This design comes from an exercise in tuning for small area on the open sky130 flow, not from production work. At most, simulation tests tie the RTL to the original design; equivalence was not proved. Some runs may be left out. An edit can pass the tests and still lose a function that they never use. Function not checked in runs 5 to 10 and 13: the RTL went through the layout flow alone. Power and IR drop assume default switching activity.

`design.v`:
```
module ram16x8 (data_out, clk, w_mem, address, data_in);
input[3:0] address;
input[7:0] data_in;
input w_mem, clk;
output[7:0] data_out;
reg[7:0] ram_data[15:0]; 
reg[7:0] data_out;
always@(posedge clk)begin
	if (w_mem == 1'b0)
		data_out <= ram_data[address];
	else
		ram_data[address] <= data_in;
end
endmodule
module cpu(out, in, clk, reset);
parameter DATA_IN=0, REG_C_O=1, ALU_OUT=2, MEM_OUT=3;
input[7:0] in;
input clk, reset;
output[7:0] out;
reg[7:0] reg_a, reg_b, reg_c, instr, write_data, out;
wire[7:0] in, mem_out, alu_out;
wire clk, reset;
wire [3:0] addr;
wire [1:0] sel;
wire ready, w_out, w_reg_a, w_reg_b, w_reg_c, w_mem;
always@(alu_out or in or mem_out or reg_c or sel)begin
	if (sel == DATA_IN) 
		write_data = in;
	else if (sel == REG_C_O) 
		write_data = reg_c;
	else if (sel == ALU_OUT) 
		write_data = alu_out;
	else
		write_data = mem_out;
end
always@(posedge clk)begin
	if(reset)begin
		instr <= 0;
		reg_a <= 0;
		reg_b <= 0;
		reg_c <= 0;
		out <= 0;
	end
	else begin
	    instr <= in;
		if(ready)begin
			if (w_reg_c)
				reg_c <= write_data;
			else if (w_reg_a)
				reg_a <= write_data;
			else if (w_reg_b)
				reg_b <= write_data;
			else if (w_out)
				out <= write_data;
			else
				out <= 0;
		end
	end
end
ram16x8 r1(
	.data_out	(mem_out[7:0]),
	.address	(addr[3:0]),
	.data_in	(write_data[7:0]),
	.w_mem		(w_mem & ~reset),
	.clk		(clk));
ALU a1(
	.alu_out	(alu_out[7:0]),
	.reg_a		(reg_a[7:0]),
	.reg_b		(reg_b[7:0]),
	.sel_fun	(instr[6:4]));
Control c1(
	.addr		(addr[3:0]),
	.sel		(sel[1:0]),
	.ready		(ready),
	.w_out		(w_out),
	.w_reg_a	(w_reg_a),
	.w_reg_b	(w_reg_b),
	.w_reg_c	(w_reg_c),
	.w_mem		(w_mem),
	.opcode		(instr[7:0]),
	.clk		(clk),
	.reset		(reset));
endmodule
module Control(opcode, clk, reset, addr, sel, ready,
		w_out, w_reg_a, w_reg_b, w_reg_c, w_mem) ;
parameter DATA_IN=0, REG_C_O=1, ALU_OUT=2, MEM_OUT=3;
parameter ST_0=0, ST_1=1, ST_2=2, ST_3=3;
input[7:0] opcode;
input clk, reset;
output[3:0] addr;
output[1:0] sel;
output ready, w_out, w_reg_a, w_reg_b, w_reg_c, w_mem;
reg[3:0] addr;
reg[1:0] sel;
reg ready, w_mem, w_out, w_reg_a, w_reg_b, w_reg_c;
reg[1:0] current_state, next_state;
always@(posedge clk)begin
	if (!reset)
		current_state <= next_state;
	else
		current_state <= ST_0;
	end
always@(current_state or opcode)begin
	ready = 0; addr = 0;
	w_out=0; w_reg_a=0; w_reg_b=0; w_reg_c=0; w_mem=0;
	sel=DATA_IN; next_state=ST_0;
	case(current_state)
	ST_0:begin
		ready = 1;
		addr = opcode[3:0];
		case (opcode[7:4])
		4'b0000:begin  
				w_out=0; w_reg_a=0; w_reg_b=0; w_reg_c=1; w_mem=0;
				sel=ALU_OUT; next_state=ST_0;  
				end
		4'b0001:begin  
				w_out=0; w_reg_a=0; w_reg_b=0; w_reg_c=1; w_mem=0;
				sel=ALU_OUT; next_state=ST_0;
				end
		4'b0010:begin  
				w_out=0; w_reg_a=0; w_reg_b=0; w_reg_c=1; w_mem=0;
				sel=ALU_OUT; next_state=ST_0;
				end
		4'b0011:begin  
				w_out=0; w_reg_a=0; w_reg_b=0; w_reg_c=1; w_mem=0;
				sel=ALU_OUT; next_state=ST_0;
				end
		4'b0100:begin  
				w_out=0; w_reg_a=0; w_reg_b=0; w_reg_c=1; w_mem=0;
				sel=ALU_OUT; next_state=ST_0;
				end
		4'b0101:begin  
				w_out=0; w_reg_a=0; w_reg_b=0; w_reg_c=1; w_mem=0;
				sel=ALU_OUT; next_state=ST_0;
				end
		4'b0110:begin  
				w_out=1; w_reg_a=1; w_reg_b=0; w_reg_c=0; w_mem=0;
				sel=DATA_IN;
				next_state=ST_1;
				end
		4'b0111:begin  
				w_out=0; w_reg_a=0; w_reg_b=1; w_reg_c=0; w_mem=0;
				sel=DATA_IN;
				next_state=ST_1;
				end
		4'b1000:begin  
				w_out=0; w_reg_a=0; w_reg_b=0; w_reg_c=0; w_mem=1;
				sel=DATA_IN; next_state=ST_1;
				end
		4'b1001:begin  
				w_out=0; w_reg_a=0; w_reg_b=0; w_reg_c=0; w_mem=1;
				sel=REG_C_O; next_state=ST_0;
				end
		4'b1010:begin  
				w_out=0; w_reg_a=0; w_reg_b=0; w_reg_c=0; w_mem=0;
				sel=MEM_OUT; next_state=ST_2;
				ready = 0;
				end
		4'b1011:begin  
				w_out=1; w_reg_a=0; w_reg_b=0; w_reg_c=0; w_mem=0;
				sel=REG_C_O; next_state=ST_0;
				end
		4'b1100:begin  
				w_out=0; w_reg_a=0; w_reg_b=0; w_reg_c=0; w_mem=0;
				sel=MEM_OUT; next_state=ST_3;
				ready = 0;
				end
		4'b1101:begin  
				w_out=0; w_reg_a=1; w_reg_b=0; w_reg_c=0; w_mem=0;
				sel=REG_C_O; next_state=ST_0;
				end
		4'b1110:begin  
				w_out=0; w_reg_a=0; w_reg_b=1; w_reg_c=0; w_mem=0;
				sel=REG_C_O; next_state=ST_0;
				end
		default:begin
				w_out=0; w_reg_a=0; w_reg_b=0; w_reg_c=0; w_mem=0;
				sel=ALU_OUT; next_state=ST_0;
				ready = 0;
				end
		endcase
	end
	ST_1 : begin  
			ready = 0; addr = 0;
			next_state = ST_0;
			end
	ST_2 : begin  
			ready = 1; w_reg_c = 1;
			sel = MEM_OUT;
			next_state = ST_0;
			end
	ST_3 : begin  
			ready = 1; w_out = 1;
			sel = MEM_OUT;
			next_state = ST_0;
			end
	endcase
end
endmodule
module ALU(alu_out, reg_a, reg_b, sel_fun) ;
input[7:0]  reg_a, reg_b;
input[2:0] 	sel_fun;
output[7:0] alu_out;
reg[7:0] 	alu_out;
always@(reg_a or reg_b or sel_fun)begin
	case (sel_fun)
	3'b000 : alu_out = reg_a + reg_b;
	3'b001 : alu_out = reg_a - reg_b;
	3'b010 : alu_out = reg_a + 1;
	3'b011 : alu_out = reg_a - 1;
	3'b100 : alu_out = reg_a + reg_b + 1;
	3'b101 : alu_out = (-reg_a);
	default: alu_out = 8'b0;
	endcase
end
endmodule
```
`config.mk`:
```
export PLATFORM = sky130hd
export DESIGN_NAME = cpu
export DESIGN_NICKNAME = cpu
export VERILOG_FILES = /design/flow/design.v
export SDC_FILE = /design/flow/constraint.sdc
export NUM_CORES = 4
export LEC_CHECK = 0
export CAP_MARGIN = 20
export CORE_MARGIN = 2
export CORE_UTILIZATION = 40
export SLEW_MARGIN = 20
```
`run.sh`:
```
#!/bin/bash
# synth_recipe.tcl (not shown) runs the flow's synth.tcl, then flattens the netlist and writes it again
# the make line also repeats each setting of config.mk as NAME=value (left out here)
make -C /OpenROAD-flow-scripts/flow DESIGN_CONFIG=/design/flow/config.mk WORK_HOME=/design/flow/orfs CLKGATE_MAP_FILE= SYNTH_SCRIPT=/design/flow/synth_recipe.tcl finish
```
`constraint.sdc`:
```
create_clock -name core_clock -period 5.0 [get_ports {clk}]
set_input_delay 1.0000 -clock core_clock [delete_from_list [all_inputs] [get_ports {clk}]]
set_output_delay 1.0000 -clock core_clock [all_outputs]
set_load 0.01 [all_outputs]
```
==> run_1/met3.png <==
The bar under the picture is 50 um long. Cells faint in the background.
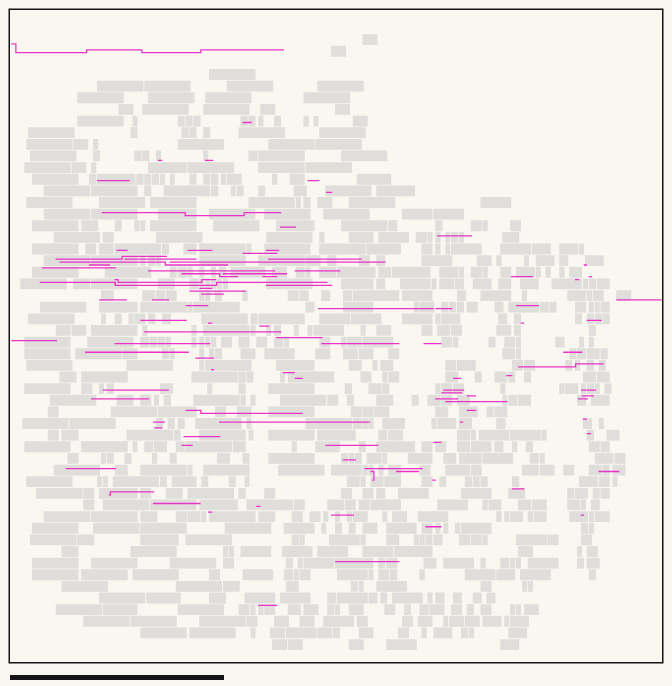
wire length on this layer = 1,030 um
longest straight run = 50.1 um
share of all routed wire = 4.7%
nets with wire on the layer = 63
main direction = horizontal
DR vias: 6,045
GR Util met3: 0.0330
final wirelength: 21.7 mm

==> run_1/drive_strength.png <==
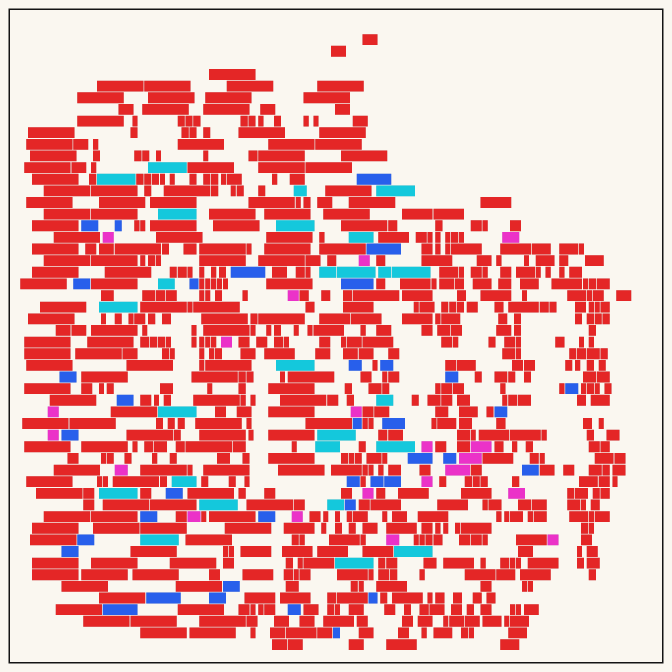
red -> drive 1 or less  # cells 698, share 89%, most used edfxtp_1
cyan -> drive 6 and up  # cells 26, share 3.3%, most used clkbuf_16
magenta -> drive 3 to 4  # cells 20, share 2.6%, most used buf_4
blue -> drive 2  # cells 37, share 4.7%, most used mux2_2
P&R area growth vs syn: 11.1%
non-clock buffer count: 28

==> impl_results.md, run 1 <==
* Largest net degree at the start of global routing at 50
* Starting Density at 0.405
* Clock-pin transition on the worst setup and hold timing paths at 70 ps
* Final Max Tran Viols at 0
* Clock sink count at 187
* Detailed-route DRC error count at 0
* Register area share after synthesis at 0.579
* CTS root buf: clkbuf_16
* Most common cell after layout, fill and taps aside: edfxtp_1
* Fraction of registers with async set/reset at 0
* Leading area contributor after synthesis: edfxtp_1
* Endpoints failing setup at 0
* CP Data Required Time at 5100 ps
* Worst-margin pin slew at 1010 ps
* Layout Skew at between 10 and 15 ps
* Design Power at 3.52 mW
* # Post-CTS Setup Buffers at 0
* Vias in the first global route at 6,037
* Maximum vdd drop at 260 uV
* Crit path DAT at 4250 ps
* DP HPWL at 14.9 mm
* Hold wc startpoint: out[4]
* Element type at the critical path start: register
* Crit Path Max Fanout at 16
* Clock latency on the worst-skew pair at 440 ps
* Syn nets at between 700 and 800
* Most frequent cells in the layout: 136 x edfxtp_1, 98 x nor2_1, 50 x dfxtp_1, 49 x a21oi_1, 45 x nand2_1
* Post-DR vias/cell at 5.70
* RSZ-0062 raised after global routing: no
* Syn_area_per_cell at between 10 and 15 sq um
* CTS Buffer Depth at 2
* Synth Register Bits at 187
* Relative slew slack at 0.321
* GPL Wtd Cong at about 0.87
* Status: complete, no violations
* Crit path launch: instr[4]
* Number of diodes at 0
* Worst R2R Path Depth at 11
* # IOs at 18
* Top-area cell type share of the netlist area at 0.463
* Hold Path Stages at 2
* Crit. End Element: register
* Area contributors post-synth: edfxtp_1 46%, dfxtp_1 12%, nor2_1 4.2%, mux2i_1 3.7%, ha_1 3.3%
* Max Fclk at around 240 MHz
* GRT overflow at 0
* Max cap viols at 0
* Initial antenna violation count at 0
* Fin nets at 803
* Tcrit/Tclk final at 0.830
* Setup TNS at 0 ps
* Die ar. at around 0.023 sq mm
* CTS Hold Bufs at 0
* DRT iter0 DRCs at 525
* First-pass GRT wire length at ~34 mm
* Layout cells sized above 1 at 0.106
* Reg-to-Reg Start: instr[4]
* Clock buffer count from CTS at 17
* Hold Crit Class: reg -> reg
* Htree depth at 4
* Routed wire length per instance at just over 20 um
* Cell Rows at 54
* Cells after Synth at about 760
* Post-layout min period at 4150 ps
* Critical path class: reg -> reg
* Input/output buffers at 17
* Die height at 152 um
* Synth Warn # at 4
* Post-synth EDFFs at 136
* PwrDens at 359 mW/mm^2
* CTS tree: done
* Lkg Pwr at between 3 and 4 nW
* Die X at 152 um
* Cell area after synthesis at about 0.009 sq mm
* Final-report hold violation count at 0
* Post-cts sizing count at 0
* DRT Pass-1 Iters at 5
* Global router's overall resource usage at 0.189
* Final antenna-violating net count at 0
* Cell variety after synth at 75
* Core Area at about 0.022 sq mm
* Top FF cell, synth: edfxtp_1
==> run_1/registers.png <==
Other sequential cells in the stronger gray, the rest of the logic in the fainter gray.
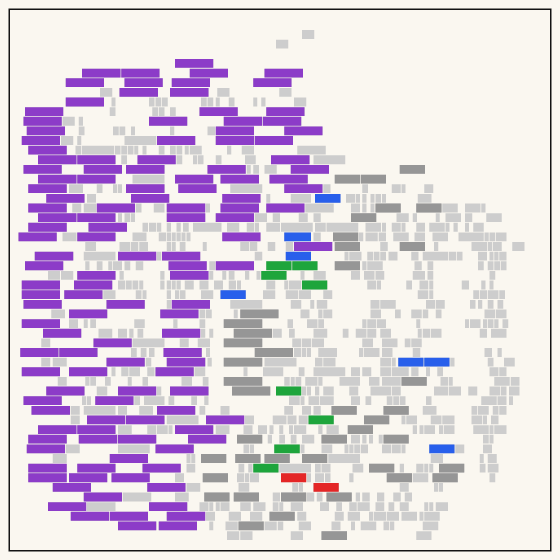
green -> reg_c  # flops 8
red -> c1.current_state  # flops 2
blue -> instr  # flops 7
purple -> r1.ram_data  # flops 128
final core utilization: 0.450
P_seq: 1.78 mW
Register Area: 0.00511 sq mm
Seq/total area: 0.521

[run 1: metrics by stage]
step | std cells | area, sq um | hold WS [ps] | worst slack, ps | util
5_1_grt | 1061 | 9790 | 488 | 623 | 0.450
3_3_place_gp | 1029 | 9210 | 445 | 1090 | 0.423
3_5_place_dp | 1029 | 9210 | 448 | 949 | 0.423
4_1_cts | 1061 | 9790 | 457 | 929 | 0.450
2_1_floorplan | 759 | 8810 | 442 | 1470 | -
6_report | 1061 | 9790 | 454 | 851 | 0.450
[run 1: per-layer routing]
metal | vias up | part of all wire | track usage
li1 | 2858 | - | -
met1 | 2966 | 0.43 | 0.247
met2 | 176 | 0.49 | 0.311
met3 | 45 | 0.047 | 0.0330
met4 | 0 | 0.033 | 0.0816
met5 | - | 0 | 0
[run 1: kinds of logic (layout without fill, tap and decap cells)]
group                      count (synthesis)  after routing  share of synthesized area
and+or+nand+nor                          237            237                      0.133
AOI/OAI and AO/OA                        191            191                      0.142
DFF                                      187            187                      0.579
buffers and inverters                     60             82                     0.0329
muxes                                     51             51                     0.0673
adders and majority gates                 25             25                     0.0372
xor gates and xnor gates                   8              8                    0.00795
[run 1: Yosys cell counts (all sizes together), types with 7 or more instances]
cell and count:
nand3 9, nor2 98, nand3b 7, dfxtp 51, nor2b 18, nand2 45, ha 23, edfxtp 136
o221ai 9, a21oi 49, a22oi 14, nand2b 15, clkbuf 29, a211oi 20, nor3 13, inv 22
buf 8, mux2i 33, o21ai 46, mux2 13
[run 1: path summary, 6_finish.rpt]
path                             to  slack, ps
setup / recovery  r1.ram_data[6][7]        850
hold / removal               out[4]        450
setup reg to reg  r1.ram_data[6][7]        850
hold reg to reg              out[4]        450
[run 1: critical path, stage by stage, from the launching register on]
cell	delay (ps)
dfxtp_1	580
nor2b_1	410
nor3_1	80
a311oi_1	280
ha_1	320
and2_1	200
a221oi_1	450
nand4_1	160
nand3_1	120
mux2i_1	340
nor3_4	120
nor2_1	750
[run 1: final cells by class]
class | count | area, sq um
Sequential cell | 187 | 5110
Inverter | 22 | 82.6
Clock buffer | 17 | 425
Multi-Input combinational cell | 512 | 3430
Clock inverter | 15 | 154
Timing Repair Buffer | 28 | 248
Tap cell | 280 | 350
Fill cell | 2036 | 12000
[run 1: sequential cells by signal (all words and copies together), names as in the netlist, named ones only]
name / cells
r1.ram_data: 128
reg_b: 8
reg_a: 8
c1.current_state: 2
out: 8
reg_c: 8
instr: 7
r1.data_out: 8
[run 1: power breakdown]
group | switching [mW] | internal, mW
Combinational | 0.297 | 0.135
Clock | 0.637 | 0.664
Sequential | 0.0242 | 1.76
## Run 2: what changed since run 1
==> design.v (replaced) <==
module cpu(out, in, clk, reset);
input  [7:0] in;
input        clk, reset;
output [7:0] out;
reg [7:0] out;
reg [7:0] reg_a, reg_b, reg_c;
reg [7:0] mem [0:15];
reg [3:0] op;       
reg [3:0] n;        
reg       skip;     
reg       ldc;      
reg       outm;     
wire exec = ~skip & ~ldc & ~outm;
wire op_in  = exec & ((op == 4'h6) | (op == 4'h7) | (op == 4'h8));
wire op_a   = exec & ((op == 4'h6) | (op == 4'hd));
wire op_b   = exec & ((op == 4'h7) | (op == 4'he));
wire op_w   = exec & ((op == 4'h8) | (op == 4'h9));
wire op_alu = exec & ~op[3] & ~(op[2] & op[1]);
wire op_ld  = exec & (op == 4'ha);
wire op_om  = exec & (op == 4'hc);
wire op_oc  = exec & (op == 4'hb);
wire [7:0] bus = (op[3] & (op[0] | op[1])) ? reg_c : in;
reg  [7:0] x, y;
reg        cin;
always @* begin
	x = reg_a; y = reg_b; cin = 1'b0;
	case (op[2:0])
	3'b000: begin y = reg_b;  cin = 1'b0; end
	3'b001: begin y = ~reg_b; cin = 1'b1; end
	3'b010: begin y = 8'h00;  cin = 1'b1; end
	3'b011: begin y = 8'hff;  cin = 1'b0; end
	3'b100: begin y = reg_b;  cin = 1'b1; end
	default: begin x = ~reg_a; y = 8'h00; cin = 1'b1; end
	endcase
end
wire [7:0] alu = x + y + {7'b0, cin};
wire [7:0] rd = mem[n];
always @(posedge clk) begin
	if (op_w & ~reset)
		mem[n] <= bus;
end
always @(posedge clk) begin
	if (reset) begin
		reg_a <= 8'h00;
		reg_b <= 8'h00;
		reg_c <= 8'h00;
		out   <= 8'h00;
		skip  <= 1'b1;
		ldc   <= 1'b0;
		outm  <= 1'b0;
	end else begin
		if (op_a) reg_a <= bus;
		if (op_b) reg_b <= bus;
		if (op_alu) reg_c <= alu;
		else if (ldc) reg_c <= rd;
		if (op_w) out <= 8'h00;
		else if (op_oc) out <= reg_c;
		else if (outm) out <= rd;
		skip <= op_in;
		ldc  <= op_ld;
		outm <= op_om;
	end
end
always @(posedge clk) begin
	op <= in[7:4];
	if (~(op_ld | op_om))
		n <= in[3:0];
end
endmodule
--- a/config.mk
+++ b/config.mk
@@ -10,2 +10,5 @@
 export CORE_UTILIZATION = 40
+export CTS_BUF_LIST = sky130_fd_sc_hd__clkbuf_8
+export CTS_CLUSTER_DIAMETER = 100
+export CTS_CLUSTER_SIZE = 50
 export SLEW_MARGIN = 20
==> impl_results.md, run 2 <==
* Most frequent cells in the layout: 132 x edfxtp_1, 49 x nor2_1, 42 x dfxtp_1, 39 x mux4_2, 21 x a21oi_1 (was 136 x edfxtp_1, 98 x nor2_1, 50 x dfxtp_1, 49 x a21oi_1, 45 x nand2_1)
* Post-layout min period at 3320 ps (was 4150 ps)
* Post-cts sizing count at 0 (unchanged)
* Element type at the critical path start: register (unchanged)
* Setup TNS at 0 ps (unchanged)
* Most frequent CP cell: fa_1
* Final-report hold violation count at 0 (unchanged)
* Tcrit/Tclk final at 0.664 (was 0.830)
* Crit. End Element: register (unchanged)
* Core Area at 0.0180 sq mm (was 0.0218 sq mm)
* Clock buffer count from CTS at 17 (unchanged)
* Fillers at 1,576 (was 2,036)
* Worst-margin pin slew at 1040 ps (was 1010 ps)
* Layout Skew at 14.1 ps (was 10.7 ps)
* Slowest CP cell: dfxtp_1 (was nor2_1)
* Worst-path cell chain: o21ai_1 > xor2_1 > fa_1 > fa_1 > nor2b_1 > o31a_1 > o211ai_1 > a31o_2 > a21oi_1 (was nor2b_1 > nor3_1 > a311oi_1 > ha_1 > and2_1 > a221oi_1 > nand4_1 > nand3_1 > mux2i_1 > nor3_4 > nor2_1)
* Layout cells sized above 1 at 0.176 (was 0.106)
* Crit path DAT at 3710 ps (was 4250 ps)
* Vias in the first global route at 4,204 (was 6,037)
* Die X at 139 um (was 152 um)
* Global router's overall resource usage at 0.179 (was 0.189)
* Clock sink count at 175 (was 187)
* Status: complete, no violations (unchanged)
* Clock network power share at 0.327 (was 0.370)
* Crit path launch: op[1] (was instr[4])
* Design area at 0.00806 sq mm (was 0.00979 sq mm)
* Largest family of logic cells by synthesized area: multiplexers (was compound AO/OA/AOI/OAI gates)
* Design Power at 2.79 mW (was 3.52 mW)
* P&R area growth vs syn at 10.0% (was 11.1%)
* Internal Power at 2.06 mW (was 2.56 mW)
* Routed wire length per instance at 22.7 um (was 20.4 um)
* Cell Rows at 49 (was 54)
* Commonest cells in the netlist: 132 x edfxtp_1, 50 x nor2_1, 43 x dfxtp_1 (was 136 x edfxtp_1, 98 x nor2_1, 51 x dfxtp_1)
* Area contributors post-synth: edfxtp_1 54%, mux4_2 12%, dfxtp_1 12%, nor2_1 2.6%, mux2i_1 2.5% (was edfxtp_1 46%, dfxtp_1 12%, nor2_1 4.2%, mux2i_1 3.7%, ha_1 3.3%)
* Lkg Pwr at 2.65 nW (was 3.42 nW)
* R2R setup slack at 1680 ps (was 850 ps)
* Register area share after synthesis at 0.659 (was 0.579)
* DRT Pass-1 Iters at 6 (was 5)
* Synth Warn # at 1 (was 4)
* Top FF cell, synth: edfxtp_1 (unchanged)
* Die height at 139 um (was 152 um)
* Synth Register Bits at 175 (was 187)
* Fraction of registers with async set/reset at 0 (unchanged)
* CTS tree: done (unchanged)
* DP Area at 0.00769 sq mm (was 0.00921 sq mm)
* DR vias at 4,159 (was 6,045)
* Largest Register: mem (was r1.ram_data)
* CTS Hold Bufs at 0 (unchanged)
run 2: cell types whose count changed after synthesis, sizes merged, moves of 15 or more:
cell    previous run  this run
a21oi             49        21
nor2              98        50
mux4               5        39
o21ai             46         5
clkbuf            29        11
nand2             45        15
ha                23         6
mux2i             33        18
run 2: layer usage:
layer	vias up	share of wire	track usage
met4	0	0.018	0.0516
met1	2173	0.45	0.250
met5	-	0	0
met3	18	0.043	0.0403
met2	110	0.49	0.282
li1	1858	-	-
run 2: worst min-delay path, cell delays in order, from the launching register on:
cell,delay (ps)
dfxtp_1,340
a21oi_1,60
nor2_1,70
run 2: worst min path at each step:
stage,cells after the start,start,end,slack (ps)
floorplan,2,reg_b[0],reg_b[0],460
global placement,2,reg_b[4],reg_b[4],470
detailed placement,2,reg_b[1],reg_b[1],480
CTS,2,reg_b[1],reg_b[1],500
global route,2,reg_b[5],reg_b[5],530
finish,2,reg_b[1],reg_b[1],500
run 2: cell families (layout without fill, tap and decap cells):
| kind of cell | after synthesis | in the layout |
|---|---|---|
| buf+inv | 38 | 68 |
| simple gates | 115 | 115 |
| compound gates | 61 | 61 |
| xor+xnor | 12 | 12 |
| mux | 62 | 62 |
| fa+ha+maj | 8 | 8 |
| flops | 175 | 175 |
run 2: final cells by class:
type	instances	share of cell area
sequential	175	0.599
clock inverter	15	0.0154
multi-input combinational	258	0.289
tap	229	0.0356
clock buffer	17	0.0290
inverter	14	0.00652
timing repair buffer	22	0.0258
run 2: power groups by stage:
stage | Sequential [mW] | Combinational (mW) | Clock, mW
2_1_floorplan | 1.63 | 0.190 | 0
3_3_place_gp | 1.65 | 0.255 | 0
3_5_place_dp | 1.65 | 0.261 | 0
4_1_cts | 1.62 | 0.261 | 0.937
5_1_grt | 1.62 | 0.283 | 1.00
6_report | 1.62 | 0.260 | 0.914
==> run_2/zoom.png <==
The bar under the picture is 10 um long. Region (57, 85) to (82, 110) um. Cells in gray, sequential cells in the stronger gray; small squares are vias.
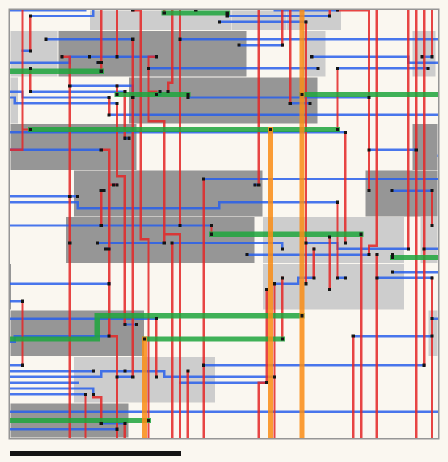
orange -> met4
green -> met3
red -> met2
blue -> met1
most frequent = edfxtp_1 (7), mux4_2 (3), inv_1 (2)
netlist names of flops here include = mem (7), reg_c (1)
cells with their middle in the window = 13
sequential cells in the window = 8

==> run_2/drive_strength.png <==
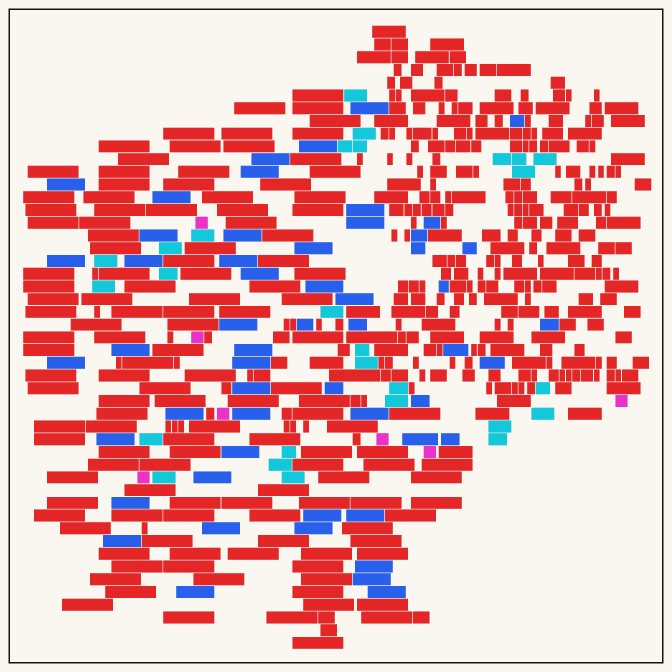
cyan -> drive 6 and up  # cells 27, share 5.4%, most used clkbuf_8
magenta -> drive 3 to 4  # cells 7, share 1.4%, most used buf_4
blue -> drive 2  # cells 54, share 11%, most used mux4_2
red -> drive 1 or less  # cells 413, share 82%, most used edfxtp_1

## Run 3: what changed since run 2
--- a/config.mk
+++ b/config.mk
@@ -10,5 +10,2 @@
 export CORE_UTILIZATION = 40
-export CTS_BUF_LIST = sky130_fd_sc_hd__clkbuf_8
-export CTS_CLUSTER_DIAMETER = 100
-export CTS_CLUSTER_SIZE = 50
 export SLEW_MARGIN = 20
==> impl_results.md, run 3 <==
* Die X at 139 um (unchanged)
* CTS Buffer Depth at 2 (unchanged)
* Critical path class: reg -> reg (unchanged)
* Hold Slack at 500 ps (was 499 ps)
* DP HPWL at 11.2 mm (unchanged)
* Global router's overall resource usage at 0.179 (about the same)
* Tcrit/Tclk final at 0.662 (was 0.664)
* Largest Register: mem (unchanged)
* Design area at 0.00825 sq mm (was 0.00806 sq mm)
* Element type at the critical path start: register (unchanged)
* Max FFs per register at 128 (unchanged)
* Initial antenna violation count at 0 (unchanged)
* CP Data Required Time at 5360 ps (was 5390 ps)
* Post-layout min period at 3310 ps (was 3320 ps)
* Endpoints failing setup at 0 (unchanged)
* Most common cell after layout, fill and taps aside: edfxtp_1 (unchanged)
* DR vias at 4,150 (was 4,159)
* Final Max Tran Viols at 0 (unchanged)
* Crit Path Max Fanout at 21 (unchanged)
* Setup TNS at 0 ps (unchanged)
* First-pass GRT wire length at 25.9 mm (was 25.8 mm)
* P&R area growth vs syn at 12.6% (was 10.0%)
* Maximum vdd drop at 260 uV (was 220 uV)
* Relative slew slack at 0.292 (was 0.298)
* # Post-CTS Setup Buffers at 0 (unchanged)
* Final antenna-violating net count at 0 (unchanged)
* Cell area after synthesis at 0.00732 sq mm (unchanged)
* Starting Density at 0.408 (unchanged)
* Synth Warn # at 1 (unchanged)
* Hold Crit Class: reg -> reg (unchanged)
* Lkg Pwr at 2.73 nW (was 2.65 nW)
* GRT overflow at 0 (unchanged)
* Layout cells sized above 1 at 0.176 (unchanged)
* Core Area at 0.0180 sq mm (unchanged)
* Cells after Synth at 471 (unchanged)
* DRT iter0 DRCs at 399 (was 458)
* Post-synth EDFFs at 132 (unchanged)
* Status: complete, no violations (unchanged)
* Final-report hold violation count at 0 (unchanged)
* Top FF cell, synth: edfxtp_1 (unchanged)
* RSZ-0062 raised after global routing: no (unchanged)
* Cell variety after synth at 50 (unchanged)
* Routed wire length per instance at 22.9 um (was 22.7 um)
* Fin nets at 506 (unchanged)
* DP Area at 0.00769 sq mm (unchanged)
* Register area share after synthesis at 0.659 (unchanged)
* Die height at 139 um (unchanged)
* GPL Wtd Cong at 0.828 (unchanged)
* Die ar. at 0.0194 sq mm (unchanged)
* Synth Register Bits at 175 (unchanged)
* Most frequent cell after synthesis: edfxtp_1 (unchanged)
* Post-cts sizing count at 0 (unchanged)
==> run 3: layout make-up <==
class,instances,area (sq um)
clock buffers,19,433
clock inverters,13,116
fillers,1555,9720
inverters,14,52.6
multi-input cells,258,2320
flip-flops and latches,175,4830
well taps,229,287
repair buffers,22,208
==> run 3: critical path, stage by stage (launching register included) <==
cell	delay, ps
dfxtp_1	820
o21ai_1	470
xor2_1	270
fa_1	470
fa_1	390
nor2b_1	200
o31a_1	200
o211ai_1	100
a31o_2	210
a21oi_1	110
==> run 3: power breakdown <==
group,switching (mW),internal [mW]
Combinational,0.156,0.105
Sequential,0.0265,1.59
Clock,0.596,0.657
Total,0.779,2.35
==> run 3: path summary, 6_finish.rpt <==
kind | from | end | slack (ps) | cells after the start
max | op[1] | reg_c[6] | 1690 | 9
min | reg_b[4] | reg_b[4] | 500 | 2
max reg2reg | op[1] | reg_c[6] | 1690 | 9
min reg2reg | reg_b[4] | reg_b[4] | 500 | 2
==> run 3: kinds of logic after synthesis <==
family | count (synthesis) | synth area share
compound gates | 61 | 0.0581
xor+xnor | 12 | 0.0144
fa+ha+maj | 8 | 0.0157
buf+inv | 38 | 0.0251
flops | 175 | 0.659
mux | 62 | 0.152
simple gates | 115 | 0.0755
==> run 3: through the flow <==
| step | total power [mW] | worst slack, ps | utilization | std cells |
|---|---|---|---|---|
| after floorplan | 1.82 | 2090 | - | 471 |
| after global placement | 1.91 | 1690 | 0.428 | 698 |
| after detailed placement | 1.91 | 1550 | 0.428 | 698 |
| after CTS | 3.15 | 1730 | 0.459 | 730 |
| after global routing | 3.24 | 1490 | 0.459 | 730 |
| final | 3.13 | 1690 | 0.459 | 730 |
==> run 3: metal layers <==
metal | wire (um) | up-vias | GRT usage
met4 | 221 | 0 | 0.0500
met2 | 8260 | 119 | 0.284
met1 | 7510 | 2156 | 0.252
met5 | 0 | - | 0
li1 | - | 1860 | -
met3 | 715 | 15 | 0.0389
==> run_3/zoom.png <==
The bar under the picture is 10 um long. Region (57, 85) to (82, 110) um. Cells in gray, sequential cells in the stronger gray; small squares are vias.
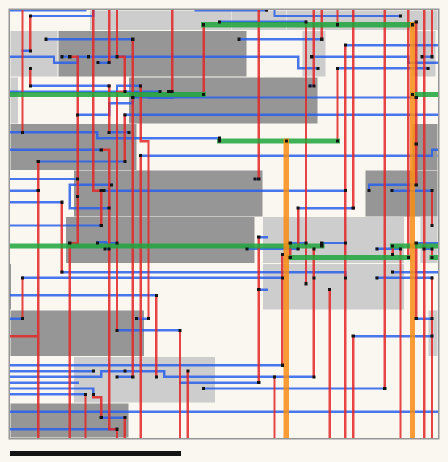
red -> met2
orange -> met4
green -> met3
blue -> met1
netlist names of flops here include = mem (7), reg_c (1)
cells with their middle in the window = 13
most frequent = edfxtp_1 (7), mux4_2 (3), inv_1 (2)
sequential cells in the window = 8

==> run_3/cts_layout.png <==
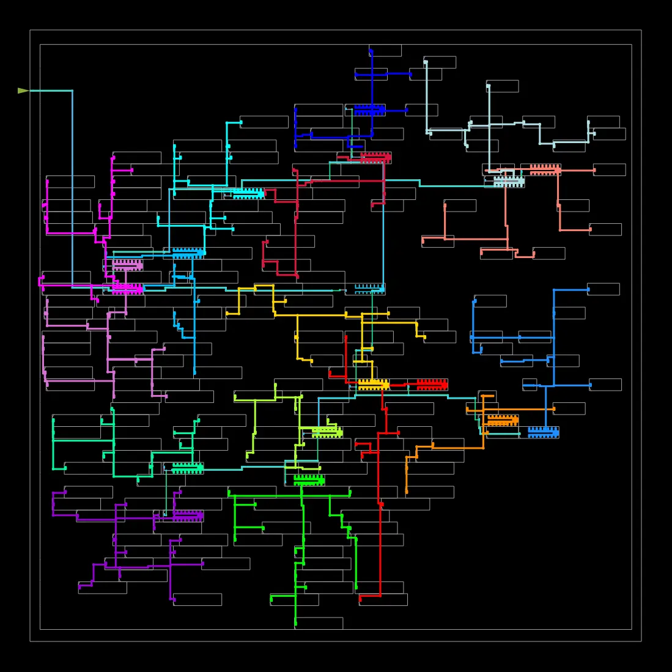
clock sink count: 175
htree depth: 4
clock buffer count from CTS: 17
count of flip-flops and latches: 175
CTS root buf: clkbuf_16

## Run 4: what changed since run 3
==> flow/run.sh (new file) <==
#!/bin/bash
# Layout: the standard flow, with a smaller clock tree (no dummy loads, small buffers).
set -euo pipefail
CTS="-sink_clustering_enable -repair_clock_nets -dont_use_dummy_load -buf_list sky130_fd_sc_hd__clkbuf_8 -sink_clustering_size 40 -sink_clustering_max_diameter 100"
bash standard.sh "CTS_ARGS=$CTS" finish > standard.log 2>&1
==> standard.sh (new file) <==
#!/bin/bash
# synth_recipe.tcl (not shown) runs the flow's synth.tcl, then flattens the netlist and writes it again
# the make line also repeats each setting of config.mk as NAME=value (left out here)
make -C /OpenROAD-flow-scripts/flow DESIGN_CONFIG=/design/flow/config.mk WORK_HOME=/design/flow/orfs CLKGATE_MAP_FILE= SYNTH_SCRIPT=/design/flow/synth_recipe.tcl "${@:-finish}"
removed: run.sh
==> impl_results.md, run 4 <==
* Status: complete, no violations (unchanged)
* DRT Pass-1 Iters at 5 (was 6)
* CP Data Required Time at 5360 ps (about the same)
* Top-area cell type share of the netlist area at 0.541 (unchanged)
* Area contributors post-synth: edfxtp_1 54%, mux4_2 12%, dfxtp_1 12%, nor2_1 2.6%, mux2i_1 2.5% (unchanged)
* Maximum vdd drop at 208 uV (was 260 uV)
* Global router's overall resource usage at 0.177 (was 0.179)
* DP HPWL at 11.2 mm (unchanged)
* Largest net degree at the start of global routing at 33 (unchanged)
* Element type at the critical path start: register (unchanged)
* Crit. End Element: register (unchanged)
* Final Max Tran Viols at 0 (unchanged)
* Setup TNS at 0 ps (unchanged)
* Input/output buffers at 17 (unchanged)
* Endpoints failing setup at 0 (unchanged)
* Post-layout min period at 3320 ps (was 3310 ps)
* Met1 GRT Util at 0.246 (was 0.252)
* Final antenna-violating net count at 0 (unchanged)
* Register area share after synthesis at 0.659 (unchanged)
* Critical path class: reg -> reg (unchanged)
* Cell Rows at 49 (unchanged)
* Hold Slack at 498 ps (was 500 ps)
* First-pass GRT wire length at 25.6 mm (was 25.9 mm)
* Layout Skew at 36.8 ps (was 12.7 ps)
* Post-synth EDFFs at 132 (unchanged)
* Post-cts sizing count at 0 (unchanged)
* Crit path DAT at 3680 ps (was 3670 ps)
* Fraction of met2 tracks used by global routing at 0.284 (about the same)
* Clock latency on the worst-skew pair at 450 ps (was 430 ps)
* Die height at 139 um (unchanged)
* Leading area contributor after synthesis: edfxtp_1 (unchanged)
* CTS Buffer Depth at 2 (unchanged)
* Initial antenna violation count at 0 (unchanged)
* Most frequent cell after synthesis: edfxtp_1 (unchanged)
* Htree depth at 4 (unchanged)
* Clock buffer count from CTS at 17 (unchanged)
* Vias in the first global route at 4,174 (was 4,185)
* Layout cells sized above 1 at 0.156 (was 0.176)
* Crit Path Max Fanout at 21 (unchanged)
* Clock sink count at 175 (unchanged)
* Max cap viols at 0 (unchanged)
* Max Fclk at 302 MHz (about the same)
* # Post-CTS Setup Buffers at 0 (unchanged)
* Commonest cells in the netlist: 132 x edfxtp_1, 50 x nor2_1, 43 x dfxtp_1 (unchanged)
* DRT iter0 DRCs at 388 (was 399)
* Core Area at 0.0180 sq mm (unchanged)
* Synth Warn # at 1 (unchanged)
* Fraction of registers with async set/reset at 0 (unchanged)
* Post-Place Setup Slack at 1550 ps (unchanged)
* # IOs at 18 (unchanged)
* Syn_area_per_cell at 15.5 sq um (unchanged)
* Lkg Pwr at 2.58 nW (was 2.73 nW)
* Final-report hold violation count at 0 (unchanged)
* Cell variety after synth at 50 (unchanged)
* Max FFs per register at 128 (unchanged)
* Top FF cell, synth: edfxtp_1 (unchanged)
* Fin nets at 506 (unchanged)
* Die ar. at 0.0194 sq mm (unchanged)
* CTS Hold Bufs at 0 (unchanged)
* RSZ-0062 raised after global routing: no (unchanged)
* Cells after Synth at 471 (unchanged)
* Routed wire length per instance at 23.1 um (was 22.9 um)
* Most common cell after layout, fill and taps aside: edfxtp_1 (unchanged)
* GPL Wtd Cong at 0.828 (unchanged)
* Most used routing layer: met2 (unchanged)
* Clock-pin transition on the worst setup and hold timing paths at 70 ps (about the same)
* Syn nets at 489 (unchanged)
* CTS tree: done (unchanged)
* Hold Crit Class: reg -> reg (unchanged)
* CTS root buf: clkbuf_8 (was clkbuf_16)
* Detailed-route DRC error count at 0 (unchanged)
* Worst-margin pin slew at 1090 ps (was 1050 ps)
* Cell area after synthesis at 0.00732 sq mm (unchanged)
* Die X at 139 um (unchanged)
* Largest Register: mem (unchanged)
* DR vias at 4,098 (was 4,150)
* Tcrit/Tclk final at 0.663 (was 0.662)
* DP Area at 0.00769 sq mm (unchanged)
* Post-DR vias/cell at 5.73 (was 5.68)
* Relative slew slack at 0.269 (was 0.292)
## run 4: cell counts after synthesis
No cell type changed its count.
## run 4: area by class of cell
class	instances	area [sq um]
multi-input combinational	258	2320
timing repair buffer	22	208
fill	1588	10000
clock buffer	17	234
tap	229	287
inverter	14	52.6
sequential	175	4830
## run 4: path summary, 6_finish.rpt
check                start        to  slack [ps]  cells past startpoint
hold / removal    reg_b[0]  reg_b[0]         500                      2
hold reg to reg   reg_b[0]  reg_b[0]         500                      2
setup / recovery     op[1]  reg_c[6]        1680                      9
setup reg to reg     op[1]  reg_c[6]        1680                      9
## run 4: critical path, cell delays in order, from the launching register on
cell and delay (ps):
dfxtp_1 830, o21ai_1 480, xor2_1 270, fa_1 470, fa_1 390, nor2b_1 190
o31a_1 200, o211ai_1 100, a31o_2 210, a21oi_1 110
## run 4: logic make-up (layout without fill, tap and decap cells)
kind of cell / after synthesis / after routing / synth area share
mux: 62 / 62 / 0.152
xor+xnor: 12 / 12 / 0.0144
compound gates: 61 / 61 / 0.0581
buf+inv: 38 / 53 / 0.0251
flops: 175 / 175 / 0.659
fa+ha+maj: 8 / 8 / 0.0157
simple gates: 115 / 115 / 0.0755
## run 4: stage by stage
stage                util  instances  total power, mW
global placement    0.428        698             1.91
floorplan               -        471             1.82
detailed placement  0.428        698             1.91
global route        0.442        715             2.71
CTS                 0.441        715             2.63
finish              0.442        715             2.61
## run 4: where the power goes
part           leakage (nW)  switching [mW]  internal (mW)
Clock                 0.122           0.428          0.301
Sequential             1.55          0.0265           1.59
Combinational         0.906           0.155          0.104
## run 4: routing by layer
layer | vias to the layer above | share of wire
met5 | - | 0
met4 | 0 | 0.015
met3 | 13 | 0.050
met2 | 132 | 0.49
met1 | 2118 | 0.45
li1 | 1835 | -
==> run_4/drive_strength.png <==
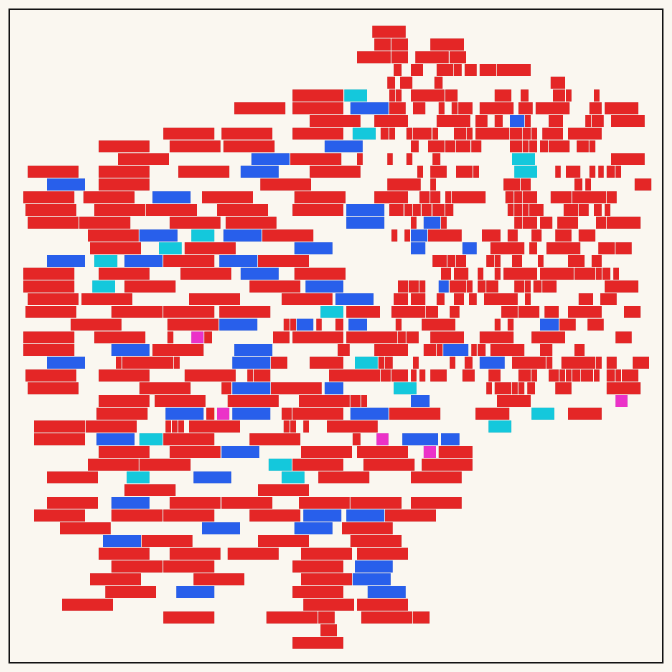
magenta -> drive 3 to 4  # cells 5, share 1.0%, most used buf_4
blue -> drive 2  # cells 54, share 11%, most used mux4_2
cyan -> drive 6 and up  # cells 17, share 3.5%, most used clkbuf_8
red -> drive 1 or less  # cells 410, share 84%, most used edfxtp_1
non-clock buffer count: 22
P&R area growth vs syn: 8.32%
design area: 0.00793 sq mm
post-route setup slack: 1680 ps

==> run_4/met3.png <==
The bar under the picture is 50 um long. Cells faint in the background.
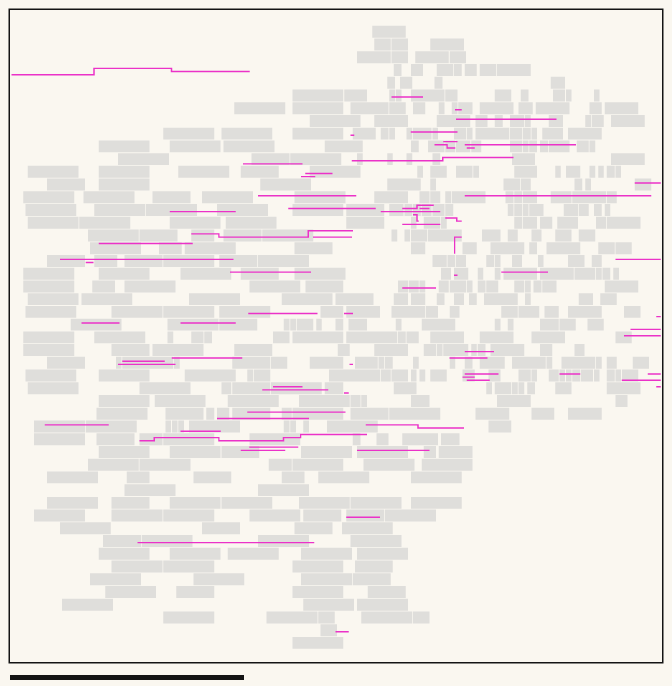
nets with wire on the layer = 52
longest straight run = 39.6 um
wire length on this layer = 827 um
main direction = horizontal
share of all routed wire = 5.0%
GR Util met3: 0.0403
final wirelength: 16.5 mm

## Run 5: what changed since run 4
--- a/design.v
+++ b/design.v
@@ -6,3 +6,4 @@
 reg [7:0] reg_a, reg_b, reg_c;
-reg [7:0] mem [0:15];
+reg [7:0] m0, m1, m2, m3, m4, m5, m6, m7;
+reg [7:0] m8, m9, m10, m11, m12, m13, m14, m15;
 reg [3:0] op;       
@@ -36,6 +37,25 @@
 wire [7:0] alu = x + y + {7'b0, cin};
-wire [7:0] rd = mem[n];
+wire [15:0] dec = 16'h0001 << n;
+wire [7:0] rd = ({8{dec[0]}}  & m0)  | ({8{dec[1]}}  & m1)  | ({8{dec[2]}}  & m2)  | ({8{dec[3]}}  & m3)
+              | ({8{dec[4]}}  & m4)  | ({8{dec[5]}}  & m5)  | ({8{dec[6]}}  & m6)  | ({8{dec[7]}}  & m7)
+              | ({8{dec[8]}}  & m8)  | ({8{dec[9]}}  & m9)  | ({8{dec[10]}} & m10) | ({8{dec[11]}} & m11)
+              | ({8{dec[12]}} & m12) | ({8{dec[13]}} & m13) | ({8{dec[14]}} & m14) | ({8{dec[15]}} & m15);
+wire wr = op_w & ~reset;
 always @(posedge clk) begin
-	if (op_w & ~reset)
-		mem[n] <= bus;
+	if (wr & dec[0]) m0  <= bus;
+	if (wr & dec[1]) m1  <= bus;
+	if (wr & dec[2]) m2  <= bus;
+	if (wr & dec[3]) m3  <= bus;
+	if (wr & dec[4]) m4  <= bus;
+	if (wr & dec[5]) m5  <= bus;
+	if (wr & dec[6]) m6  <= bus;
+	if (wr & dec[7]) m7  <= bus;
+	if (wr & dec[8]) m8  <= bus;
+	if (wr & dec[9]) m9  <= bus;
+	if (wr & dec[10]) m10 <= bus;
+	if (wr & dec[11]) m11 <= bus;
+	if (wr & dec[12]) m12 <= bus;
+	if (wr & dec[13]) m13 <= bus;
+	if (wr & dec[14]) m14 <= bus;
+	if (wr & dec[15]) m15 <= bus;
 end
==> flow/run.sh (replaced) <==
#!/bin/bash
# Own layout flow: the standard flow (standard.sh) with
#  - the standard synthesis script, except that ABC maps the logic with an
#    area-oriented script (flow/area.abc); registers are untouched by ABC,
#  - single-size buffers on the ports,
#  - a smaller clock tree.
set -euo pipefail
here=$(pwd)
{
  echo 'proc abc {args} {'
  echo '  set i [lsearch -exact $args -script]'
  echo "  if { \$i >= 0 } { lset args [expr {\$i + 1}] $here/flow/area.abc }"
  echo '  yosys abc {*}$args'
  echo '}'
  cat synth_recipe.tcl
} > own_synth.tcl
CTS="-sink_clustering_enable -repair_clock_nets -dont_use_dummy_load -buf_list sky130_fd_sc_hd__clkbuf_8 -sink_clustering_size 50 -sink_clustering_max_diameter 100"
bash standard.sh "SYNTH_SCRIPT=$here/own_synth.tcl" \
  "BUFFER_PORTS_ARGS=-buffer_cell sky130_fd_sc_hd__buf_1" \
  "CTS_ARGS=$CTS" finish > standard.log 2>&1
==> flow/area.abc (new file) <==
strash
ifraig
scorr
dc2
strash
dch -f
amap
topo
==> impl_results.md, run 5 <==
* Post-cts sizing count at 0 (unchanged)
* RSZ-0062 raised after global routing: no (unchanged)
* Clock buffer count from CTS at 17 (unchanged)
* Clock-pin transition on the worst setup and hold timing paths at 60 ps (was 70 ps)
* Starting Density at 0.408 (about the same)
* Crit path buf inv count at 3 (was 0)
* Slowest CP cell: nor2_1 (was dfxtp_1)
* # IOs at 18 (unchanged)
* Synth Warn # at 1 (unchanged)
* DRT Pass-1 Iters at 5 (unchanged)
* Worst-margin pin slew at 1100 ps (was 1090 ps)
* Post-Synth XOR/XNOR Area at 0 (was 0.0144)
* Syn_area_per_cell at 13.6 sq um (was 15.5 sq um)
* Synth Register Bits at 171 (was 175)
* Multiplexer share of the synthesized area at 0 (was 0.152)
* Htree depth at 4 (unchanged)
* Routed wire length per instance at 22.7 um (was 23.1 um)
* Final Max Tran Viols at 0 (unchanged)
* Post-synth EDFFs at 132 (unchanged)
* Critical path class: reg -> reg (unchanged)
* Top FF cell, synth: edfxtp_1 (unchanged)
* Crit path launch: op[2] (was op[1])
* Layout cells sized above 1 at 0.0679 (was 0.156)
* Most frequent cell after synthesis: edfxtp_1 (unchanged)
* Final core utilization at 0.451 (was 0.442)
* M1 WL at 7.72 mm (was 7.37 mm)
* Number of diodes at 0 (unchanged)
* Hold Path Sink: reg_b[3] (was reg_b[0])
* GPL Wtd Cong at 0.906 (was 0.828)
* Element type at the critical path start: register (unchanged)
* Routed wl met3 at 1.46 mm (was 827 um)
* Initial antenna violation count at 0 (unchanged)
* Crit path DAT at 3950 ps (was 3680 ps)
* Cells after Synth at 492 (was 471)
* Post-layout min period at 3670 ps (was 3320 ps)
* Family with the most delay on the worst path: adder cells (was compound AO/OA/AOI/OAI gates)
* Global router's overall resource usage at 0.199 (was 0.177)
* Lkg Pwr at 2.43 nW (was 2.58 nW)
* Largest family of logic cells by synthesized area: compound AO/OA/AOI/OAI gates (was multiplexers)
* Design Power at 2.51 mW (was 2.61 mW)
* Hold wc startpoint: reg_b[3] (was reg_b[0])
* Cell variety after synth at 38 (was 50)
* Register area share after synthesis at 0.707 (was 0.659)
* Die X at 134 um (was 139 um)
* Leading area contributor after synthesis: edfxtp_1 (unchanged)
* Tcrit/Tclk final at 0.734 (was 0.663)
* CTS Hold Bufs at 0 (unchanged)
* Endpoints failing setup at 0 (unchanged)
* Largest net degree at the start of global routing at 25 (was 33)
* Post-Synth Simple-Gate Area at 0.0928 (was 0.0755)
* CP Data Required Time at 5290 ps (was 5360 ps)
* P&R area growth vs syn at 10.7% (was 8.32%)
* Commonest cells in the netlist: 132 x edfxtp_1, 53 x nor2_1, 39 x clkinv_1, 39 x dfxtp_1, 31 x a22oi_1 (was 132 x edfxtp_1, 50 x nor2_1, 43 x dfxtp_1)
* GRT overflow at 0 (unchanged)
* Syn nets at 510 (was 489)
* Setup TNS at 0 ps (unchanged)
* Final-report hold violation count at 0 (unchanged)
* Reg-to-Reg Start: op[2] (was op[1])
* Die height at 134 um (was 139 um)
* PwrDens at 338 mW/mm^2 (was 329 mW/mm^2)
* Crit Path Max Fanout at 16 (was 21)
* Hold Crit Class: reg -> reg (unchanged)
* Compound-gate portion of the synthesized area at 0.161 (was 0.0581)
* R2R setup slack at 1330 ps (was 1680 ps)
* Status: complete, no violations (unchanged)
* CTS Buffer Depth at 2 (unchanged)
* # Post-CTS Setup Buffers at 0 (unchanged)
* Fin nets at 565 (was 506)
* Maximum vdd drop at 137 uV (was 208 uV)
* Max cap viols at 0 (unchanged)
* Max layer used: met4 (unchanged)
* Crit path largest cell delay at 670 ps (was 830 ps)
* Most common cell after layout, fill and taps aside: edfxtp_1 (unchanged)
* DRT iter0 DRCs at 661 (was 388)
* Worst-path cell chain: clkinv_1 > nor2_1 > o21ai_0 > fa_1 > fa_1 > clkinv_1 > a21oi_1 > o21ai_0 > nand2_1 > clkinv_1 > o21a_1 > nor2_1 > nand2_1 > o211ai_1 > a32oi_1 > nor2_1 (was o21ai_1 > xor2_1 > fa_1 > fa_1 > nor2b_1 > o31a_1 > o211ai_1 > a31o_2 > a21oi_1)
* CTS tree: done (unchanged)
* Metal2 WL at 7.81 mm (was 8.09 mm)
* Worst R2R Path Depth at 16 (was 9)
* Die ar. at 0.0178 sq mm (was 0.0194 sq mm)
run 5: changes by cell type after synthesis, sizes merged, moves of 13 or more:
cell,before,now
mux4,39,0
clkinv,0,39
a22o,0,13
buf,13,0
a222oi,0,20
inv,14,0
nor4,2,16
a22oi,9,31
mux2i,18,0
run 5: cell type report:
cell class / instances / area [sq um]
well taps: 220 / 275
fillers: 1487 / 9030
multi-input cells: 282 / 1830
inverters: 39 / 146
clock buffers: 17 / 234
repair buffers: 36 / 206
flip-flops and latches: 171 / 4740
run 5: metrics by stage:
step / setup slack [ps] / cell area [sq um] / std cells
6_report: 1330 / 7430 / 765
5_1_grt: 1020 / 7430 / 765
4_1_cts: 1350 / 7430 / 765
3_5_place_dp: 1370 / 7200 / 748
3_3_place_gp: 1510 / 7200 / 748
2_1_floorplan: 1750 / 6710 / 492
run 5: how the worst max path moves through the flow:
stage	end	slack, ps	cells after the start
floorplan	reg_c[6]	1750	16
global placement	reg_c[6]	1510	16
detailed placement	reg_c[6]	1370	16
CTS	reg_c[6]	1350	16
global route	reg_c[6]	1020	16
finish	reg_c[6]	1330	16
run 5: report_power, final:
group	leakage (nW)	internal, mW	switching [mW]
clock network	0.122	0.300	0.409
logic	0.788	0.0681	0.161
registers	1.52	1.55	0.0171
total	2.43	1.92	0.588
run 5: cells by family (layout without fill, tap and decap cells):
group,after synthesis,after routing
compound gates,141,141
flops,171,171
buf+inv,39,92
simple gates,133,133
fa+ha+maj,8,8
run 5: worst register-to-register path, delay by kind of cell (launching register included):
family,cells,cell delay (ps)
compound gates,6,910
fa+ha+maj,2,970
buf+inv,3,260
flops,1,470
simple gates,5,930
run 5: routing by layer:
layer  up-vias  GRT usage
li1       2088          -
met2       230      0.296
met4         0     0.0762
met1      2294      0.289
met3        30     0.0388
met5         -          0
==> run_5/met3.png <==
The bar under the picture is 50 um long. Cells faint in the background.
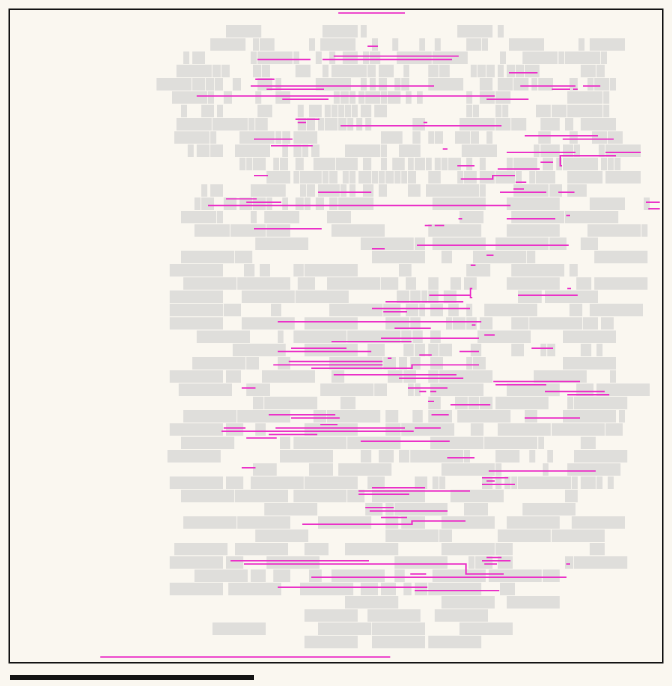
nets with wire on the layer = 80
share of all routed wire = 8.4%
main direction = horizontal
longest straight run = 61.6 um
DR vias: 4,642
GR Util met3: 0.0388
final wirelength: 17.4 mm

==> run_5/cts_layout.png <==
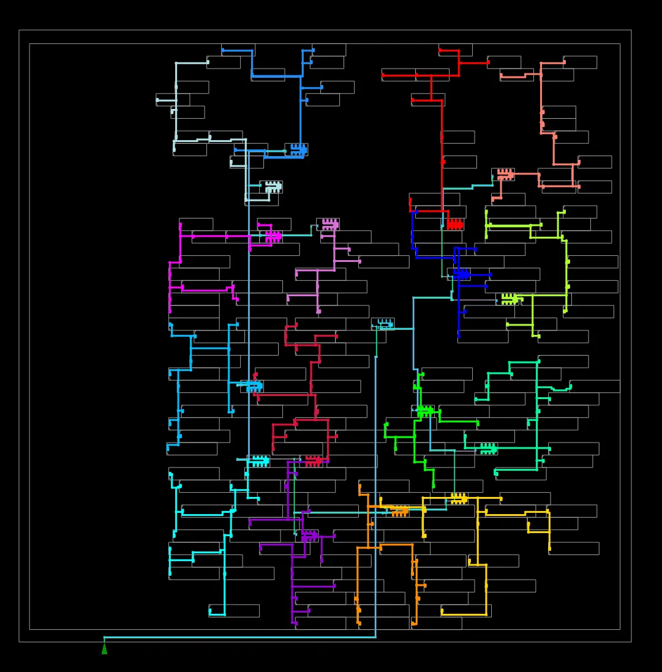
CTS root buf: clkbuf_8
clock sink count: 171
count of flip-flops and latches: 171

## Run 6: what changed since run 5
--- a/config.mk
+++ b/config.mk
@@ -7,5 +7,6 @@
 export LEC_CHECK = 0
-export CAP_MARGIN = 20
+export CAP_MARGIN = 0
 export CORE_MARGIN = 2
 export CORE_UTILIZATION = 40
-export SLEW_MARGIN = 20
+export GPL_TIMING_DRIVEN = 0
+export SLEW_MARGIN = 0
==> impl_results.md, run 6 <==
* Status: complete, no violations (unchanged)
* Clock sink count at 171 (unchanged)
* Setup TNS at 0 ps (unchanged)
* CTS tree: done (unchanged)
* Slowest CP cell: nor2_1 (unchanged)
* Input/output buffers at 17 (unchanged)
* Syn_area_per_cell at 13.6 sq um (unchanged)
* Final-report hold violation count at 0 (unchanged)
* Cell Rows at 47 (unchanged)
* Layout Skew at 15.2 ps (was 21.3 ps)
* Post-DR vias/cell at 6.05 (was 6.07)
* Final Max Tran Viols at 0 (unchanged)
* Clock latency on the worst-skew pair at 450 ps (was 440 ps)
* Die height at 134 um (unchanged)
* Family with the most delay on the worst path: compound AO/OA/AOI/OAI gates (was adder cells)
* Clock network power share at 0.285 (was 0.283)
* Layout cells sized above 1 at 0.0907 (was 0.0679)
* Hold Crit Class: reg -> reg (unchanged)
* Worst-path cell chain: clkinv_1 > nor2_1 > o21ai_0 > fa_1 > fa_1 > clkinv_1 > a21oi_1 > o21ai_0 > nand2_1 > clkinv_1 > o21a_1 > nor2_1 > nand2_1 > o211ai_1 > a32oi_1 > nor2_1 (unchanged)
* Crit path largest cell delay at 720 ps (was 670 ps)
* GPL Wtd Cong at 0.899 (was 0.906)
* Most common cell after layout, fill and taps aside: edfxtp_1 (unchanged)
* Core Area at 0.0165 sq mm (unchanged)
* CTS root buf: clkbuf_8 (unchanged)
* Area contributors post-synth: edfxtp_1 59%, dfxtp_1 12%, a22oi_1 3.5%, a222oi_1 3.0%, nor2_1 3.0% (unchanged)
* Critical path class: reg -> reg (unchanged)
* Lkg Pwr at 2.41 nW (was 2.43 nW)
* DP HPWL at 11.7 mm (was 11.8 mm)
* P&R area growth vs syn at 11.7% (was 10.7%)
* Comb pwr share at 0.092 (was 0.091)
* Final core utilization at 0.455 (was 0.451)
* # Post-CTS Setup Buffers at 0 (unchanged)
* Htree depth at 4 (unchanged)
* Die ar. at 0.0178 sq mm (unchanged)
* DR vias at 4,597 (was 4,642)
* Die X at 134 um (unchanged)
* Starting Density at 0.408 (unchanged)
* Tcrit/Tclk final at 0.774 (was 0.734)
* Synth Warn # at 1 (unchanged)
* Cell variety after synth at 38 (unchanged)
* Cell area after synthesis at 0.00671 sq mm (unchanged)
* Internal Power at 1.92 mW (about the same)
* Crit path DAT at 4170 ps (was 3950 ps)
* Crit path buf inv count at 3 (unchanged)
* Element type at the critical path start: register (unchanged)
[run 6: changes by cell type in the layout (fill, tap and decap cells not counted)]
cell / change
nor4_1: -16
nor4_2: +16
a211oi_1: -1
buf_4: -5
a211oi_2: +1
[run 6: area by class of cell]
type	instances	area, sq um
Multi-Input combinational cell	282	1930
Fill cell	1464	8970
Sequential cell	171	4740
Timing Repair Buffer	31	169
Clock buffer	17	234
Tap cell	220	275
Inverter	39	146
[run 6: final timing paths]
| kind | startpoint | to | slack [ps] | cells past startpoint |
|---|---|---|---|---|
| setup / recovery | op[2] | reg_c[6] | 1130 | 16 |
| hold / removal | reg_b[6] | reg_b[6] | 460 | 2 |
| setup reg to reg | op[2] | reg_c[6] | 1130 | 16 |
| hold reg to reg | reg_b[6] | reg_b[6] | 460 | 2 |
[run 6: worst reg2reg max path: cells and delay by family, from the launching register on]
family / cells / cell delay, ps
adders and majority gates: 2 / 950
and+or+nand+nor: 5 / 1000
buffers and inverters: 3 / 260
AOI/OAI and AO/OA: 6 / 1030
DFF: 1 / 500
[run 6: power by group through the flow]
stage                     Clock, mW  Sequential, mW  Combinational, mW
after floorplan                   0            1.60              0.131
after global placement            0            1.60              0.211
after detailed placement          0            1.61              0.225
after CTS                     0.726            1.57              0.227
after global routing          0.779            1.58              0.251
final                         0.721            1.57              0.231
[run 6: through the flow]
stage	cell area [sq um]	setup slack (ps)	instances
final	7500	1130	760
after global routing	7500	730	760
after CTS	7490	1160	760
after global placement	7050	1180	729
after floorplan	6710	1750	492
after detailed placement	7260	1170	743
[run 6: cells by family after synthesis]
kind of cell    count (synthesis)  synth area share
compound gates                141             0.161
fa+ha+maj                       8            0.0171
buf+inv                        39            0.0218
flops                         171             0.707
simple gates                  133            0.0928
[run 6: metal layers]
metal,global-route usage,vias to the layer above,part of all wire
met5,0,-,0
met4,0.0810,0,0.028
met3,0.0651,36,0.089
met2,0.296,214,0.46
met1,0.275,2262,0.43
li1,-,2085,-
==> run_6/drive_strength.png <==
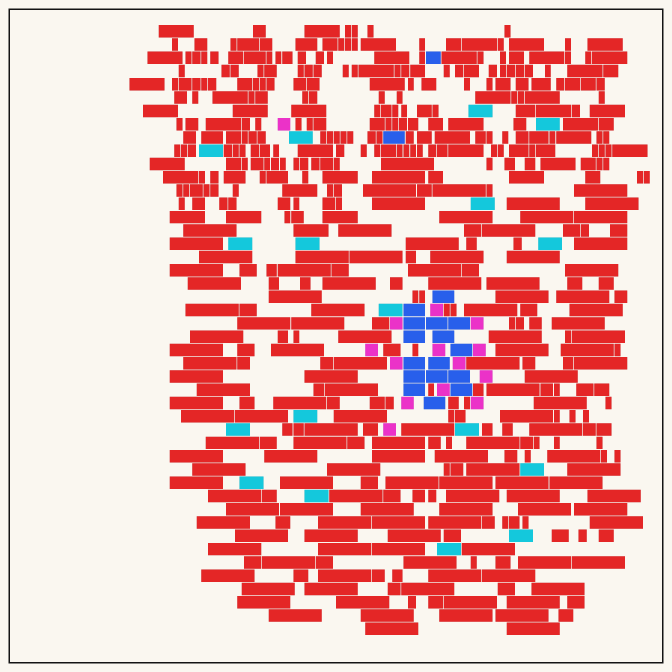
cyan -> drive 6 and up  # cells 17, share 3.1%, most used clkbuf_8
red -> drive 1 or less  # cells 491, share 91%, most used edfxtp_1
blue -> drive 2  # cells 18, share 3.3%, most used nor4_2
magenta -> drive 3 to 4  # cells 14, share 2.6%, most used buf_4

==> run_6/cts_layout.png <==
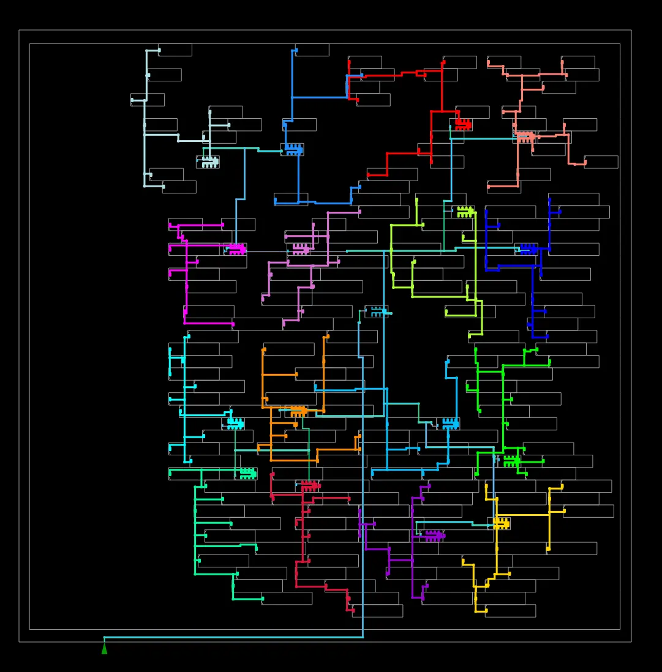

## Run 7: what changed since run 6
--- a/design.v
+++ b/design.v
@@ -36,3 +36,9 @@
 end
-wire [7:0] alu = x + y + {7'b0, cin};
+wire [8:0] cy;
+assign cy[0] = cin;
+genvar i;
+generate for (i = 0; i < 8; i = i + 1) begin : add
+	assign cy[i+1] = (x[i] & y[i]) | (x[i] & cy[i]) | (y[i] & cy[i]);
+end endgenerate
+wire [7:0] alu = x ^ y ^ cy[7:0];
 wire [15:0] dec = 16'h0001 << n;
--- a/flow/run.sh
+++ b/flow/run.sh
@@ -3,5 +3,6 @@
 #  - the standard synthesis script, except that ABC maps the logic with an
-#    area-oriented script (flow/area.abc); registers are untouched by ABC,
+#    area-oriented script (flow/area.abc); ABC does not touch the registers,
 #  - single-size buffers on the ports,
-#  - a smaller clock tree.
+#  - a clock tree of mid-size buffers without dummy loads.
+# All tool output goes to standard.log here and ORFS's logs under orfs/logs.
 set -euo pipefail
@@ -16,3 +17,3 @@
 } > own_synth.tcl
-CTS="-sink_clustering_enable -repair_clock_nets -dont_use_dummy_load -buf_list sky130_fd_sc_hd__clkbuf_8 -sink_clustering_size 50 -sink_clustering_max_diameter 100"
+CTS="-sink_clustering_enable -repair_clock_nets -dont_use_dummy_load -buf_list sky130_fd_sc_hd__clkbuf_8"
 bash standard.sh "SYNTH_SCRIPT=$here/own_synth.tcl" \
--- a/config.mk
+++ b/config.mk
@@ -7,6 +7,6 @@
 export LEC_CHECK = 0
-export CAP_MARGIN = 0
+export CAP_MARGIN = 20
 export CORE_MARGIN = 2
-export CORE_UTILIZATION = 40
+export CORE_UTILIZATION = 60
 export GPL_TIMING_DRIVEN = 0
-export SLEW_MARGIN = 0
+export SLEW_MARGIN = 20
==> impl_results.md, run 7 <==
* Status: complete, no violations (unchanged)
* Crit path buf inv count at 0 (was 3)
* Starting Density at 0.614 (was 0.408)
* Synth Warn # at 1 (unchanged)
* DRT Pass-1 Iters at 6 (was 8)
* Slowest CP cell: fa_1 (was nor2_1)
* Syn_area_per_cell at 14.4 sq um (was 13.6 sq um)
* Post-synth EDFFs at 132 (unchanged)
* DP Area at 0.00708 sq mm (was 0.00726 sq mm)
* Crit Path Max Fanout at 10 (was 16)
* P&R area growth vs syn at 11.7% (about the same)
* Hold Path Sink: reg_b[7] (was reg_b[6])
* Endpoints failing setup at 0 (unchanged)
* Lkg Pwr at 2.42 nW (was 2.41 nW)
* Clock buffer count from CTS at 17 (unchanged)
* Crit path largest cell delay at 480 ps (was 720 ps)
* Area contributors post-synth: edfxtp_1 60%, dfxtp_1 12%, a222oi_1 3.6%, nor2_1 3.6%, a22oi_1 2.4% (was edfxtp_1 59%, dfxtp_1 12%, a22oi_1 3.5%, a222oi_1 3.0%, nor2_1 3.0%)
* CTS tree: done (unchanged)
* Max Fclk at 209 MHz (was 258 MHz)
* Most frequent cell after synthesis: edfxtp_1 (unchanged)
* # IOs at 18 (unchanged)
* Design area at 0.00740 sq mm (was 0.00750 sq mm)
* Htree depth at 4 (unchanged)
* CTS Buffer Depth at 2 (unchanged)
* Cell Rows at 38 (was 47)
* Hold wc startpoint: reg_b[7] (was reg_b[6])
* Cell variety after synth at 32 (was 38)
* Largest net degree at the start of global routing at 23 (was 25)
* Die X at 109 um (was 134 um)
* DR vias at 4,510 (was 4,597)
* R2R setup slack at 210 ps (was 1130 ps)
* GRT overflow at 0 (unchanged)
* Tcrit/Tclk final at 0.957 (was 0.774)
* Layout cells sized above 1 at 0.136 (was 0.0907)
* Element type at the critical path start: register (unchanged)
* DRT iter0 DRCs at 697 (was 590)
* Number of diodes at 0 (unchanged)
* Max cap viols at 0 (unchanged)
* GPL Wtd Cong at 0.898 (was 0.899)
* Die ar. at 0.0119 sq mm (was 0.0178 sq mm)
* PwrDens at 340 mW/mm^2 (was 337 mW/mm^2)
* Cells after Synth at 461 (was 492)
* Routed wire length per instance at 25.7 um (was 22.7 um)
* Most frequent cells in the layout: 132 x edfxtp_1, 60 x nor2_1, 36 x dfxtp_1, 24 x clkinv_1, 24 x a222oi_1 (was 132 x edfxtp_1, 53 x nor2_1, 39 x clkinv_1, 39 x dfxtp_1, 31 x a22oi_1)
* Initial antenna violation count at 0 (unchanged)
* Post-DR vias/cell at 6.89 (was 6.05)
* Top-area cell type share of the netlist area at 0.599 (was 0.590)
* Post-route setup slack at 214 ps (was 1130 ps)
* Register area share after synthesis at 0.716 (was 0.707)
* Layout Skew at 24.9 ps (was 15.2 ps)
* Crit path DAT at 5090 ps (was 4170 ps)
* Most frequent CP cell: fa_2
* Relative slew slack at 0.342 (was 0.359)
* Hold Path Stages at 2 (unchanged)
* Worst-path cell chain: nand3b_1 > nor2_1 > a211oi_1 > fa_2 > fa_2 > fa_1 > fa_1 > fa_2 > fa_1 > fa_2 > a21oi_2 > nor2_1 > a21oi_2 > a211oi_1 > a311oi_1 > nor2_1 (was clkinv_1 > nor2_1 > o21ai_0 > fa_1 > fa_1 > clkinv_1 > a21oi_1 > o21ai_0 > nand2_1 > clkinv_1 > o21a_1 > nor2_1 > nand2_1 > o211ai_1 > a32oi_1 > nor2_1)
* Clock sink count at 171 (unchanged)
* Final core utilization at 0.685 (was 0.455)
* Hold Crit Class: reg -> reg (unchanged)
* Synth Register Bits at 171 (unchanged)
* First-pass GRT wire length at 25.2 mm (was 26.1 mm)
* Post-Place Setup Slack at -546 ps (was 1170 ps)
* Crit. End Element: register (unchanged)
* Worst-margin pin slew at 983 ps (was 958 ps)
* Family with the most delay on the worst path: adder cells (was compound AO/OA/AOI/OAI gates)
* CP Data Required Time at 5310 ps (was 5300 ps)
* RSZ-0062 raised after global routing: no (unchanged)
* Syn nets at 478 (was 510)
* Cell area after synthesis at 0.00662 sq mm (was 0.00671 sq mm)
* Core Area at 0.0108 sq mm (was 0.0165 sq mm)
* Detailed-route DRC error count at 0 (unchanged)
* Commonest cells in the netlist: 132 x edfxtp_1, 63 x nor2_1, 39 x dfxtp_1 (was 132 x edfxtp_1, 53 x nor2_1, 39 x clkinv_1, 39 x dfxtp_1, 31 x a22oi_1)
* Setup TNS at 0 ps (unchanged)
* Reg-to-Reg Start: op[2] (unchanged)
* Final wirelength at 16.8 mm (was 17.3 mm)
* Final-report hold violation count at 0 (unchanged)
* Clock-pin transition on the worst setup and hold timing paths at 70 ps (about the same)
* Maximum vdd drop at 208 uV (was 148 uV)
* Final antenna-violating net count at 0 (unchanged)
* Global router's overall resource usage at 0.305 (was 0.200)
* DP HPWL at 11.3 mm (was 11.7 mm)
* Final Max Tran Viols at 0 (unchanged)
* Clock latency on the worst-skew pair at 470 ps (was 450 ps)
* Worst R2R Path Depth at 16 (unchanged)
* Fin nets at 534 (was 560)
* Post-layout min period at 4790 ps (was 3870 ps)
* Top FF cell, synth: edfxtp_1 (unchanged)
* Vias in the first global route at 4,204 (was 4,318)
* R2r endpoint: reg_c[7] (was reg_c[6])
* Critical path class: reg -> reg (unchanged)
==> run 7: cell count changes after synthesis, moves of 4 or more <==
cell and change:
fa_1 +5, or3_1 +5, a222oi_1 +4, nand2_1 -5, a21oi_1 -9, a211oi_1 +5
a22oi_1 -10, nor2_1 +10, o21ai_0 -11, nand3_1 -4, clkinv_1 -14, a22o_1 +4
o2111a_1 +5, ha_1 -6
==> run 7: per-layer routing <==
layer,vias up,track usage,share of wire
met2,243,0.440,0.45
met3,37,0.0992,0.11
met4,0,0.121,0.028
met5,-,0,0
li1,1993,-,-
met1,2237,0.432,0.41
==> run 7: kinds of logic (layout without fill, tap and decap cells) <==
logic type,count (synthesis),count (layout),share of synthesized area
AO/OA/AOI/OAI,118,118,0.148
adder cells (fa/ha/maj),7,7,0.0212
buffers and inverters,25,79,0.0142
flip-flops,171,171,0.716
AND/OR/NAND/NOR,140,140,0.100
==> run 7: cell type report <==
type	instances	area, sq um
flip-flops and latches	171	4750
multi-input cells	265	1950
inverters	25	95.1
clock buffers	17	234
fillers	753	3390
well taps	140	175
repair buffers	37	196
==> run 7: power by group <==
group / leakage, nW / total, mW / internal (mW) / switching, mW
logic: 0.783 / 0.224 / 0.0714 / 0.153
registers: 1.52 / 1.58 / 1.56 / 0.0208
clock network: 0.122 / 0.718 / 0.300 / 0.418
total: 2.42 / 2.52 / 1.93 / 0.592
==> run 7: how the worst max path moves through the flow <==
stage	from	to	cells after the start
3_5_place_dp	op[1]	reg_c[7]	16
4_1_cts	op[0]	reg_c[7]	17
6_report	op[2]	reg_c[7]	16
2_1_floorplan	op[1]	reg_c[7]	17
3_3_place_gp	op[1]	reg_c[7]	16
5_1_grt	op[2]	reg_c[7]	16
==> run 7: worst register-to-register path, cell delays in order (launching register included) <==
cell and delay, ps:
dfxtp_4 400, nand3b_1 220, nor2_1 120, a211oi_1 70, fa_2 380, fa_2 410
fa_1 450, fa_1 480, fa_2 410, fa_1 460, fa_2 420, a21oi_2 180
nor2_1 70, a21oi_2 180, a211oi_1 110, a311oi_1 220, nor2_1 60
==> run 7: stage by stage <==
step | hold WS [ps] | cells
after floorplan | 434 | 461
after global placement | 442 | 618
after detailed placement | 467 | 634
after CTS | 478 | 654
after global routing | 495 | 655
final | 482 | 655
==> run 7: what timing repair did <==
action,4_1_cts,5_1_grt
setup endpoints to repair,1,1
pin swaps,2,2
setup buffers,3,1
resized for setup,11,6
==> run_7/met3.png <==
The bar under the picture is 20 um long. Cells faint in the background.
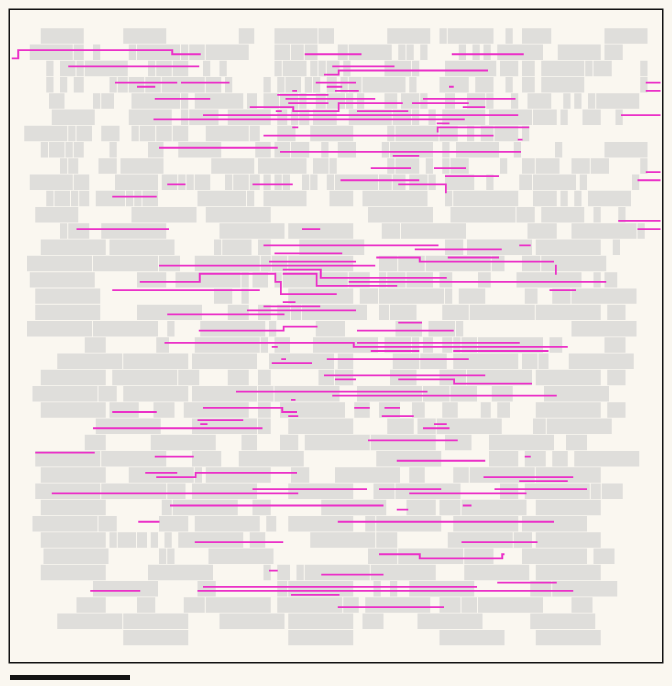
share of all routed wire = 11%
longest straight run = 62.6 um
main direction = horizontal

==> run_7/zoom.png <==
The bar under the picture is 10 um long. Region (42, 64) to (67, 89) um. Cells in gray, sequential cells in the stronger gray; small squares are vias.
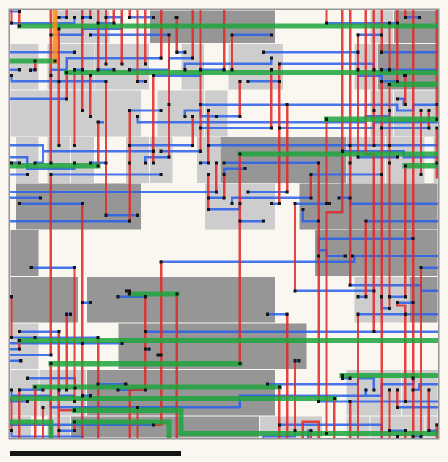
green -> met3
red -> met2
orange -> met4
blue -> met1
cells with their middle in the window = 35
netlist names of flops here include = m13 (2), reg_c (2)
most frequent = nor2_1 (5), edfxtp_1 (5), clkinv_1 (4)
sequential cells in the window = 8

## Run 8: what changed since run 7
==> flow/area.abc (replaced) <==
strash
ifraig
scorr
dc2
strash
dch -f
amap
topo
stime -c
buffer -c
upsize -c
dnsize -c
==> impl_results.md, run 8 <==
* Status: complete, no violations (unchanged)
* Layout cells sized above 1 at 0.161 (was 0.136)
* Most frequent cell after synthesis: edfxtp_1 (unchanged)
* Syn_area_per_cell at 14.9 sq um (was 14.4 sq um)
* Die ar. at 0.0127 sq mm (was 0.0119 sq mm)
* DRT Pass-1 Iters at 7 (was 6)
* Post-Synth Simple-Gate Area at 0.132 (was 0.100)
* PwrDens at 332 mW/mm^2 (was 340 mW/mm^2)
* Leading area contributor after synthesis: edfxtp_1 (unchanged)
* Clock buffer count from CTS at 17 (unchanged)
* Final wirelength at 17.0 mm (was 16.8 mm)
* Multiplexer share of the synthesized area at 0 (unchanged)
* Design area at 0.00765 sq mm (was 0.00740 sq mm)
* Post-synth EDFFs at 132 (unchanged)
* Core Area at 0.0115 sq mm (was 0.0108 sq mm)
* Max cap viols at 0 (unchanged)
* Max Fclk at 209 MHz (about the same)
* Input/output buffers at 17 (unchanged)
* Tcrit/Tclk final at 0.956 (was 0.957)
* Area of the multi-input gates at 0.00215 sq mm (was 0.00195 sq mm)
* CTS root buf: clkbuf_8 (unchanged)
* Initial antenna violation count at 0 (unchanged)
* Area contributors post-synth: edfxtp_1 56%, dfxtp_1 11%, nor4_4 4.5%, a222oi_1 3.4%, nor2_1 3.0% (was edfxtp_1 60%, dfxtp_1 12%, a222oi_1 3.6%, nor2_1 3.6%, a22oi_1 2.4%)
* Final-report hold violation count at 0 (unchanged)
* Largest family of logic cells by synthesized area: compound AO/OA/AOI/OAI gates (unchanged)
* Fraction of registers with async set/reset at 0 (unchanged)
* Cells after DPL at 634 (unchanged)
* DP HPWL at 11.2 mm (was 11.3 mm)
* Crit. End Element: register (unchanged)
* Vias in the first global route at 4,273 (was 4,204)
* Clock-pin transition on the worst setup and hold timing paths at 70 ps (about the same)
* Final Max Tran Viols at 0 (unchanged)
* Crit path DAT at 5080 ps (was 5090 ps)
* Starting Density at 0.618 (was 0.614)
* Most common cell after layout, fill and taps aside: edfxtp_1 (unchanged)
* Critical path class: reg -> reg (unchanged)
* Worst-margin pin slew at 1010 ps (was 983 ps)
* Post-layout min period at 4780 ps (was 4790 ps)
* Register Area at 0.00475 sq mm (unchanged)
* CP Capture Point: reg_c[7] (unchanged)
* Top FF cell, synth: edfxtp_1 (unchanged)
* Cell Rows at 39 (was 38)
* Register area share after synthesis at 0.670 (was 0.716)
* Post-synthesis adder-cell area fraction at 0.0198 (was 0.0212)
* Top-area cell type share of the netlist area at 0.560 (was 0.599)
* Hold Crit Class: reg -> reg (unchanged)
* Element type at the critical path start: register (unchanged)
* Commonest cells in the netlist: 132 x edfxtp_1, 57 x nor2_1, 39 x dfxtp_1 (was 132 x edfxtp_1, 63 x nor2_1, 39 x dfxtp_1)
* Fillers at 846 (was 753)
* Post-DR vias/cell at 6.74 (was 6.89)
* Clock latency on the worst-skew pair at 460 ps (was 470 ps)
* Die X at 113 um (was 109 um)
* Worst R2R Path Depth at 20 (was 16)
* Most frequent cells in the layout: 132 x edfxtp_1, 56 x nor2_1, 36 x dfxtp_1, 24 x a222oi_1, 21 x a22oi_1 (was 132 x edfxtp_1, 60 x nor2_1, 36 x dfxtp_1, 24 x clkinv_1, 24 x a222oi_1)
* Crit path largest cell delay at 410 ps (was 480 ps)
* Synth Warn # at 1 (unchanged)
* CP Data Required Time at 5300 ps (was 5310 ps)
* Relative slew slack at 0.322 (was 0.342)
* Non-Filler Instances at 653 (was 655)
* Syn nets at 491 (was 478)
* CTS Buffer Depth at 2 (unchanged)
* Detailed-route DRC error count at 0 (unchanged)
* DR vias at 4,403 (was 4,510)
* Clock sink count at 171 (unchanged)
* Slowest CP cell: fa_2 (was fa_1)
* Hold wc startpoint: outm (was reg_b[7])
* GPL Wtd Cong at 0.894 (was 0.898)
* CTS tree: done (unchanged)
* Maximum vdd drop at 258 uV (was 208 uV)
* GRT overflow at 0 (unchanged)
* Cell area after synthesis at 0.00708 sq mm (was 0.00662 sq mm)
* Layout Skew at 35.7 ps (was 24.9 ps)
* Die height at 113 um (was 109 um)
* # IOs at 18 (unchanged)
* CTS Hold Bufs at 0 (unchanged)
-- run 8: cell count changes after synthesis, sizes merged --
cell / delta
clkinv: -22
clkbuf: +7
buf: +6
inv: +22
-- run 8: power by group --
part           internal [mW]  switching [mW]  total (mW)
Clock                  0.300           0.409       0.708
Sequential              1.56          0.0136        1.57
Combinational         0.0849           0.180       0.265
Total                   1.94           0.603        2.54
-- run 8: routing by layer --
layer	vias up	global-route usage	wire, um
met3	31	0.0648	1510
li1	1972	-	-
met5	-	0	0
met2	217	0.419	7840
met1	2183	0.407	7210
met4	0	0.104	410
-- run 8: how the worst min path moves through the flow --
stage | end | slack (ps) | depth (start not counted)
finish | out[7] | 470 | 1
global route | out[7] | 500 | 1
CTS | out[7] | 470 | 1
detailed placement | out[7] | 460 | 1
global placement | reg_b[7] | 450 | 2
floorplan | out[7] | 430 | 1
-- run 8: layout make-up --
cell class                 instances  area share
sequential                       171       0.621
inverter                          25      0.0188
tap                              143      0.0234
multi-input combinational        265       0.281
clock buffer                      17      0.0306
buffer                            12      0.0137
timing repair buffer              20      0.0113
-- run 8: cells by family (layout without fill, tap and decap cells) --
logic type,count (synthesis),after routing
AOI/OAI and AO/OA,118,118
adders and majority gates,7,7
buffers and inverters,38,74
DFF,171,171
and+or+nand+nor,140,140
-- run 8: critical path: cells and delay by family, from the launching register on --
| family | cells | cell delay (ps) |
|---|---|---|
| flip-flops | 1 | 380 |
| AND/OR/NAND/NOR | 6 | 660 |
| AO/OA/AOI/OAI | 5 | 560 |
| buffers and inverters | 2 | 250 |
| adder cells (fa/ha/maj) | 7 | 2780 |
-- run 8: what timing repair did --
item                                    in CTS  in global routing
pin swaps                                    3                  2
setup buffers                                3                  0
gates resized for setup                      8                  9
endpoints found under the hold margin        0                  0
endpoints found under the setup margin       1                  1
-- run 8: metrics by stage --
stage	setup TNS [ps]	hold WS (ps)	worst slack, ps	util
after floorplan	0	435	6.31	-
after global routing	0	497	55.6	0.667
after global placement	-410	453	-410	0.640
final	0	475	221	0.667
after detailed placement	-502	458	-502	0.640
after CTS	0	469	28.2	0.665
==> run_8/zoom.png <==
The bar under the picture is 10 um long. Region (44, 66) to (69, 91) um. Cells in gray, sequential cells in the stronger gray; small squares are vias.
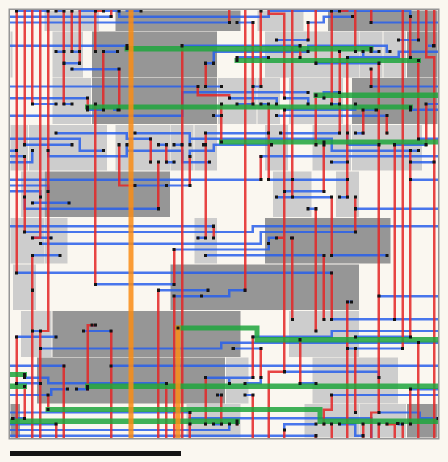
blue -> met1
orange -> met4
green -> met3
red -> met2
sequential cells in the window = 8
most frequent = nand2_1 (5), dfxtp_1 (5), inv_1 (4)
netlist names of flops here include = reg_c (3), m8 (2)
cells with their middle in the window = 37

==> run_8/cts_layout.png <==
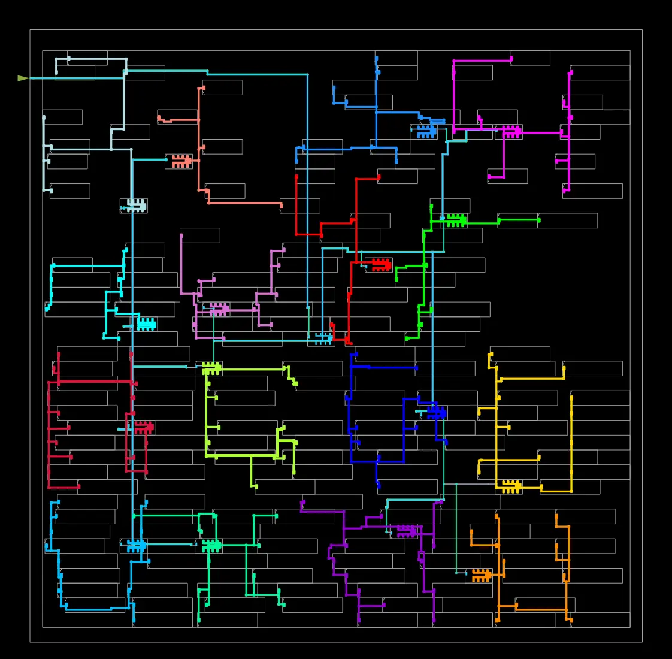

## Run 9: what changed since run 8
==> flow/area.abc (replaced) <==
strash
ifraig
scorr
dc2
strash
dch -f
amap
topo
--- a/config.mk
+++ b/config.mk
@@ -7,3 +7,3 @@
 export LEC_CHECK = 0
-export CAP_MARGIN = 20
+export CAP_MARGIN = 0
 export CORE_MARGIN = 2
@@ -11,2 +11,2 @@
 export GPL_TIMING_DRIVEN = 0
-export SLEW_MARGIN = 20
+export SLEW_MARGIN = 0
==> impl_results.md, run 9 <==
* Fin nets at 529 (unchanged)
* GRT overflow at 0 (unchanged)
* CTS root buf: clkbuf_8 (unchanged)
* Design area at 0.00738 sq mm (was 0.00765 sq mm)
* Most common cell after layout, fill and taps aside: edfxtp_1 (unchanged)
* DRT Pass-1 Iters at 5 (was 7)
* Max cap viols at 0 (unchanged)
* Area contributors post-synth: edfxtp_1 60%, dfxtp_1 12%, a222oi_1 3.6%, nor2_1 3.6%, a22oi_1 2.4% (was edfxtp_1 56%, dfxtp_1 11%, nor4_4 4.5%, a222oi_1 3.4%, nor2_1 3.0%)
* Final core utilization at 0.684 (was 0.667)
* DR vias at 4,494 (was 4,403)
* Slowest CP cell: fa_1 (was fa_2)
* Final-report hold violation count at 0 (unchanged)
* Worst-margin pin slew at 1080 ps (was 1010 ps)
* Initial antenna violation count at 0 (unchanged)
* Global router's overall resource usage at 0.298 (was 0.280)
* CP Data Required Time at 5300 ps (about the same)
* Detailed-route DRC error count at 0 (unchanged)
* Syn_area_per_cell at 14.4 sq um (was 14.9 sq um)
* Crit path buf inv count at 1 (was 2)
* Number of diodes at 0 (unchanged)
* Status: complete, no violations (unchanged)
* Critical path class: reg -> reg (unchanged)
* Crit. End Element: register (unchanged)
* DP HPWL at 11.0 mm (was 11.2 mm)
* Cell Rows at 38 (was 39)
* Htree depth at 4 (unchanged)
* Family with the most delay on the worst path: adder cells (unchanged)
* Die ar. at 0.0119 sq mm (was 0.0127 sq mm)
* Clock sink count at 171 (unchanged)
* Final antenna-violating net count at 0 (unchanged)
* Hold Path Sink: reg_b[7] (was out[7])
* Leading area contributor after synthesis: edfxtp_1 (unchanged)
* Cells after Synth at 461 (was 474)
* RSZ-0062 raised after global routing: no (unchanged)
* # IOs at 18 (unchanged)
* Register area share after synthesis at 0.716 (was 0.670)
* Top FF cell, synth: edfxtp_1 (unchanged)
* P&R area growth vs syn at 11.4% (was 7.99%)
* Post-DR vias/cell at 6.91 (was 6.74)
* Input/output buffers at 17 (unchanged)
* Most frequent cell after synthesis: edfxtp_1 (unchanged)
* R2R setup slack at 200 ps (was 220 ps)
* Synth Register Bits at 171 (unchanged)
* Final Max Tran Viols at 0 (unchanged)
* Endpoints failing setup at 0 (unchanged)
* Post-synth EDFFs at 132 (unchanged)
* PwrDens at 342 mW/mm^2 (was 332 mW/mm^2)
* Core Area at 0.0108 sq mm (was 0.0115 sq mm)
* Clock latency on the worst-skew pair at 460 ps (about the same)
* Syn nets at 478 (was 491)
* Crit path DAT at 5100 ps (was 5080 ps)
* Reg-to-Reg Start: op[0] (was op[1])
* Hold Crit Class: reg -> reg (unchanged)
* DP Area at 0.00707 sq mm (was 0.00734 sq mm)
* Commonest cells in the netlist: 132 x edfxtp_1, 63 x nor2_1, 39 x dfxtp_1 (was 132 x edfxtp_1, 57 x nor2_1, 39 x dfxtp_1)
* Cell variety after synth at 32 (was 50)
* Crit Path Max Fanout at 16 (was 10)
* Lkg Pwr at 2.40 nW (was 2.48 nW)
* Worst R2R Path Depth at 17 (was 20)
* Max Fclk at 208 MHz (was 209 MHz)
* R2r endpoint: reg_c[7] (unchanged)
* Clock buffer count from CTS at 17 (unchanged)
* First-pass GRT wire length at 24.6 mm (was 25.5 mm)
* Hold Slack at 484 ps (was 475 ps)
* Largest net degree at the start of global routing at 23 (was 19)
* Relative slew slack at 0.273 (was 0.322)
* Tcrit/Tclk final at 0.960 (was 0.956)
* Most frequent cells in the layout: 132 x edfxtp_1, 60 x nor2_1, 36 x dfxtp_1, 24 x clkinv_1, 24 x a222oi_1 (was 132 x edfxtp_1, 56 x nor2_1, 36 x dfxtp_1, 24 x a222oi_1, 21 x a22oi_1)
* Layout Skew at 19.8 ps (was 35.7 ps)
* Routed wire length per instance at 25.4 um (was 26.0 um)
* Post-layout min period at 4800 ps (was 4780 ps)
* Synth Warn # at 1 (unchanged)
* Clock-pin transition on the worst setup and hold timing paths at 70 ps (about the same)
* DRT iter0 DRCs at 637 (was 638)
* GPL Wtd Cong at 0.898 (was 0.894)
-- run 9: routing by layer --
metal | up-vias | part of all wire | GRT usage
met2 | 246 | 0.45 | 0.415
met1 | 2236 | 0.43 | 0.446
li1 | 1978 | - | -
met3 | 34 | 0.094 | 0.0777
met4 | 0 | 0.028 | 0.125
met5 | - | 0 | 0
-- run 9: per-stage QoR --
step / cells / setup TNS (ps) / power, mW / setup WS (ps)
3_3_place_gp: 618 / -476 / 1.80 / -476
5_1_grt: 650 / 0 / 2.59 / 29.5
2_1_floorplan: 461 / 0 / 1.72 / 16.6
6_report: 650 / 0 / 2.52 / 199
3_5_place_dp: 630 / -534 / 1.82 / -534
4_1_cts: 650 / 0 / 2.51 / 21.3
-- run 9: power breakdown --
group,internal (mW),switching [mW]
Sequential,1.56,0.0208
Clock,0.300,0.418
Combinational,0.0718,0.154
-- run 9: logic make-up after synthesis --
logic type | count (synthesis) | synth area share
flops | 171 | 0.716
simple gates | 140 | 0.100
compound gates | 118 | 0.148
buf+inv | 25 | 0.0142
fa+ha+maj | 7 | 0.0212
-- run 9: worst min-delay path: stages, from the launching register on --
cell	delay, ps
dfxtp_1	320
clkinv_1	60
a21oi_1	50
-- run 9: worst max-delay path by stage --
stage                     start       end  slack (ps)  cells after the start
after global routing      op[0]  reg_c[7]          30                     17
after global placement    op[1]  reg_c[7]        -480                     16
after CTS                 op[0]  reg_c[7]          20                     17
after detailed placement  op[1]  reg_c[7]        -530                     17
after floorplan           op[1]  reg_c[7]          20                     17
final                     op[0]  reg_c[7]         200                     17
-- run 9: layout make-up --
cell class / instances / area, sq um
tap: 140 / 175
inverter: 25 / 98.8
fill: 755 / 3420
multi-input combinational: 265 / 1940
timing repair buffer: 32 / 180
sequential: 171 / 4750
clock buffer: 17 / 234
-- run 9: repair_timing --
item	CTS	global route
gates resized for setup	13	5
setup endpoints to repair	1	1
buffers inserted	3	0
hold buffers	0	0
pin swaps	2	2
==> run_9/gate_families.png <==
The bar under the picture is 20 um long.
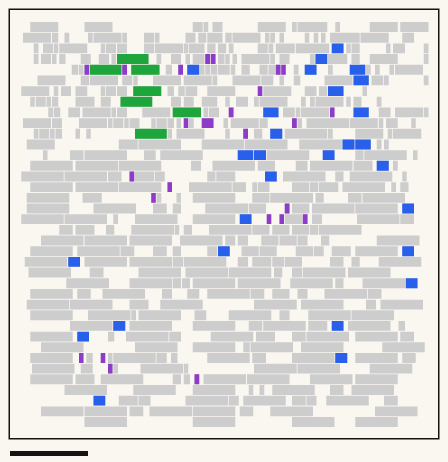
green -> adder and majority cells  # cells 7
blue -> AND-OR and OR-AND gates  # cells 28, where widely spread
purple -> inverters  # cells 25
multi-input logic portion of the cell area: 0.263
Non-Filler Instances: 650

==> run_9/met3.png <==
The bar under the picture is 20 um long. Cells faint in the background.
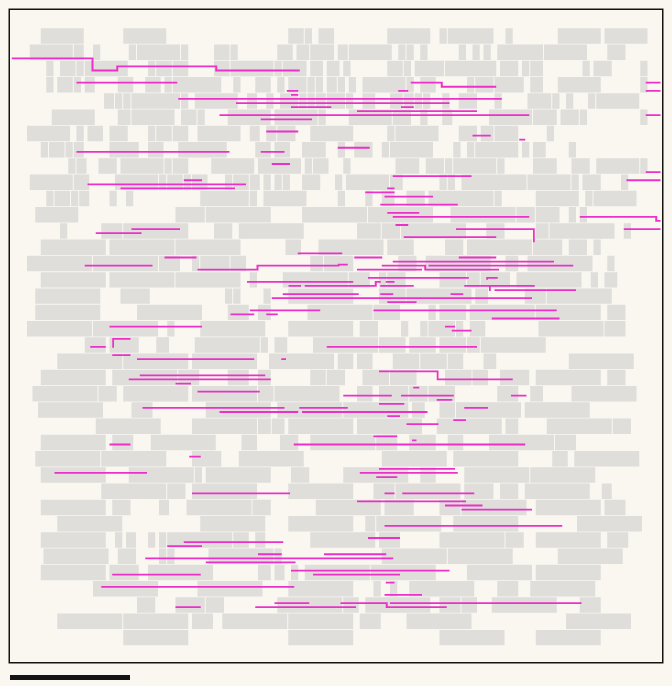
share of all routed wire = 9.4%
longest straight run = 53.8 um
wire length on this layer = 1,560 um
main direction = horizontal
nets with wire on the layer = 92
GR Util met3: 0.0777
final wirelength: 16.5 mm

## Run 10: what changed since run 9
--- a/config.mk
+++ b/config.mk
@@ -9,3 +9,3 @@
 export CORE_MARGIN = 2
-export CORE_UTILIZATION = 60
+export CORE_UTILIZATION = 40
 export GPL_TIMING_DRIVEN = 0
==> impl_results.md, run 10 <==
* Status: complete, no violations (unchanged)
* Crit path buf inv count at 1 (unchanged)
* Maximum vdd drop at 251 uV (was 194 uV)
* Cells after DPL at 713 (was 630)
* CTS Buffer Depth at 2 (unchanged)
* Core Area at 0.0164 sq mm (was 0.0108 sq mm)
* Number of stages on the worst setup path at 19 (was 17)
* Clock buffer count from CTS at 17 (unchanged)
* Final core utilization at 0.457 (was 0.684)
* Final-report hold violation count at 0 (unchanged)
* Vias in the first global route at 4,179 (was 4,119)
* Die height at 133 um (was 109 um)
* Cell variety after synth at 32 (unchanged)
* Layout Skew at 24.2 ps (was 19.8 ps)
* Clock-pin transition on the worst setup and hold timing paths at 70 ps (about the same)
* CP Data Required Time at 5300 ps (about the same)
* Initial antenna violation count at 0 (unchanged)
* Met1 GRT Util at 0.294 (was 0.446)
* Clock latency on the worst-skew pair at 450 ps (was 460 ps)
* Most used routing layer: met2 (was met1)
* Area contributors post-synth: edfxtp_1 60%, dfxtp_1 12%, a222oi_1 3.6%, nor2_1 3.6%, a22oi_1 2.4% (unchanged)
* Syn nets at 478 (unchanged)
* Final antenna-violating net count at 0 (unchanged)
* Cell Rows at 47 (was 38)
* Hold Crit Class: reg -> reg (unchanged)
* Worst R2R Path Depth at 19 (was 17)
* First-pass GRT wire length at 26.0 mm (was 24.6 mm)
* Hold Path Stages at 2 (unchanged)
* Post-synth EDFFs at 132 (unchanged)
* PwrDens at 334 mW/mm^2 (was 342 mW/mm^2)
* Die ar. at 0.0176 sq mm (was 0.0119 sq mm)
* Fraction of met2 tracks used by global routing at 0.306 (was 0.415)
* Slowest CP cell: fa_1 (unchanged)
* DRT Pass-1 Iters at 5 (unchanged)
* Synth Warn # at 1 (unchanged)
* Commonest cells in the netlist: 132 x edfxtp_1, 63 x nor2_1, 39 x dfxtp_1 (unchanged)
* Relative slew slack at 0.300 (was 0.273)
* Fraction of registers with async set/reset at 0 (unchanged)
* Most frequent CP cell: fa_1 (was fa_2)
* Most frequent cell after synthesis: edfxtp_1 (unchanged)
* DRT iter0 DRCs at 607 (was 637)
* Hold Slack at 465 ps (was 484 ps)
* P&R area growth vs syn at 13.3% (was 11.4%)
* Post-layout min period at 4800 ps (about the same)
* GRT overflow at 0 (unchanged)
* CTS root buf: clkbuf_8 (unchanged)
* CTS tree: done (unchanged)
* Starting Density at 0.404 (was 0.614)
* Number of diodes at 0 (unchanged)
* Worst-path cell chain: nor2_4 > clkinv_4 > nand2_8 > a21oi_1 > fa_1 > fa_2 > fa_2 > fa_1 > fa_1 > fa_1 > fa_2 > nor2_2 > a21oi_2 > nor2_1 > a21oi_2 > nor2_1 > a211oi_1 > a311oi_1 > nor2_1 (was nor2_4 > clkinv_4 > nand2_8 > a21oi_1 > fa_1 > fa_2 > fa_1 > fa_2 > fa_1 > fa_2 > fa_2 > a21oi_2 > nor2_1 > a21oi_2 > a211oi_1 > a311oi_1 > nor2_1)
* Global router's overall resource usage at 0.203 (was 0.298)
* Crit Path Max Fanout at 16 (unchanged)
* Routed wire length per instance at 23.6 um (was 25.4 um)
* Top FF cell, synth: edfxtp_1 (unchanged)
* Max Fclk at 209 MHz (was 208 MHz)
* Fin nets at 532 (was 529)
* Post-route setup slack at 204 ps (was 199 ps)
* Final Max Tran Viols at 0 (unchanged)
run 10: final timing paths:
path	to	slack, ps	startpoint
max	reg_c[7]	200	op[1]
min	reg_b[7]	460	reg_b[7]
max reg2reg	reg_c[7]	200	op[1]
min reg2reg	reg_b[7]	460	reg_b[7]
run 10: cell families after synthesis:
logic type / after synthesis / synth area share
AO/OA/AOI/OAI: 118 / 0.148
adder cells (fa/ha/maj): 7 / 0.0212
buffers and inverters: 25 / 0.0142
flip-flops: 171 / 0.716
AND/OR/NAND/NOR: 140 / 0.100
run 10: per-layer routing:
layer | part of all wire | wire [um]
met2 | 0.47 | 8130
met4 | 0.021 | 365
met5 | 0 | 0
met3 | 0.077 | 1330
met1 | 0.43 | 7490
run 10: worst min-delay path: cells and delay by family, from the launching register on:
kind	cells	cell delay, ps
flip-flops	1	310
buffers and inverters	1	60
AO/OA/AOI/OAI	1	50
run 10: what timing repair did:
| action | 4_1_cts | 5_1_grt |
|---|---|---|
| buffers inserted | 3 | 0 |
| hold buffers | 0 | 0 |
| gates resized for setup | 10 | 7 |
| pin swaps | 2 | 1 |
| setup endpoints to repair | 1 | 1 |
run 10: area by class of cell:
cell class / count / area, sq um
sequential: 171 / 4750
clock buffer: 17 / 234
multi-input combinational: 265 / 1940
tap: 220 / 275
fill: 1451 / 8900
inverter: 25 / 98.8
timing repair buffer: 35 / 203
run 10: per-stage QoR:
step	setup TNS [ps]	instance area (sq um)
global placement	-388	6970
CTS	0	7480
global route	-2.94	7500
detailed placement	-417	7190
floorplan	0	6630
finish	0	7500
run 10: power by group:
group          switching, mW  total (mW)  internal, mW
Clock                  0.413       0.713         0.300
Combinational          0.150       0.220        0.0697
Sequential            0.0211        1.58          1.56
==> run_10/met3.png <==
The bar under the picture is 50 um long. Cells faint in the background.
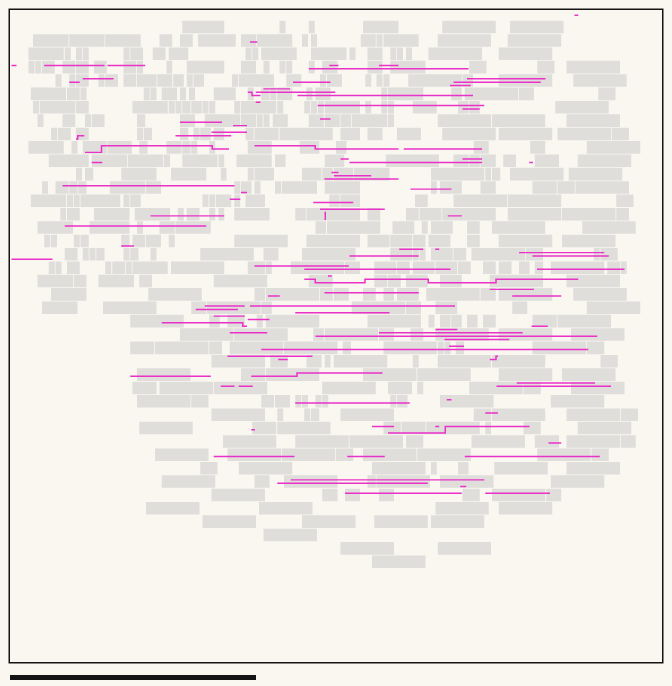
longest straight run = 66.2 um
share of all routed wire = 7.7%
nets with wire on the layer = 70
wire length on this layer = 1,330 um
GR Util met3: 0.0444
DR vias: 4,463
final wirelength: 17.3 mm

==> run_10/cts_layout.png <==
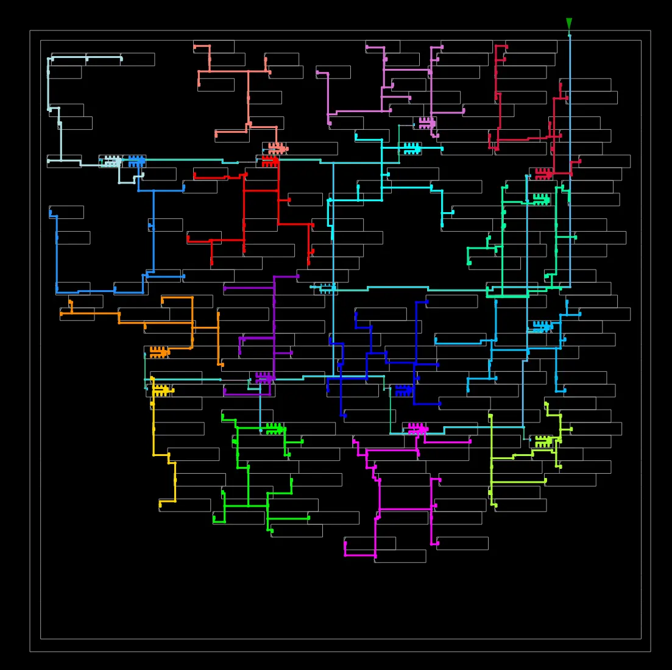

## Run 11: what changed since run 10
--- a/design.v
+++ b/design.v
@@ -44,3 +44,3 @@
 wire [15:0] dec = 16'h0001 << n;
-wire [7:0] rd = ({8{dec[0]}}  & m0)  | ({8{dec[1]}}  & m1)  | ({8{dec[2]}}  & m2)  | ({8{dec[3]}}  & m3)
+wire [7:0] rdq = ({8{dec[0]}}  & m0)  | ({8{dec[1]}}  & m1)  | ({8{dec[2]}}  & m2)  | ({8{dec[3]}}  & m3)
               | ({8{dec[4]}}  & m4)  | ({8{dec[5]}}  & m5)  | ({8{dec[6]}}  & m6)  | ({8{dec[7]}}  & m7)
@@ -48,20 +48,31 @@
               | ({8{dec[12]}} & m12) | ({8{dec[13]}} & m13) | ({8{dec[14]}} & m14) | ({8{dec[15]}} & m15);
-wire wr = op_w & ~reset;
+wire [7:0] rd = rdq ^ {8{ph}};
+reg ph;
+reg wr_q, wrn_q;    
+wire [15:0] we  = {16{wr_q & ~reset}} & dec;
+wire [15:0] wen = {16{wrn_q | reset}} | ~dec;
+wire [7:0]  wd  = bus ^ {8{ph}};
 always @(posedge clk) begin
-	if (wr & dec[0]) m0  <= bus;
-	if (wr & dec[1]) m1  <= bus;
-	if (wr & dec[2]) m2  <= bus;
-	if (wr & dec[3]) m3  <= bus;
-	if (wr & dec[4]) m4  <= bus;
-	if (wr & dec[5]) m5  <= bus;
-	if (wr & dec[6]) m6  <= bus;
-	if (wr & dec[7]) m7  <= bus;
-	if (wr & dec[8]) m8  <= bus;
-	if (wr & dec[9]) m9  <= bus;
-	if (wr & dec[10]) m10 <= bus;
-	if (wr & dec[11]) m11 <= bus;
-	if (wr & dec[12]) m12 <= bus;
-	if (wr & dec[13]) m13 <= bus;
-	if (wr & dec[14]) m14 <= bus;
-	if (wr & dec[15]) m15 <= bus;
+	ph <= ~ph;
+	m0  <= ~(({8{we[0]}}  | m0)  & ({8{wen[0]}}  | wd));
+	m1  <= ~(({8{we[1]}}  | m1)  & ({8{wen[1]}}  | wd));
+	m2  <= ~(({8{we[2]}}  | m2)  & ({8{wen[2]}}  | wd));
+	m3  <= ~(({8{we[3]}}  | m3)  & ({8{wen[3]}}  | wd));
+	m4  <= ~(({8{we[4]}}  | m4)  & ({8{wen[4]}}  | wd));
+	m5  <= ~(({8{we[5]}}  | m5)  & ({8{wen[5]}}  | wd));
+	m6  <= ~(({8{we[6]}}  | m6)  & ({8{wen[6]}}  | wd));
+	m7  <= ~(({8{we[7]}}  | m7)  & ({8{wen[7]}}  | wd));
+	m8  <= ~(({8{we[8]}}  | m8)  & ({8{wen[8]}}  | wd));
+	m9  <= ~(({8{we[9]}}  | m9)  & ({8{wen[9]}}  | wd));
+	m10 <= ~(({8{we[10]}} | m10) & ({8{wen[10]}} | wd));
+	m11 <= ~(({8{we[11]}} | m11) & ({8{wen[11]}} | wd));
+	m12 <= ~(({8{we[12]}} | m12) & ({8{wen[12]}} | wd));
+	m13 <= ~(({8{we[13]}} | m13) & ({8{wen[13]}} | wd));
+	m14 <= ~(({8{we[14]}} | m14) & ({8{wen[14]}} | wd));
+	m15 <= ~(({8{we[15]}} | m15) & ({8{wen[15]}} | wd));
+end
+wire wr_next = ~(reset | op_in | op_ld | op_om) & in[7] & ~in[6] & ~in[5];
+always @(posedge clk) begin
+	wr_q  <= wr_next;
+	wrn_q <= ~wr_next;
 end
--- a/config.mk
+++ b/config.mk
@@ -7,6 +7,6 @@
 export LEC_CHECK = 0
-export CAP_MARGIN = 0
+export CAP_MARGIN = 20
 export CORE_MARGIN = 2
-export CORE_UTILIZATION = 40
+export CORE_UTILIZATION = 50
 export GPL_TIMING_DRIVEN = 0
-export SLEW_MARGIN = 0
+export SLEW_MARGIN = 20
==> impl_results.md, run 11 <==
* Critical path class: reg -> reg (unchanged)
* Final Max Tran Viols at 0 (unchanged)
* Element type at the critical path start: register (unchanged)
* Status: complete, no violations (unchanged)
* DR vias at 5,857 (was 4,463)
* Crit. End Element: register (unchanged)
* CTS tree: done (unchanged)
* Crit path DAT at 5040 ps (was 5090 ps)
* Area contributors post-synth: dfxtp_1 53%, o22ai_1 14%, nor2_1 4.8%, a222oi_1 4.4%, clkinv_1 2.7% (was edfxtp_1 60%, dfxtp_1 12%, a222oi_1 3.6%, nor2_1 3.6%, a22oi_1 2.4%)
* Die X at 117 um (was 133 um)
* Register area share after synthesis at 0.548 (was 0.716)
* Crit path largest cell delay at 460 ps (about the same)
* Register Area at 0.00353 sq mm (was 0.00475 sq mm)
* Slowest CP cell: fa_1 (unchanged)
* Post-synth EDFFs at 4 (was 132)
* Global router's overall resource usage at 0.292 (was 0.203)
* Most common cell after layout, fill and taps aside: dfxtp_1 (was edfxtp_1)
* Commonest cells in the netlist: 170 x dfxtp_1, 143 x o22ai_1, 83 x nor2_1 (was 132 x edfxtp_1, 63 x nor2_1, 39 x dfxtp_1)
* Routed wire length per instance at 22.4 um (was 23.6 um)
* Crit Path Max Fanout at 6 (was 16)
* Htree depth at 4 (unchanged)
* Syn nets at 682 (was 478)
* Number of diodes at 0 (unchanged)
* Lkg Pwr at 2.48 nW (was 2.42 nW)
* DRT iter0 DRCs at 724 (was 607)
* Most frequent cells in the layout: 167 x dfxtp_1, 136 x o22ai_1, 80 x nor2_1, 46 x clkinv_1, 33 x nand2_1 (was 132 x edfxtp_1, 60 x nor2_1, 36 x dfxtp_1, 24 x clkinv_1, 24 x a222oi_1)
* Clock latency on the worst-skew pair at 460 ps (was 450 ps)
* DRT Pass-1 Iters at 6 (was 5)
* Syn_area_per_cell at 9.67 sq um (was 14.4 sq um)
* Top-area cell type share of the netlist area at 0.529 (was 0.599)
* Cells after Synth at 665 (was 461)
* Layout cells sized above 1 at 0.0801 (was 0.129)
* Cell variety after synth at 25 (was 32)
* Final wirelength at 19.8 mm (was 17.3 mm)
* Clock-pin transition on the worst setup and hold timing paths at 80 ps (was 70 ps)
* Core Area at 0.0126 sq mm (was 0.0164 sq mm)
* Metal2 WL at 8.69 mm (was 8.13 mm)
* Area of the multi-input gates at 0.00285 sq mm (was 0.00194 sq mm)
* Maximum vdd drop at 205 uV (was 251 uV)
* Clock sink count at 174 (was 171)
* Post-DR vias/cell at 6.63 (was 6.09)
* Hold Crit Class: reg -> reg (unchanged)
* Most frequent cell after synthesis: dfxtp_1 (was edfxtp_1)
* Max Fclk at 211 MHz (was 209 MHz)
* Layout Skew at 19.0 ps (was 24.2 ps)
* Die ar. at 0.0138 sq mm (was 0.0176 sq mm)
* # IOs at 18 (unchanged)
* Top FF cell, synth: dfxtp_1 (was edfxtp_1)
* Synth Register Bits at 174 (was 171)
* Worst-path cell chain: nor2_4 > nor2_4 > nand2_1 > o21ai_0 > fa_2 > fa_2 > fa_1 > fa_2 > fa_2 > fa_2 > fa_2 > nor2_1 > a21oi_2 > nand2_1 > o21ai_2 > nor2_1 > a21oi_2 > o22a_1 > o21ai_0 > a21oi_1 (was nor2_4 > clkinv_4 > nand2_8 > a21oi_1 > fa_1 > fa_2 > fa_2 > fa_1 > fa_1 > fa_1 > fa_2 > nor2_2 > a21oi_2 > nor2_1 > a21oi_2 > nor2_1 > a211oi_1 > a311oi_1 > nor2_1)
* Post-layout min period at 4730 ps (was 4800 ps)
* Max layer used: met4 (unchanged)
* Vias in the first global route at 5,586 (was 4,179)
* Largest net degree at the start of global routing at 28 (was 23)
* Starting Density at 0.512 (was 0.404)
* Fin nets at 731 (was 532)
* Relative slew slack at 0.307 (was 0.300)
* Post-Place Setup Slack at -547 ps (was -417 ps)
* Die height at 117 um (was 133 um)
* First-pass GRT wire length at 31.3 mm (was 26.0 mm)
* Routed wl met3 at 1.89 mm (was 1.33 mm)
* GRT overflow at 0 (unchanged)
* GPL Wtd Cong at 0.960 (was 0.856)
* CTS Buffer Depth at 2 (unchanged)
* Final-report hold violation count at 0 (unchanged)
* Initial antenna violation count at 0 (unchanged)
* DP HPWL at 13.8 mm (was 11.6 mm)
* Endpoints failing setup at 0 (unchanged)
* CP Data Required Time at 5310 ps (was 5300 ps)
* Final antenna-violating net count at 0 (unchanged)
* Max cap viols at 0 (unchanged)
* RSZ-0062 raised after global routing: no
* Detailed-route DRC error count at 0 (unchanged)
* Fraction of registers with async set/reset at 0 (unchanged)
* Leading area contributor after synthesis: dfxtp_1 (was edfxtp_1)
* PwrDens at 352 mW/mm^2 (was 334 mW/mm^2)
* Non-Filler Instances at 884 (was 733)
* CTS root buf: clkbuf_8 (unchanged)
* Input/output buffers at 17 (unchanged)
* Synth Warn # at 1 (unchanged)
* Tcrit/Tclk final at 0.946 (was 0.959)
run 11: kinds of logic after synthesis:
| logic type | synth area share |
|---|---|
| AND/OR/NAND/NOR | 0.115 |
| adder cells (fa/ha/maj) | 0.0218 |
| flip-flops | 0.548 |
| AO/OA/AOI/OAI | 0.288 |
| buffers and inverters | 0.0274 |
run 11: final cells by class:
type	count	area share
Clock buffer	17	0.0324
Inverter	47	0.0246
Multi-Input combinational cell	444	0.394
Sequential cell	174	0.488
Tap cell	172	0.0298
Timing Repair Buffer	30	0.0305
run 11: routing by layer:
metal  vias to the layer above  GRT usage
li1                       2719          -
met1                      2827      0.408
met2                       269      0.432
met3                        42     0.0982
met4                         0     0.0851
met5                         -          0
run 11: repair_timing:
item / in CTS / in global routing
buffers inserted: 4 / 0
resized for setup: 16 / 5
pin swaps: 3 / 0
setup endpoints to repair: 2 / 1
hold buffers: 0 / 0
run 11: stage by stage:
stage	utilization	power (mW)	hold WS [ps]	TNS (ps)	instance area (sq um)
floorplan	-	1.68	418	0	6440
global placement	0.534	1.78	433	-553	6720
detailed placement	0.548	1.81	439	-610	6890
CTS	0.573	2.53	452	0	7210
global route	0.575	2.63	463	0	7220
finish	0.575	2.54	448	0	7220
run 11: worst paths after layout:
path,startpoint,end,slack [ps],cells after the start
min,m8[4],m8[4],450,1
max,op[0],reg_c[7],270,20
max reg2reg,op[0],reg_c[7],270,20
min reg2reg,m8[4],m8[4],450,1
run 11: power breakdown:
| part | switching [mW] | internal, mW | leakage (nW) |
|---|---|---|---|
| Clock | 0.436 | 0.300 | 0.122 |
| Combinational | 0.183 | 0.101 | 0.815 |
| Sequential | 0.0545 | 1.47 | 1.55 |
run 11: critical path: cells and delay by family, from the launching register on:
family | cells | cell delay [ps]
AO/OA/AOI/OAI | 7 | 660
adder cells (fa/ha/maj) | 7 | 2870
flip-flops | 1 | 370
AND/OR/NAND/NOR | 6 | 670
==> run_11/drive_strength.png <==
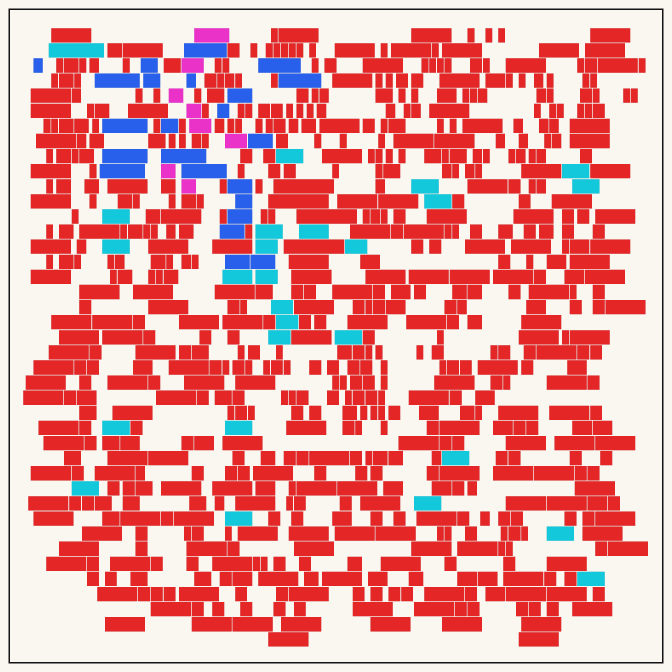
red -> drive 1 or less  # cells 655, share 92%, most used dfxtp_1
cyan -> drive 6 and up  # cells 26, share 3.7%, most used clkbuf_8
blue -> drive 2  # cells 23, share 3.2%, most used o22ai_2
magenta -> drive 3 to 4  # cells 8, share 1.1%, most used buf_4
design area: 0.00722 sq mm
non-clock buffer count: 30
post-route setup slack: 269 ps
P&R area growth vs syn: 12.2%

==> run_11/gate_families.png <==
The bar under the picture is 20 um long.
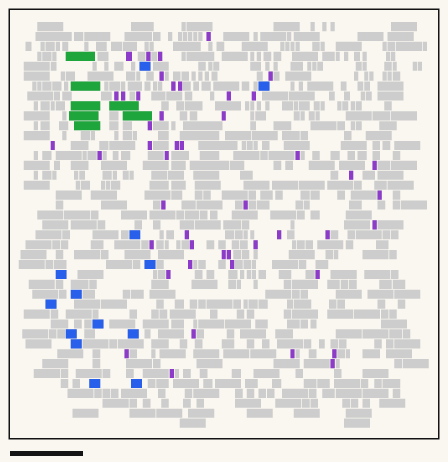
blue -> AND-OR and OR-AND gates  # cells 13
purple -> inverters  # cells 47
green -> adder and majority cells  # cells 7, where north-west

## Run 12: what changed since run 11
--- a/config.mk
+++ b/config.mk
@@ -9,4 +9,3 @@
 export CORE_MARGIN = 2
-export CORE_UTILIZATION = 50
-export GPL_TIMING_DRIVEN = 0
+export CORE_UTILIZATION = 40
 export SLEW_MARGIN = 20
==> impl_results.md, run 12 <==
* Worst-path cell chain: clkinv_2 > nand3_1 > nor2_1 > a211oi_1 > fa_1 > fa_2 > fa_2 > fa_2 > fa_2 > fa_2 > fa_1 > a21oi_2 > nand2_1 > o21ai_1 > a21oi_1 > o22a_1 > o21ai_0 > a21oi_1 (was nor2_4 > nor2_4 > nand2_1 > o21ai_0 > fa_2 > fa_2 > fa_1 > fa_2 > fa_2 > fa_2 > fa_2 > nor2_1 > a21oi_2 > nand2_1 > o21ai_2 > nor2_1 > a21oi_2 > o22a_1 > o21ai_0 > a21oi_1)
* Clock-pin transition on the worst setup and hold timing paths at 80 ps (about the same)
* Final-report hold violation count at 0 (unchanged)
* Hold Path Sink: m15[3] (was m8[4])
* Design area at 0.00717 sq mm (was 0.00722 sq mm)
* Sequential Power Share at 0.604 (was 0.599)
* Detailed-route DRC error count at 0 (unchanged)
* CTS Buffer Depth at 2 (unchanged)
* Die height at 131 um (was 117 um)
* Max cap viols at 0 (unchanged)
* Clock network power share at 0.292 (was 0.290)
* Comb pwr share at 0.104 (was 0.112)
* Hold wc startpoint: m15[3] (was m8[4])
* Most frequent cells in the layout: 167 x dfxtp_1, 143 x o22ai_1, 79 x nor2_1, 46 x clkinv_1, 33 x nand2_1 (was 167 x dfxtp_1, 136 x o22ai_1, 80 x nor2_1, 46 x clkinv_1, 33 x nand2_1)
* Top-area cell type share of the netlist area at 0.529 (unchanged)
* Largest net degree at the start of global routing at 43 (was 28)
* Relative slew slack at 0.370 (was 0.307)
* Status: complete, no violations (unchanged)
* Die X at 131 um (was 117 um)
* Clock buffer count from CTS at 17 (unchanged)
* CTS root buf: clkbuf_8 (unchanged)
* Crit path largest cell delay at 470 ps (was 460 ps)
* Synth Register Bits at 174 (unchanged)
* Hold Slack at 451 ps (was 448 ps)
* Post-cts sizing count at 6 (was 16)
* Input/output buffers at 17 (unchanged)
* Register Area at 0.00353 sq mm (about the same)
* Hold Crit Class: reg -> reg (unchanged)
* Commonest cells in the netlist: 170 x dfxtp_1, 143 x o22ai_1, 83 x nor2_1 (unchanged)
* Reg-to-Reg Start: op[2] (was op[0])
* CTS Hold Bufs at 0 (unchanged)
* Post-route setup slack at 354 ps (was 269 ps)
* Final Max Tran Viols at 0 (unchanged)
* Max Fclk at 215 MHz (was 211 MHz)
* Design Power at 2.51 mW (was 2.54 mW)
* # Post-CTS Setup Buffers at 0 (was 4)
* Post-synth EDFFs at 4 (unchanged)
* Post-Place Setup Slack at -92.6 ps (was -547 ps)
* Synth Warn # at 1 (unchanged)
* Fillers at 1,506 (was 1,185)
* Crit. End Element: register (unchanged)
* Fraction of registers with async set/reset at 0 (unchanged)
* Most common cell after layout, fill and taps aside: dfxtp_1 (unchanged)
* Htree depth at 4 (unchanged)
* P&R area growth vs syn at 11.4% (was 12.2%)
* Final antenna-violating net count at 0 (unchanged)
* Vias in the first global route at 5,462 (was 5,586)
* Syn_area_per_cell at 9.67 sq um (unchanged)
* R2r endpoint: reg_c[7] (unchanged)
* Clock latency on the worst-skew pair at 480 ps (was 460 ps)
* Post-DR vias/cell at 6.33 (was 6.63)
* Switching Fraction at 0.263 (was 0.265)
* Cells after Synth at 665 (unchanged)
* Syn nets at 682 (unchanged)
* Switching pwr at 0.661 mW (was 0.673 mW)
* Fin nets at 733 (was 731)
* Crit Path Max Fanout at 5 (was 6)
* Most frequent cell after synthesis: dfxtp_1 (unchanged)
* Die ar. at 0.0171 sq mm (was 0.0138 sq mm)
* Most frequent CP cell: fa_2 (unchanged)
* # IOs at 18 (unchanged)
* DR vias at 5,889 (was 5,857)
* Core Area at 0.0158 sq mm (was 0.0126 sq mm)
* Clock sink count at 174 (unchanged)
* Tcrit/Tclk final at 0.929 (was 0.946)
* CP Data Required Time at 5320 ps (was 5310 ps)
* PwrDens at 351 mW/mm^2 (was 352 mW/mm^2)
* Cell area after synthesis at 0.00643 sq mm (unchanged)
* Worst R2R Path Depth at 18 (was 20)
* Routed wire length per instance at 21.8 um (was 22.4 um)
* Final wirelength at 20.3 mm (was 19.8 mm)
* DP HPWL at 14.2 mm (was 13.8 mm)
## run 12: changes by cell type in the layout (fill, tap and decap cells not counted), moves of 2 or more
cell and delta:
buf_4 +11, buf_6 -6, buf_8 -2, o21ai_1 +2
o21ai_2 -2, o22ai_1 +7, o22ai_2 -7
## run 12: power by group through the flow
stage               Combinational (mW)  Clock [mW]  Sequential (mW)
CTS                              0.252       0.739             1.52
global placement                 0.246           0             1.55
global route                     0.283       0.797             1.53
finish                           0.262       0.733             1.52
floorplan                        0.153           0             1.53
detailed placement               0.251           0             1.55
## run 12: critical path, delay by kind of cell, from the launching register on
family | cells | cell delay [ps]
buffers and inverters | 1 | 90
and+or+nand+nor | 3 | 280
adders and majority gates | 7 | 2980
DFF | 1 | 370
AOI/OAI and AO/OA | 7 | 790
## run 12: how the worst max path moves through the flow
stage | cells past startpoint | slack, ps | endpoint | from
after CTS | 18 | 9 | reg_c[7] | op[1]
after floorplan | 19 | 40 | reg_c[7] | op[2]
after global placement | 17 | 60 | reg_c[7] | op[0]
after detailed placement | 17 | -90 | reg_c[7] | op[0]
after global routing | 20 | 80 | reg_c[7] | op[2]
final | 18 | 350 | reg_c[7] | op[2]
## run 12: cells by family (layout without fill, tap and decap cells)
family / after synthesis / in the layout / synth area share
compound gates: 270 / 270 / 0.288
fa+ha+maj: 7 / 7 / 0.0218
buf+inv: 47 / 96 / 0.0274
flops: 174 / 174 / 0.548
simple gates: 167 / 167 / 0.115
## run 12: per-layer routing
layer	GRT usage	vias up	routed length [um]
met1	0.353	2835	9240
met3	0.0619	44	1660
met4	0.0901	0	546
met2	0.343	285	8870
met5	0	-	0
li1	-	2725	-
## run 12: final cells by class
cell class	count	area share
clock buffers	17	0.0327
inverters	47	0.0248
multi-input cells	444	0.388
flip-flops and latches	174	0.493
well taps	216	0.0377
repair buffers	32	0.0246
==> run_12/drive_strength.png <==
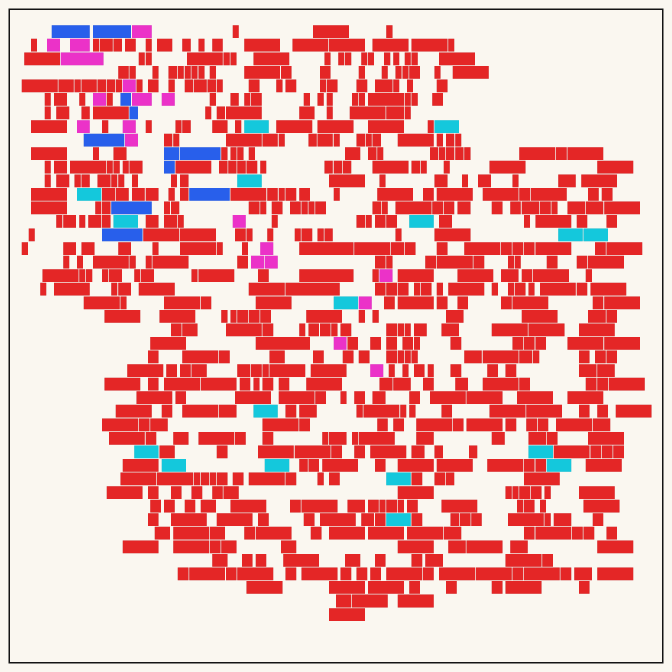
cyan -> drive 6 and up  # cells 17, share 2.4%, most used clkbuf_8
magenta -> drive 3 to 4  # cells 19, share 2.7%, most used buf_4
blue -> drive 2  # cells 11, share 1.5%, most used fa_2
red -> drive 1 or less  # cells 667, share 93%, most used dfxtp_1

==> run_12/gate_families.png <==
The bar under the picture is 50 um long.
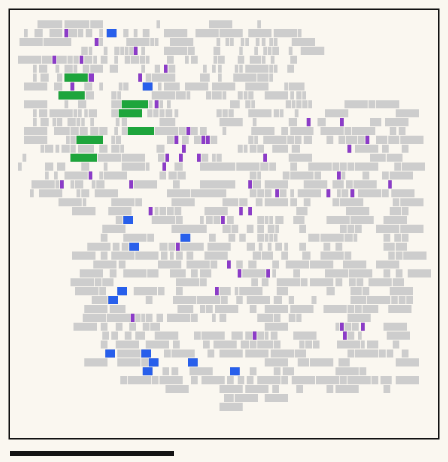
purple -> inverters  # cells 47
blue -> AND-OR and OR-AND gates  # cells 13
green -> adder and majority cells  # cells 7, where north-west

## Run 13: what changed since run 12
--- a/design.v
+++ b/design.v
@@ -13,2 +13,5 @@
 reg       outm;     
+reg       wr_q;     
+reg       wrn_q;    
+reg       ph;       
 wire exec = ~skip & ~ldc & ~outm;
@@ -17,3 +20,2 @@
 wire op_b   = exec & ((op == 4'h7) | (op == 4'he));
-wire op_w   = exec & ((op == 4'h8) | (op == 4'h9));
 wire op_alu = exec & ~op[3] & ~(op[2] & op[1]);
@@ -49,4 +51,2 @@
 wire [7:0] rd = rdq ^ {8{ph}};
-reg ph;
-reg wr_q, wrn_q;    
 wire [15:0] we  = {16{wr_q & ~reset}} & dec;
@@ -92,3 +92,3 @@
 		else if (ldc) reg_c <= rd;
-		if (op_w) out <= 8'h00;
+		if (wr_q) out <= 8'h00;
 		else if (op_oc) out <= reg_c;
==> impl_results.md, run 13 <==
* Status: complete, no violations (unchanged)
* RSZ-0062 raised after global routing: no (unchanged)
* Max cap viols at 0 (unchanged)
* DRT iter0 DRCs at 682 (was 714)
* Most frequent cells in the layout: 168 x dfxtp_1, 143 x o22ai_1, 76 x nor2_1, 42 x clkinv_1, 41 x nand2_1 (was 167 x dfxtp_1, 143 x o22ai_1, 79 x nor2_1, 46 x clkinv_1, 33 x nand2_1)
* Relative slew slack at 0.339 (was 0.370)
* Largest net degree at the start of global routing at 42 (was 43)
* Die height at 131 um (about the same)
* Vias in the first global route at 5,590 (was 5,462)
* DR vias at 5,872 (was 5,889)
* Final-report hold violation count at 0 (unchanged)
* Hold Slack at 449 ps (was 451 ps)
* Internal Power at 1.85 mW (about the same)
* CP Data Required Time at 5380 ps (was 5320 ps)
* Comb pwr share at 0.102 (was 0.104)
* DP HPWL at 13.8 mm (was 14.2 mm)
* PwrDens at 350 mW/mm^2 (was 351 mW/mm^2)
* Final antenna-violating net count at 0 (unchanged)
* Sequential Power Share at 0.606 (was 0.604)
* Maximum vdd drop at 157 uV (was 193 uV)
* Starting Density at 0.407 (was 0.406)
* Die X at 131 um (about the same)
* CTS tree: done (unchanged)
* Clock sink count at 174 (unchanged)
* Initial antenna violation count at 0 (unchanged)
* Tcrit/Tclk final at 0.940 (was 0.929)
* Setup TNS at 0 ps (unchanged)
* Final wirelength at 19.7 mm (was 20.3 mm)
* R2r endpoint: reg_c[7] (unchanged)
* Commonest cells in the netlist: 170 x dfxtp_1, 143 x o22ai_1, 80 x nor2_1 (was 170 x dfxtp_1, 143 x o22ai_1, 83 x nor2_1)
* Clock-pin transition on the worst setup and hold timing paths at 80 ps (about the same)
* Post-layout min period at 4700 ps (was 4650 ps)
* Switching pwr at 0.654 mW (was 0.661 mW)
* Cells after DPL at 917 (was 913)
* Global router's overall resource usage at 0.238 (was 0.242)
* Design area at 0.00717 sq mm (about the same)
* Lkg Pwr at 2.43 nW (was 2.42 nW)
* Hold Path Stages at 1 (unchanged)
* CTS Hold Bufs at 0 (unchanged)
* GPL Wtd Cong at 0.923 (was 0.888)
* Number of diodes at 0 (unchanged)
* R2R setup slack at 300 ps (was 350 ps)
* Fraction of registers with async set/reset at 0 (unchanged)
* GRT overflow at 0 (unchanged)
* Switching Fraction at 0.261 (was 0.263)
* Endpoints failing setup at 0 (unchanged)
* Most frequent cell after synthesis: dfxtp_1 (unchanged)
* Synth Register Bits at 174 (unchanged)
* # Post-CTS Setup Buffers at 0 (unchanged)
* Layout Skew at 25.5 ps (was 27.5 ps)
* Area contributors post-synth: dfxtp_1 53%, o22ai_1 14%, nor2_1 4.7%, a222oi_1 3.3%, a22oi_1 2.7% (was dfxtp_1 53%, o22ai_1 14%, nor2_1 4.8%, a222oi_1 4.4%, clkinv_1 2.7%)
* Crit Path Max Fanout at 5 (unchanged)
* Element type at the critical path start: register (unchanged)
* Syn_area_per_cell at 9.64 sq um (was 9.67 sq um)
* Fin nets at 737 (was 733)
* Worst-margin pin slew at 984 ps (was 935 ps)
* Core Area at 0.0158 sq mm (unchanged)
* Crit. End Element: register (unchanged)
* DP Area at 0.00690 sq mm (was 0.00689 sq mm)
* CTS root buf: clkbuf_8 (unchanged)
* Register area share after synthesis at 0.546 (was 0.548)
* Cell area after synthesis at 0.00645 sq mm (was 0.00643 sq mm)
* Post-DR vias/cell at 6.29 (was 6.33)
* P&R area growth vs syn at 11.1% (was 11.4%)
* Detailed-route DRC error count at 0 (unchanged)
* Final core utilization at 0.453 (about the same)
* Post-route setup slack at 301 ps (was 354 ps)
* CTS Buffer Depth at 2 (unchanged)
* Most common cell after layout, fill and taps aside: dfxtp_1 (unchanged)
* Reg-to-Reg Start: op[2] (unchanged)
* Input/output buffers at 17 (unchanged)
* Hold Path Sink: m1[1] (was m15[3])
* Post-synth EDFFs at 4 (unchanged)
* Hold Crit Class: reg -> reg (unchanged)
* # IOs at 18 (unchanged)
* First-pass GRT wire length at 31.0 mm (was 31.2 mm)
* Crit path DAT at 5080 ps (was 4970 ps)
* Max Fclk at 213 MHz (was 215 MHz)
* Hold wc startpoint: m1[1] (was m15[3])
* Cells after Synth at 669 (was 665)
* Htree depth at 4 (unchanged)
* Critical path class: reg -> reg (unchanged)
run 13: changes by cell type after synthesis, moves of 2 or more:
cell | previous run | this run
nand3_1 | 6 | 8
nor2b_1 | 4 | 7
a222oi_1 | 28 | 21
a2111oi_0 | 2 | 4
a221oi_1 | 6 | 8
a22o_1 | 11 | 15
a211oi_1 | 14 | 10
clkinv_1 | 47 | 42
nand2_1 | 34 | 41
nor2_1 | 83 | 80
nor4_1 | 0 | 2
run 13: critical path: stages, from the launching register on:
cell and delay (ps):
dfxtp_2 380, clkinv_1 160, nor2_4 150, o21ai_0 100, fa_1 420, fa_2 410, fa_2 410, fa_1 460
fa_1 480, fa_2 420, fa_2 410, a21oi_2 160, nand2_1 70, o21ai_1 100, nor2_1 50, a21oi_1 130
o22a_1 140, o21ai_1 50, a21oi_1 140
run 13: how the worst max path moves through the flow:
stage / start / endpoint / slack [ps] / cells past startpoint
floorplan: op[2] / reg_c[7] / 30 / 19
global placement: op[2] / reg_c[7] / 60 / 17
detailed placement: op[2] / reg_c[7] / 20 / 17
CTS: op[1] / reg_c[7] / 20 / 18
global route: op[2] / reg_c[7] / 40 / 20
finish: op[2] / reg_c[7] / 300 / 18
run 13: layer usage:
layer | GRT usage | share of wire | vias to the layer above
li1 | - | - | 2736
met1 | 0.339 | 0.46 | 2859
met2 | 0.354 | 0.44 | 244
met3 | 0.0517 | 0.070 | 33
met4 | 0.0864 | 0.024 | 0
met5 | 0 | 0 | -
run 13: cells by family after synthesis:
kind of cell / after synthesis / share of synthesized area
DFF: 174 / 0.546
AOI/OAI and AO/OA: 269 / 0.285
adders and majority gates: 7 / 0.0217
buffers and inverters: 42 / 0.0244
and+or+nand+nor: 177 / 0.123
run 13: power by group through the flow:
stage	registers, mW	clock network (mW)	logic (mW)
floorplan	1.53	0	0.153
global placement	1.55	0	0.242
detailed placement	1.55	0	0.247
CTS	1.52	0.742	0.247
global route	1.53	0.795	0.282
finish	1.52	0.732	0.256
run 13: timing repair:
item | CTS | global route
resized for setup | 1 | 12
endpoints found under the setup margin | 1 | 1
gates cloned | 0 | 0
run 13: cell type report:
class                           count  area (sq um)
Timing Repair Buffer               32           178
Clock buffer                       17           234
Sequential cell                   174          3530
Multi-Input combinational cell    453          2800
Fill cell                        1527          8660
Inverter                           42           158
Tap cell                          216           270
==> run_13/gate_families.png <==
The bar under the picture is 50 um long.
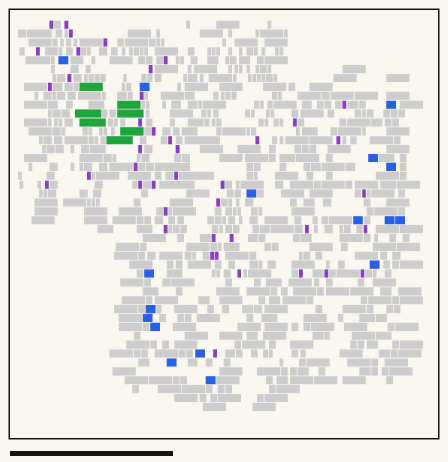
purple -> inverters  # cells 42
blue -> AND-OR and OR-AND gates  # cells 17
green -> adder and majority cells  # cells 7, where north-west
Non-Filler Instances: 934
multi-input logic portion of the cell area: 0.391

==> run_13/drive_strength.png <==
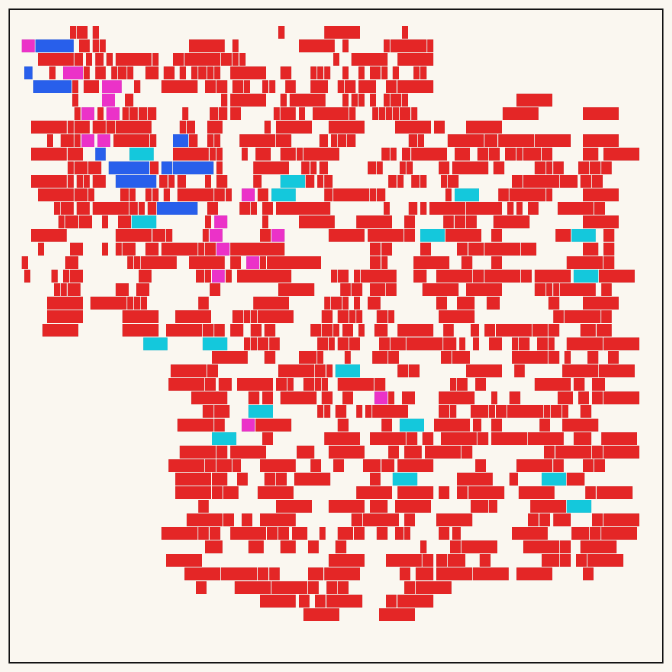
cyan -> drive 6 and up  # cells 17, share 2.4%, most used clkbuf_8
red -> drive 1 or less  # cells 674, share 94%, most used dfxtp_1
blue -> drive 2  # cells 10, share 1.4%, most used fa_2
magenta -> drive 3 to 4  # cells 17, share 2.4%, most used buf_4

Check on run 13: ideal ports give 0.301 ns setup slack; a clkbuf_16 on the clock port and buf_2 on the inputs give 0.301 ns; moving port delays by the midpoint clock arrival (0.485 ns) as well gives 0.301 ns.
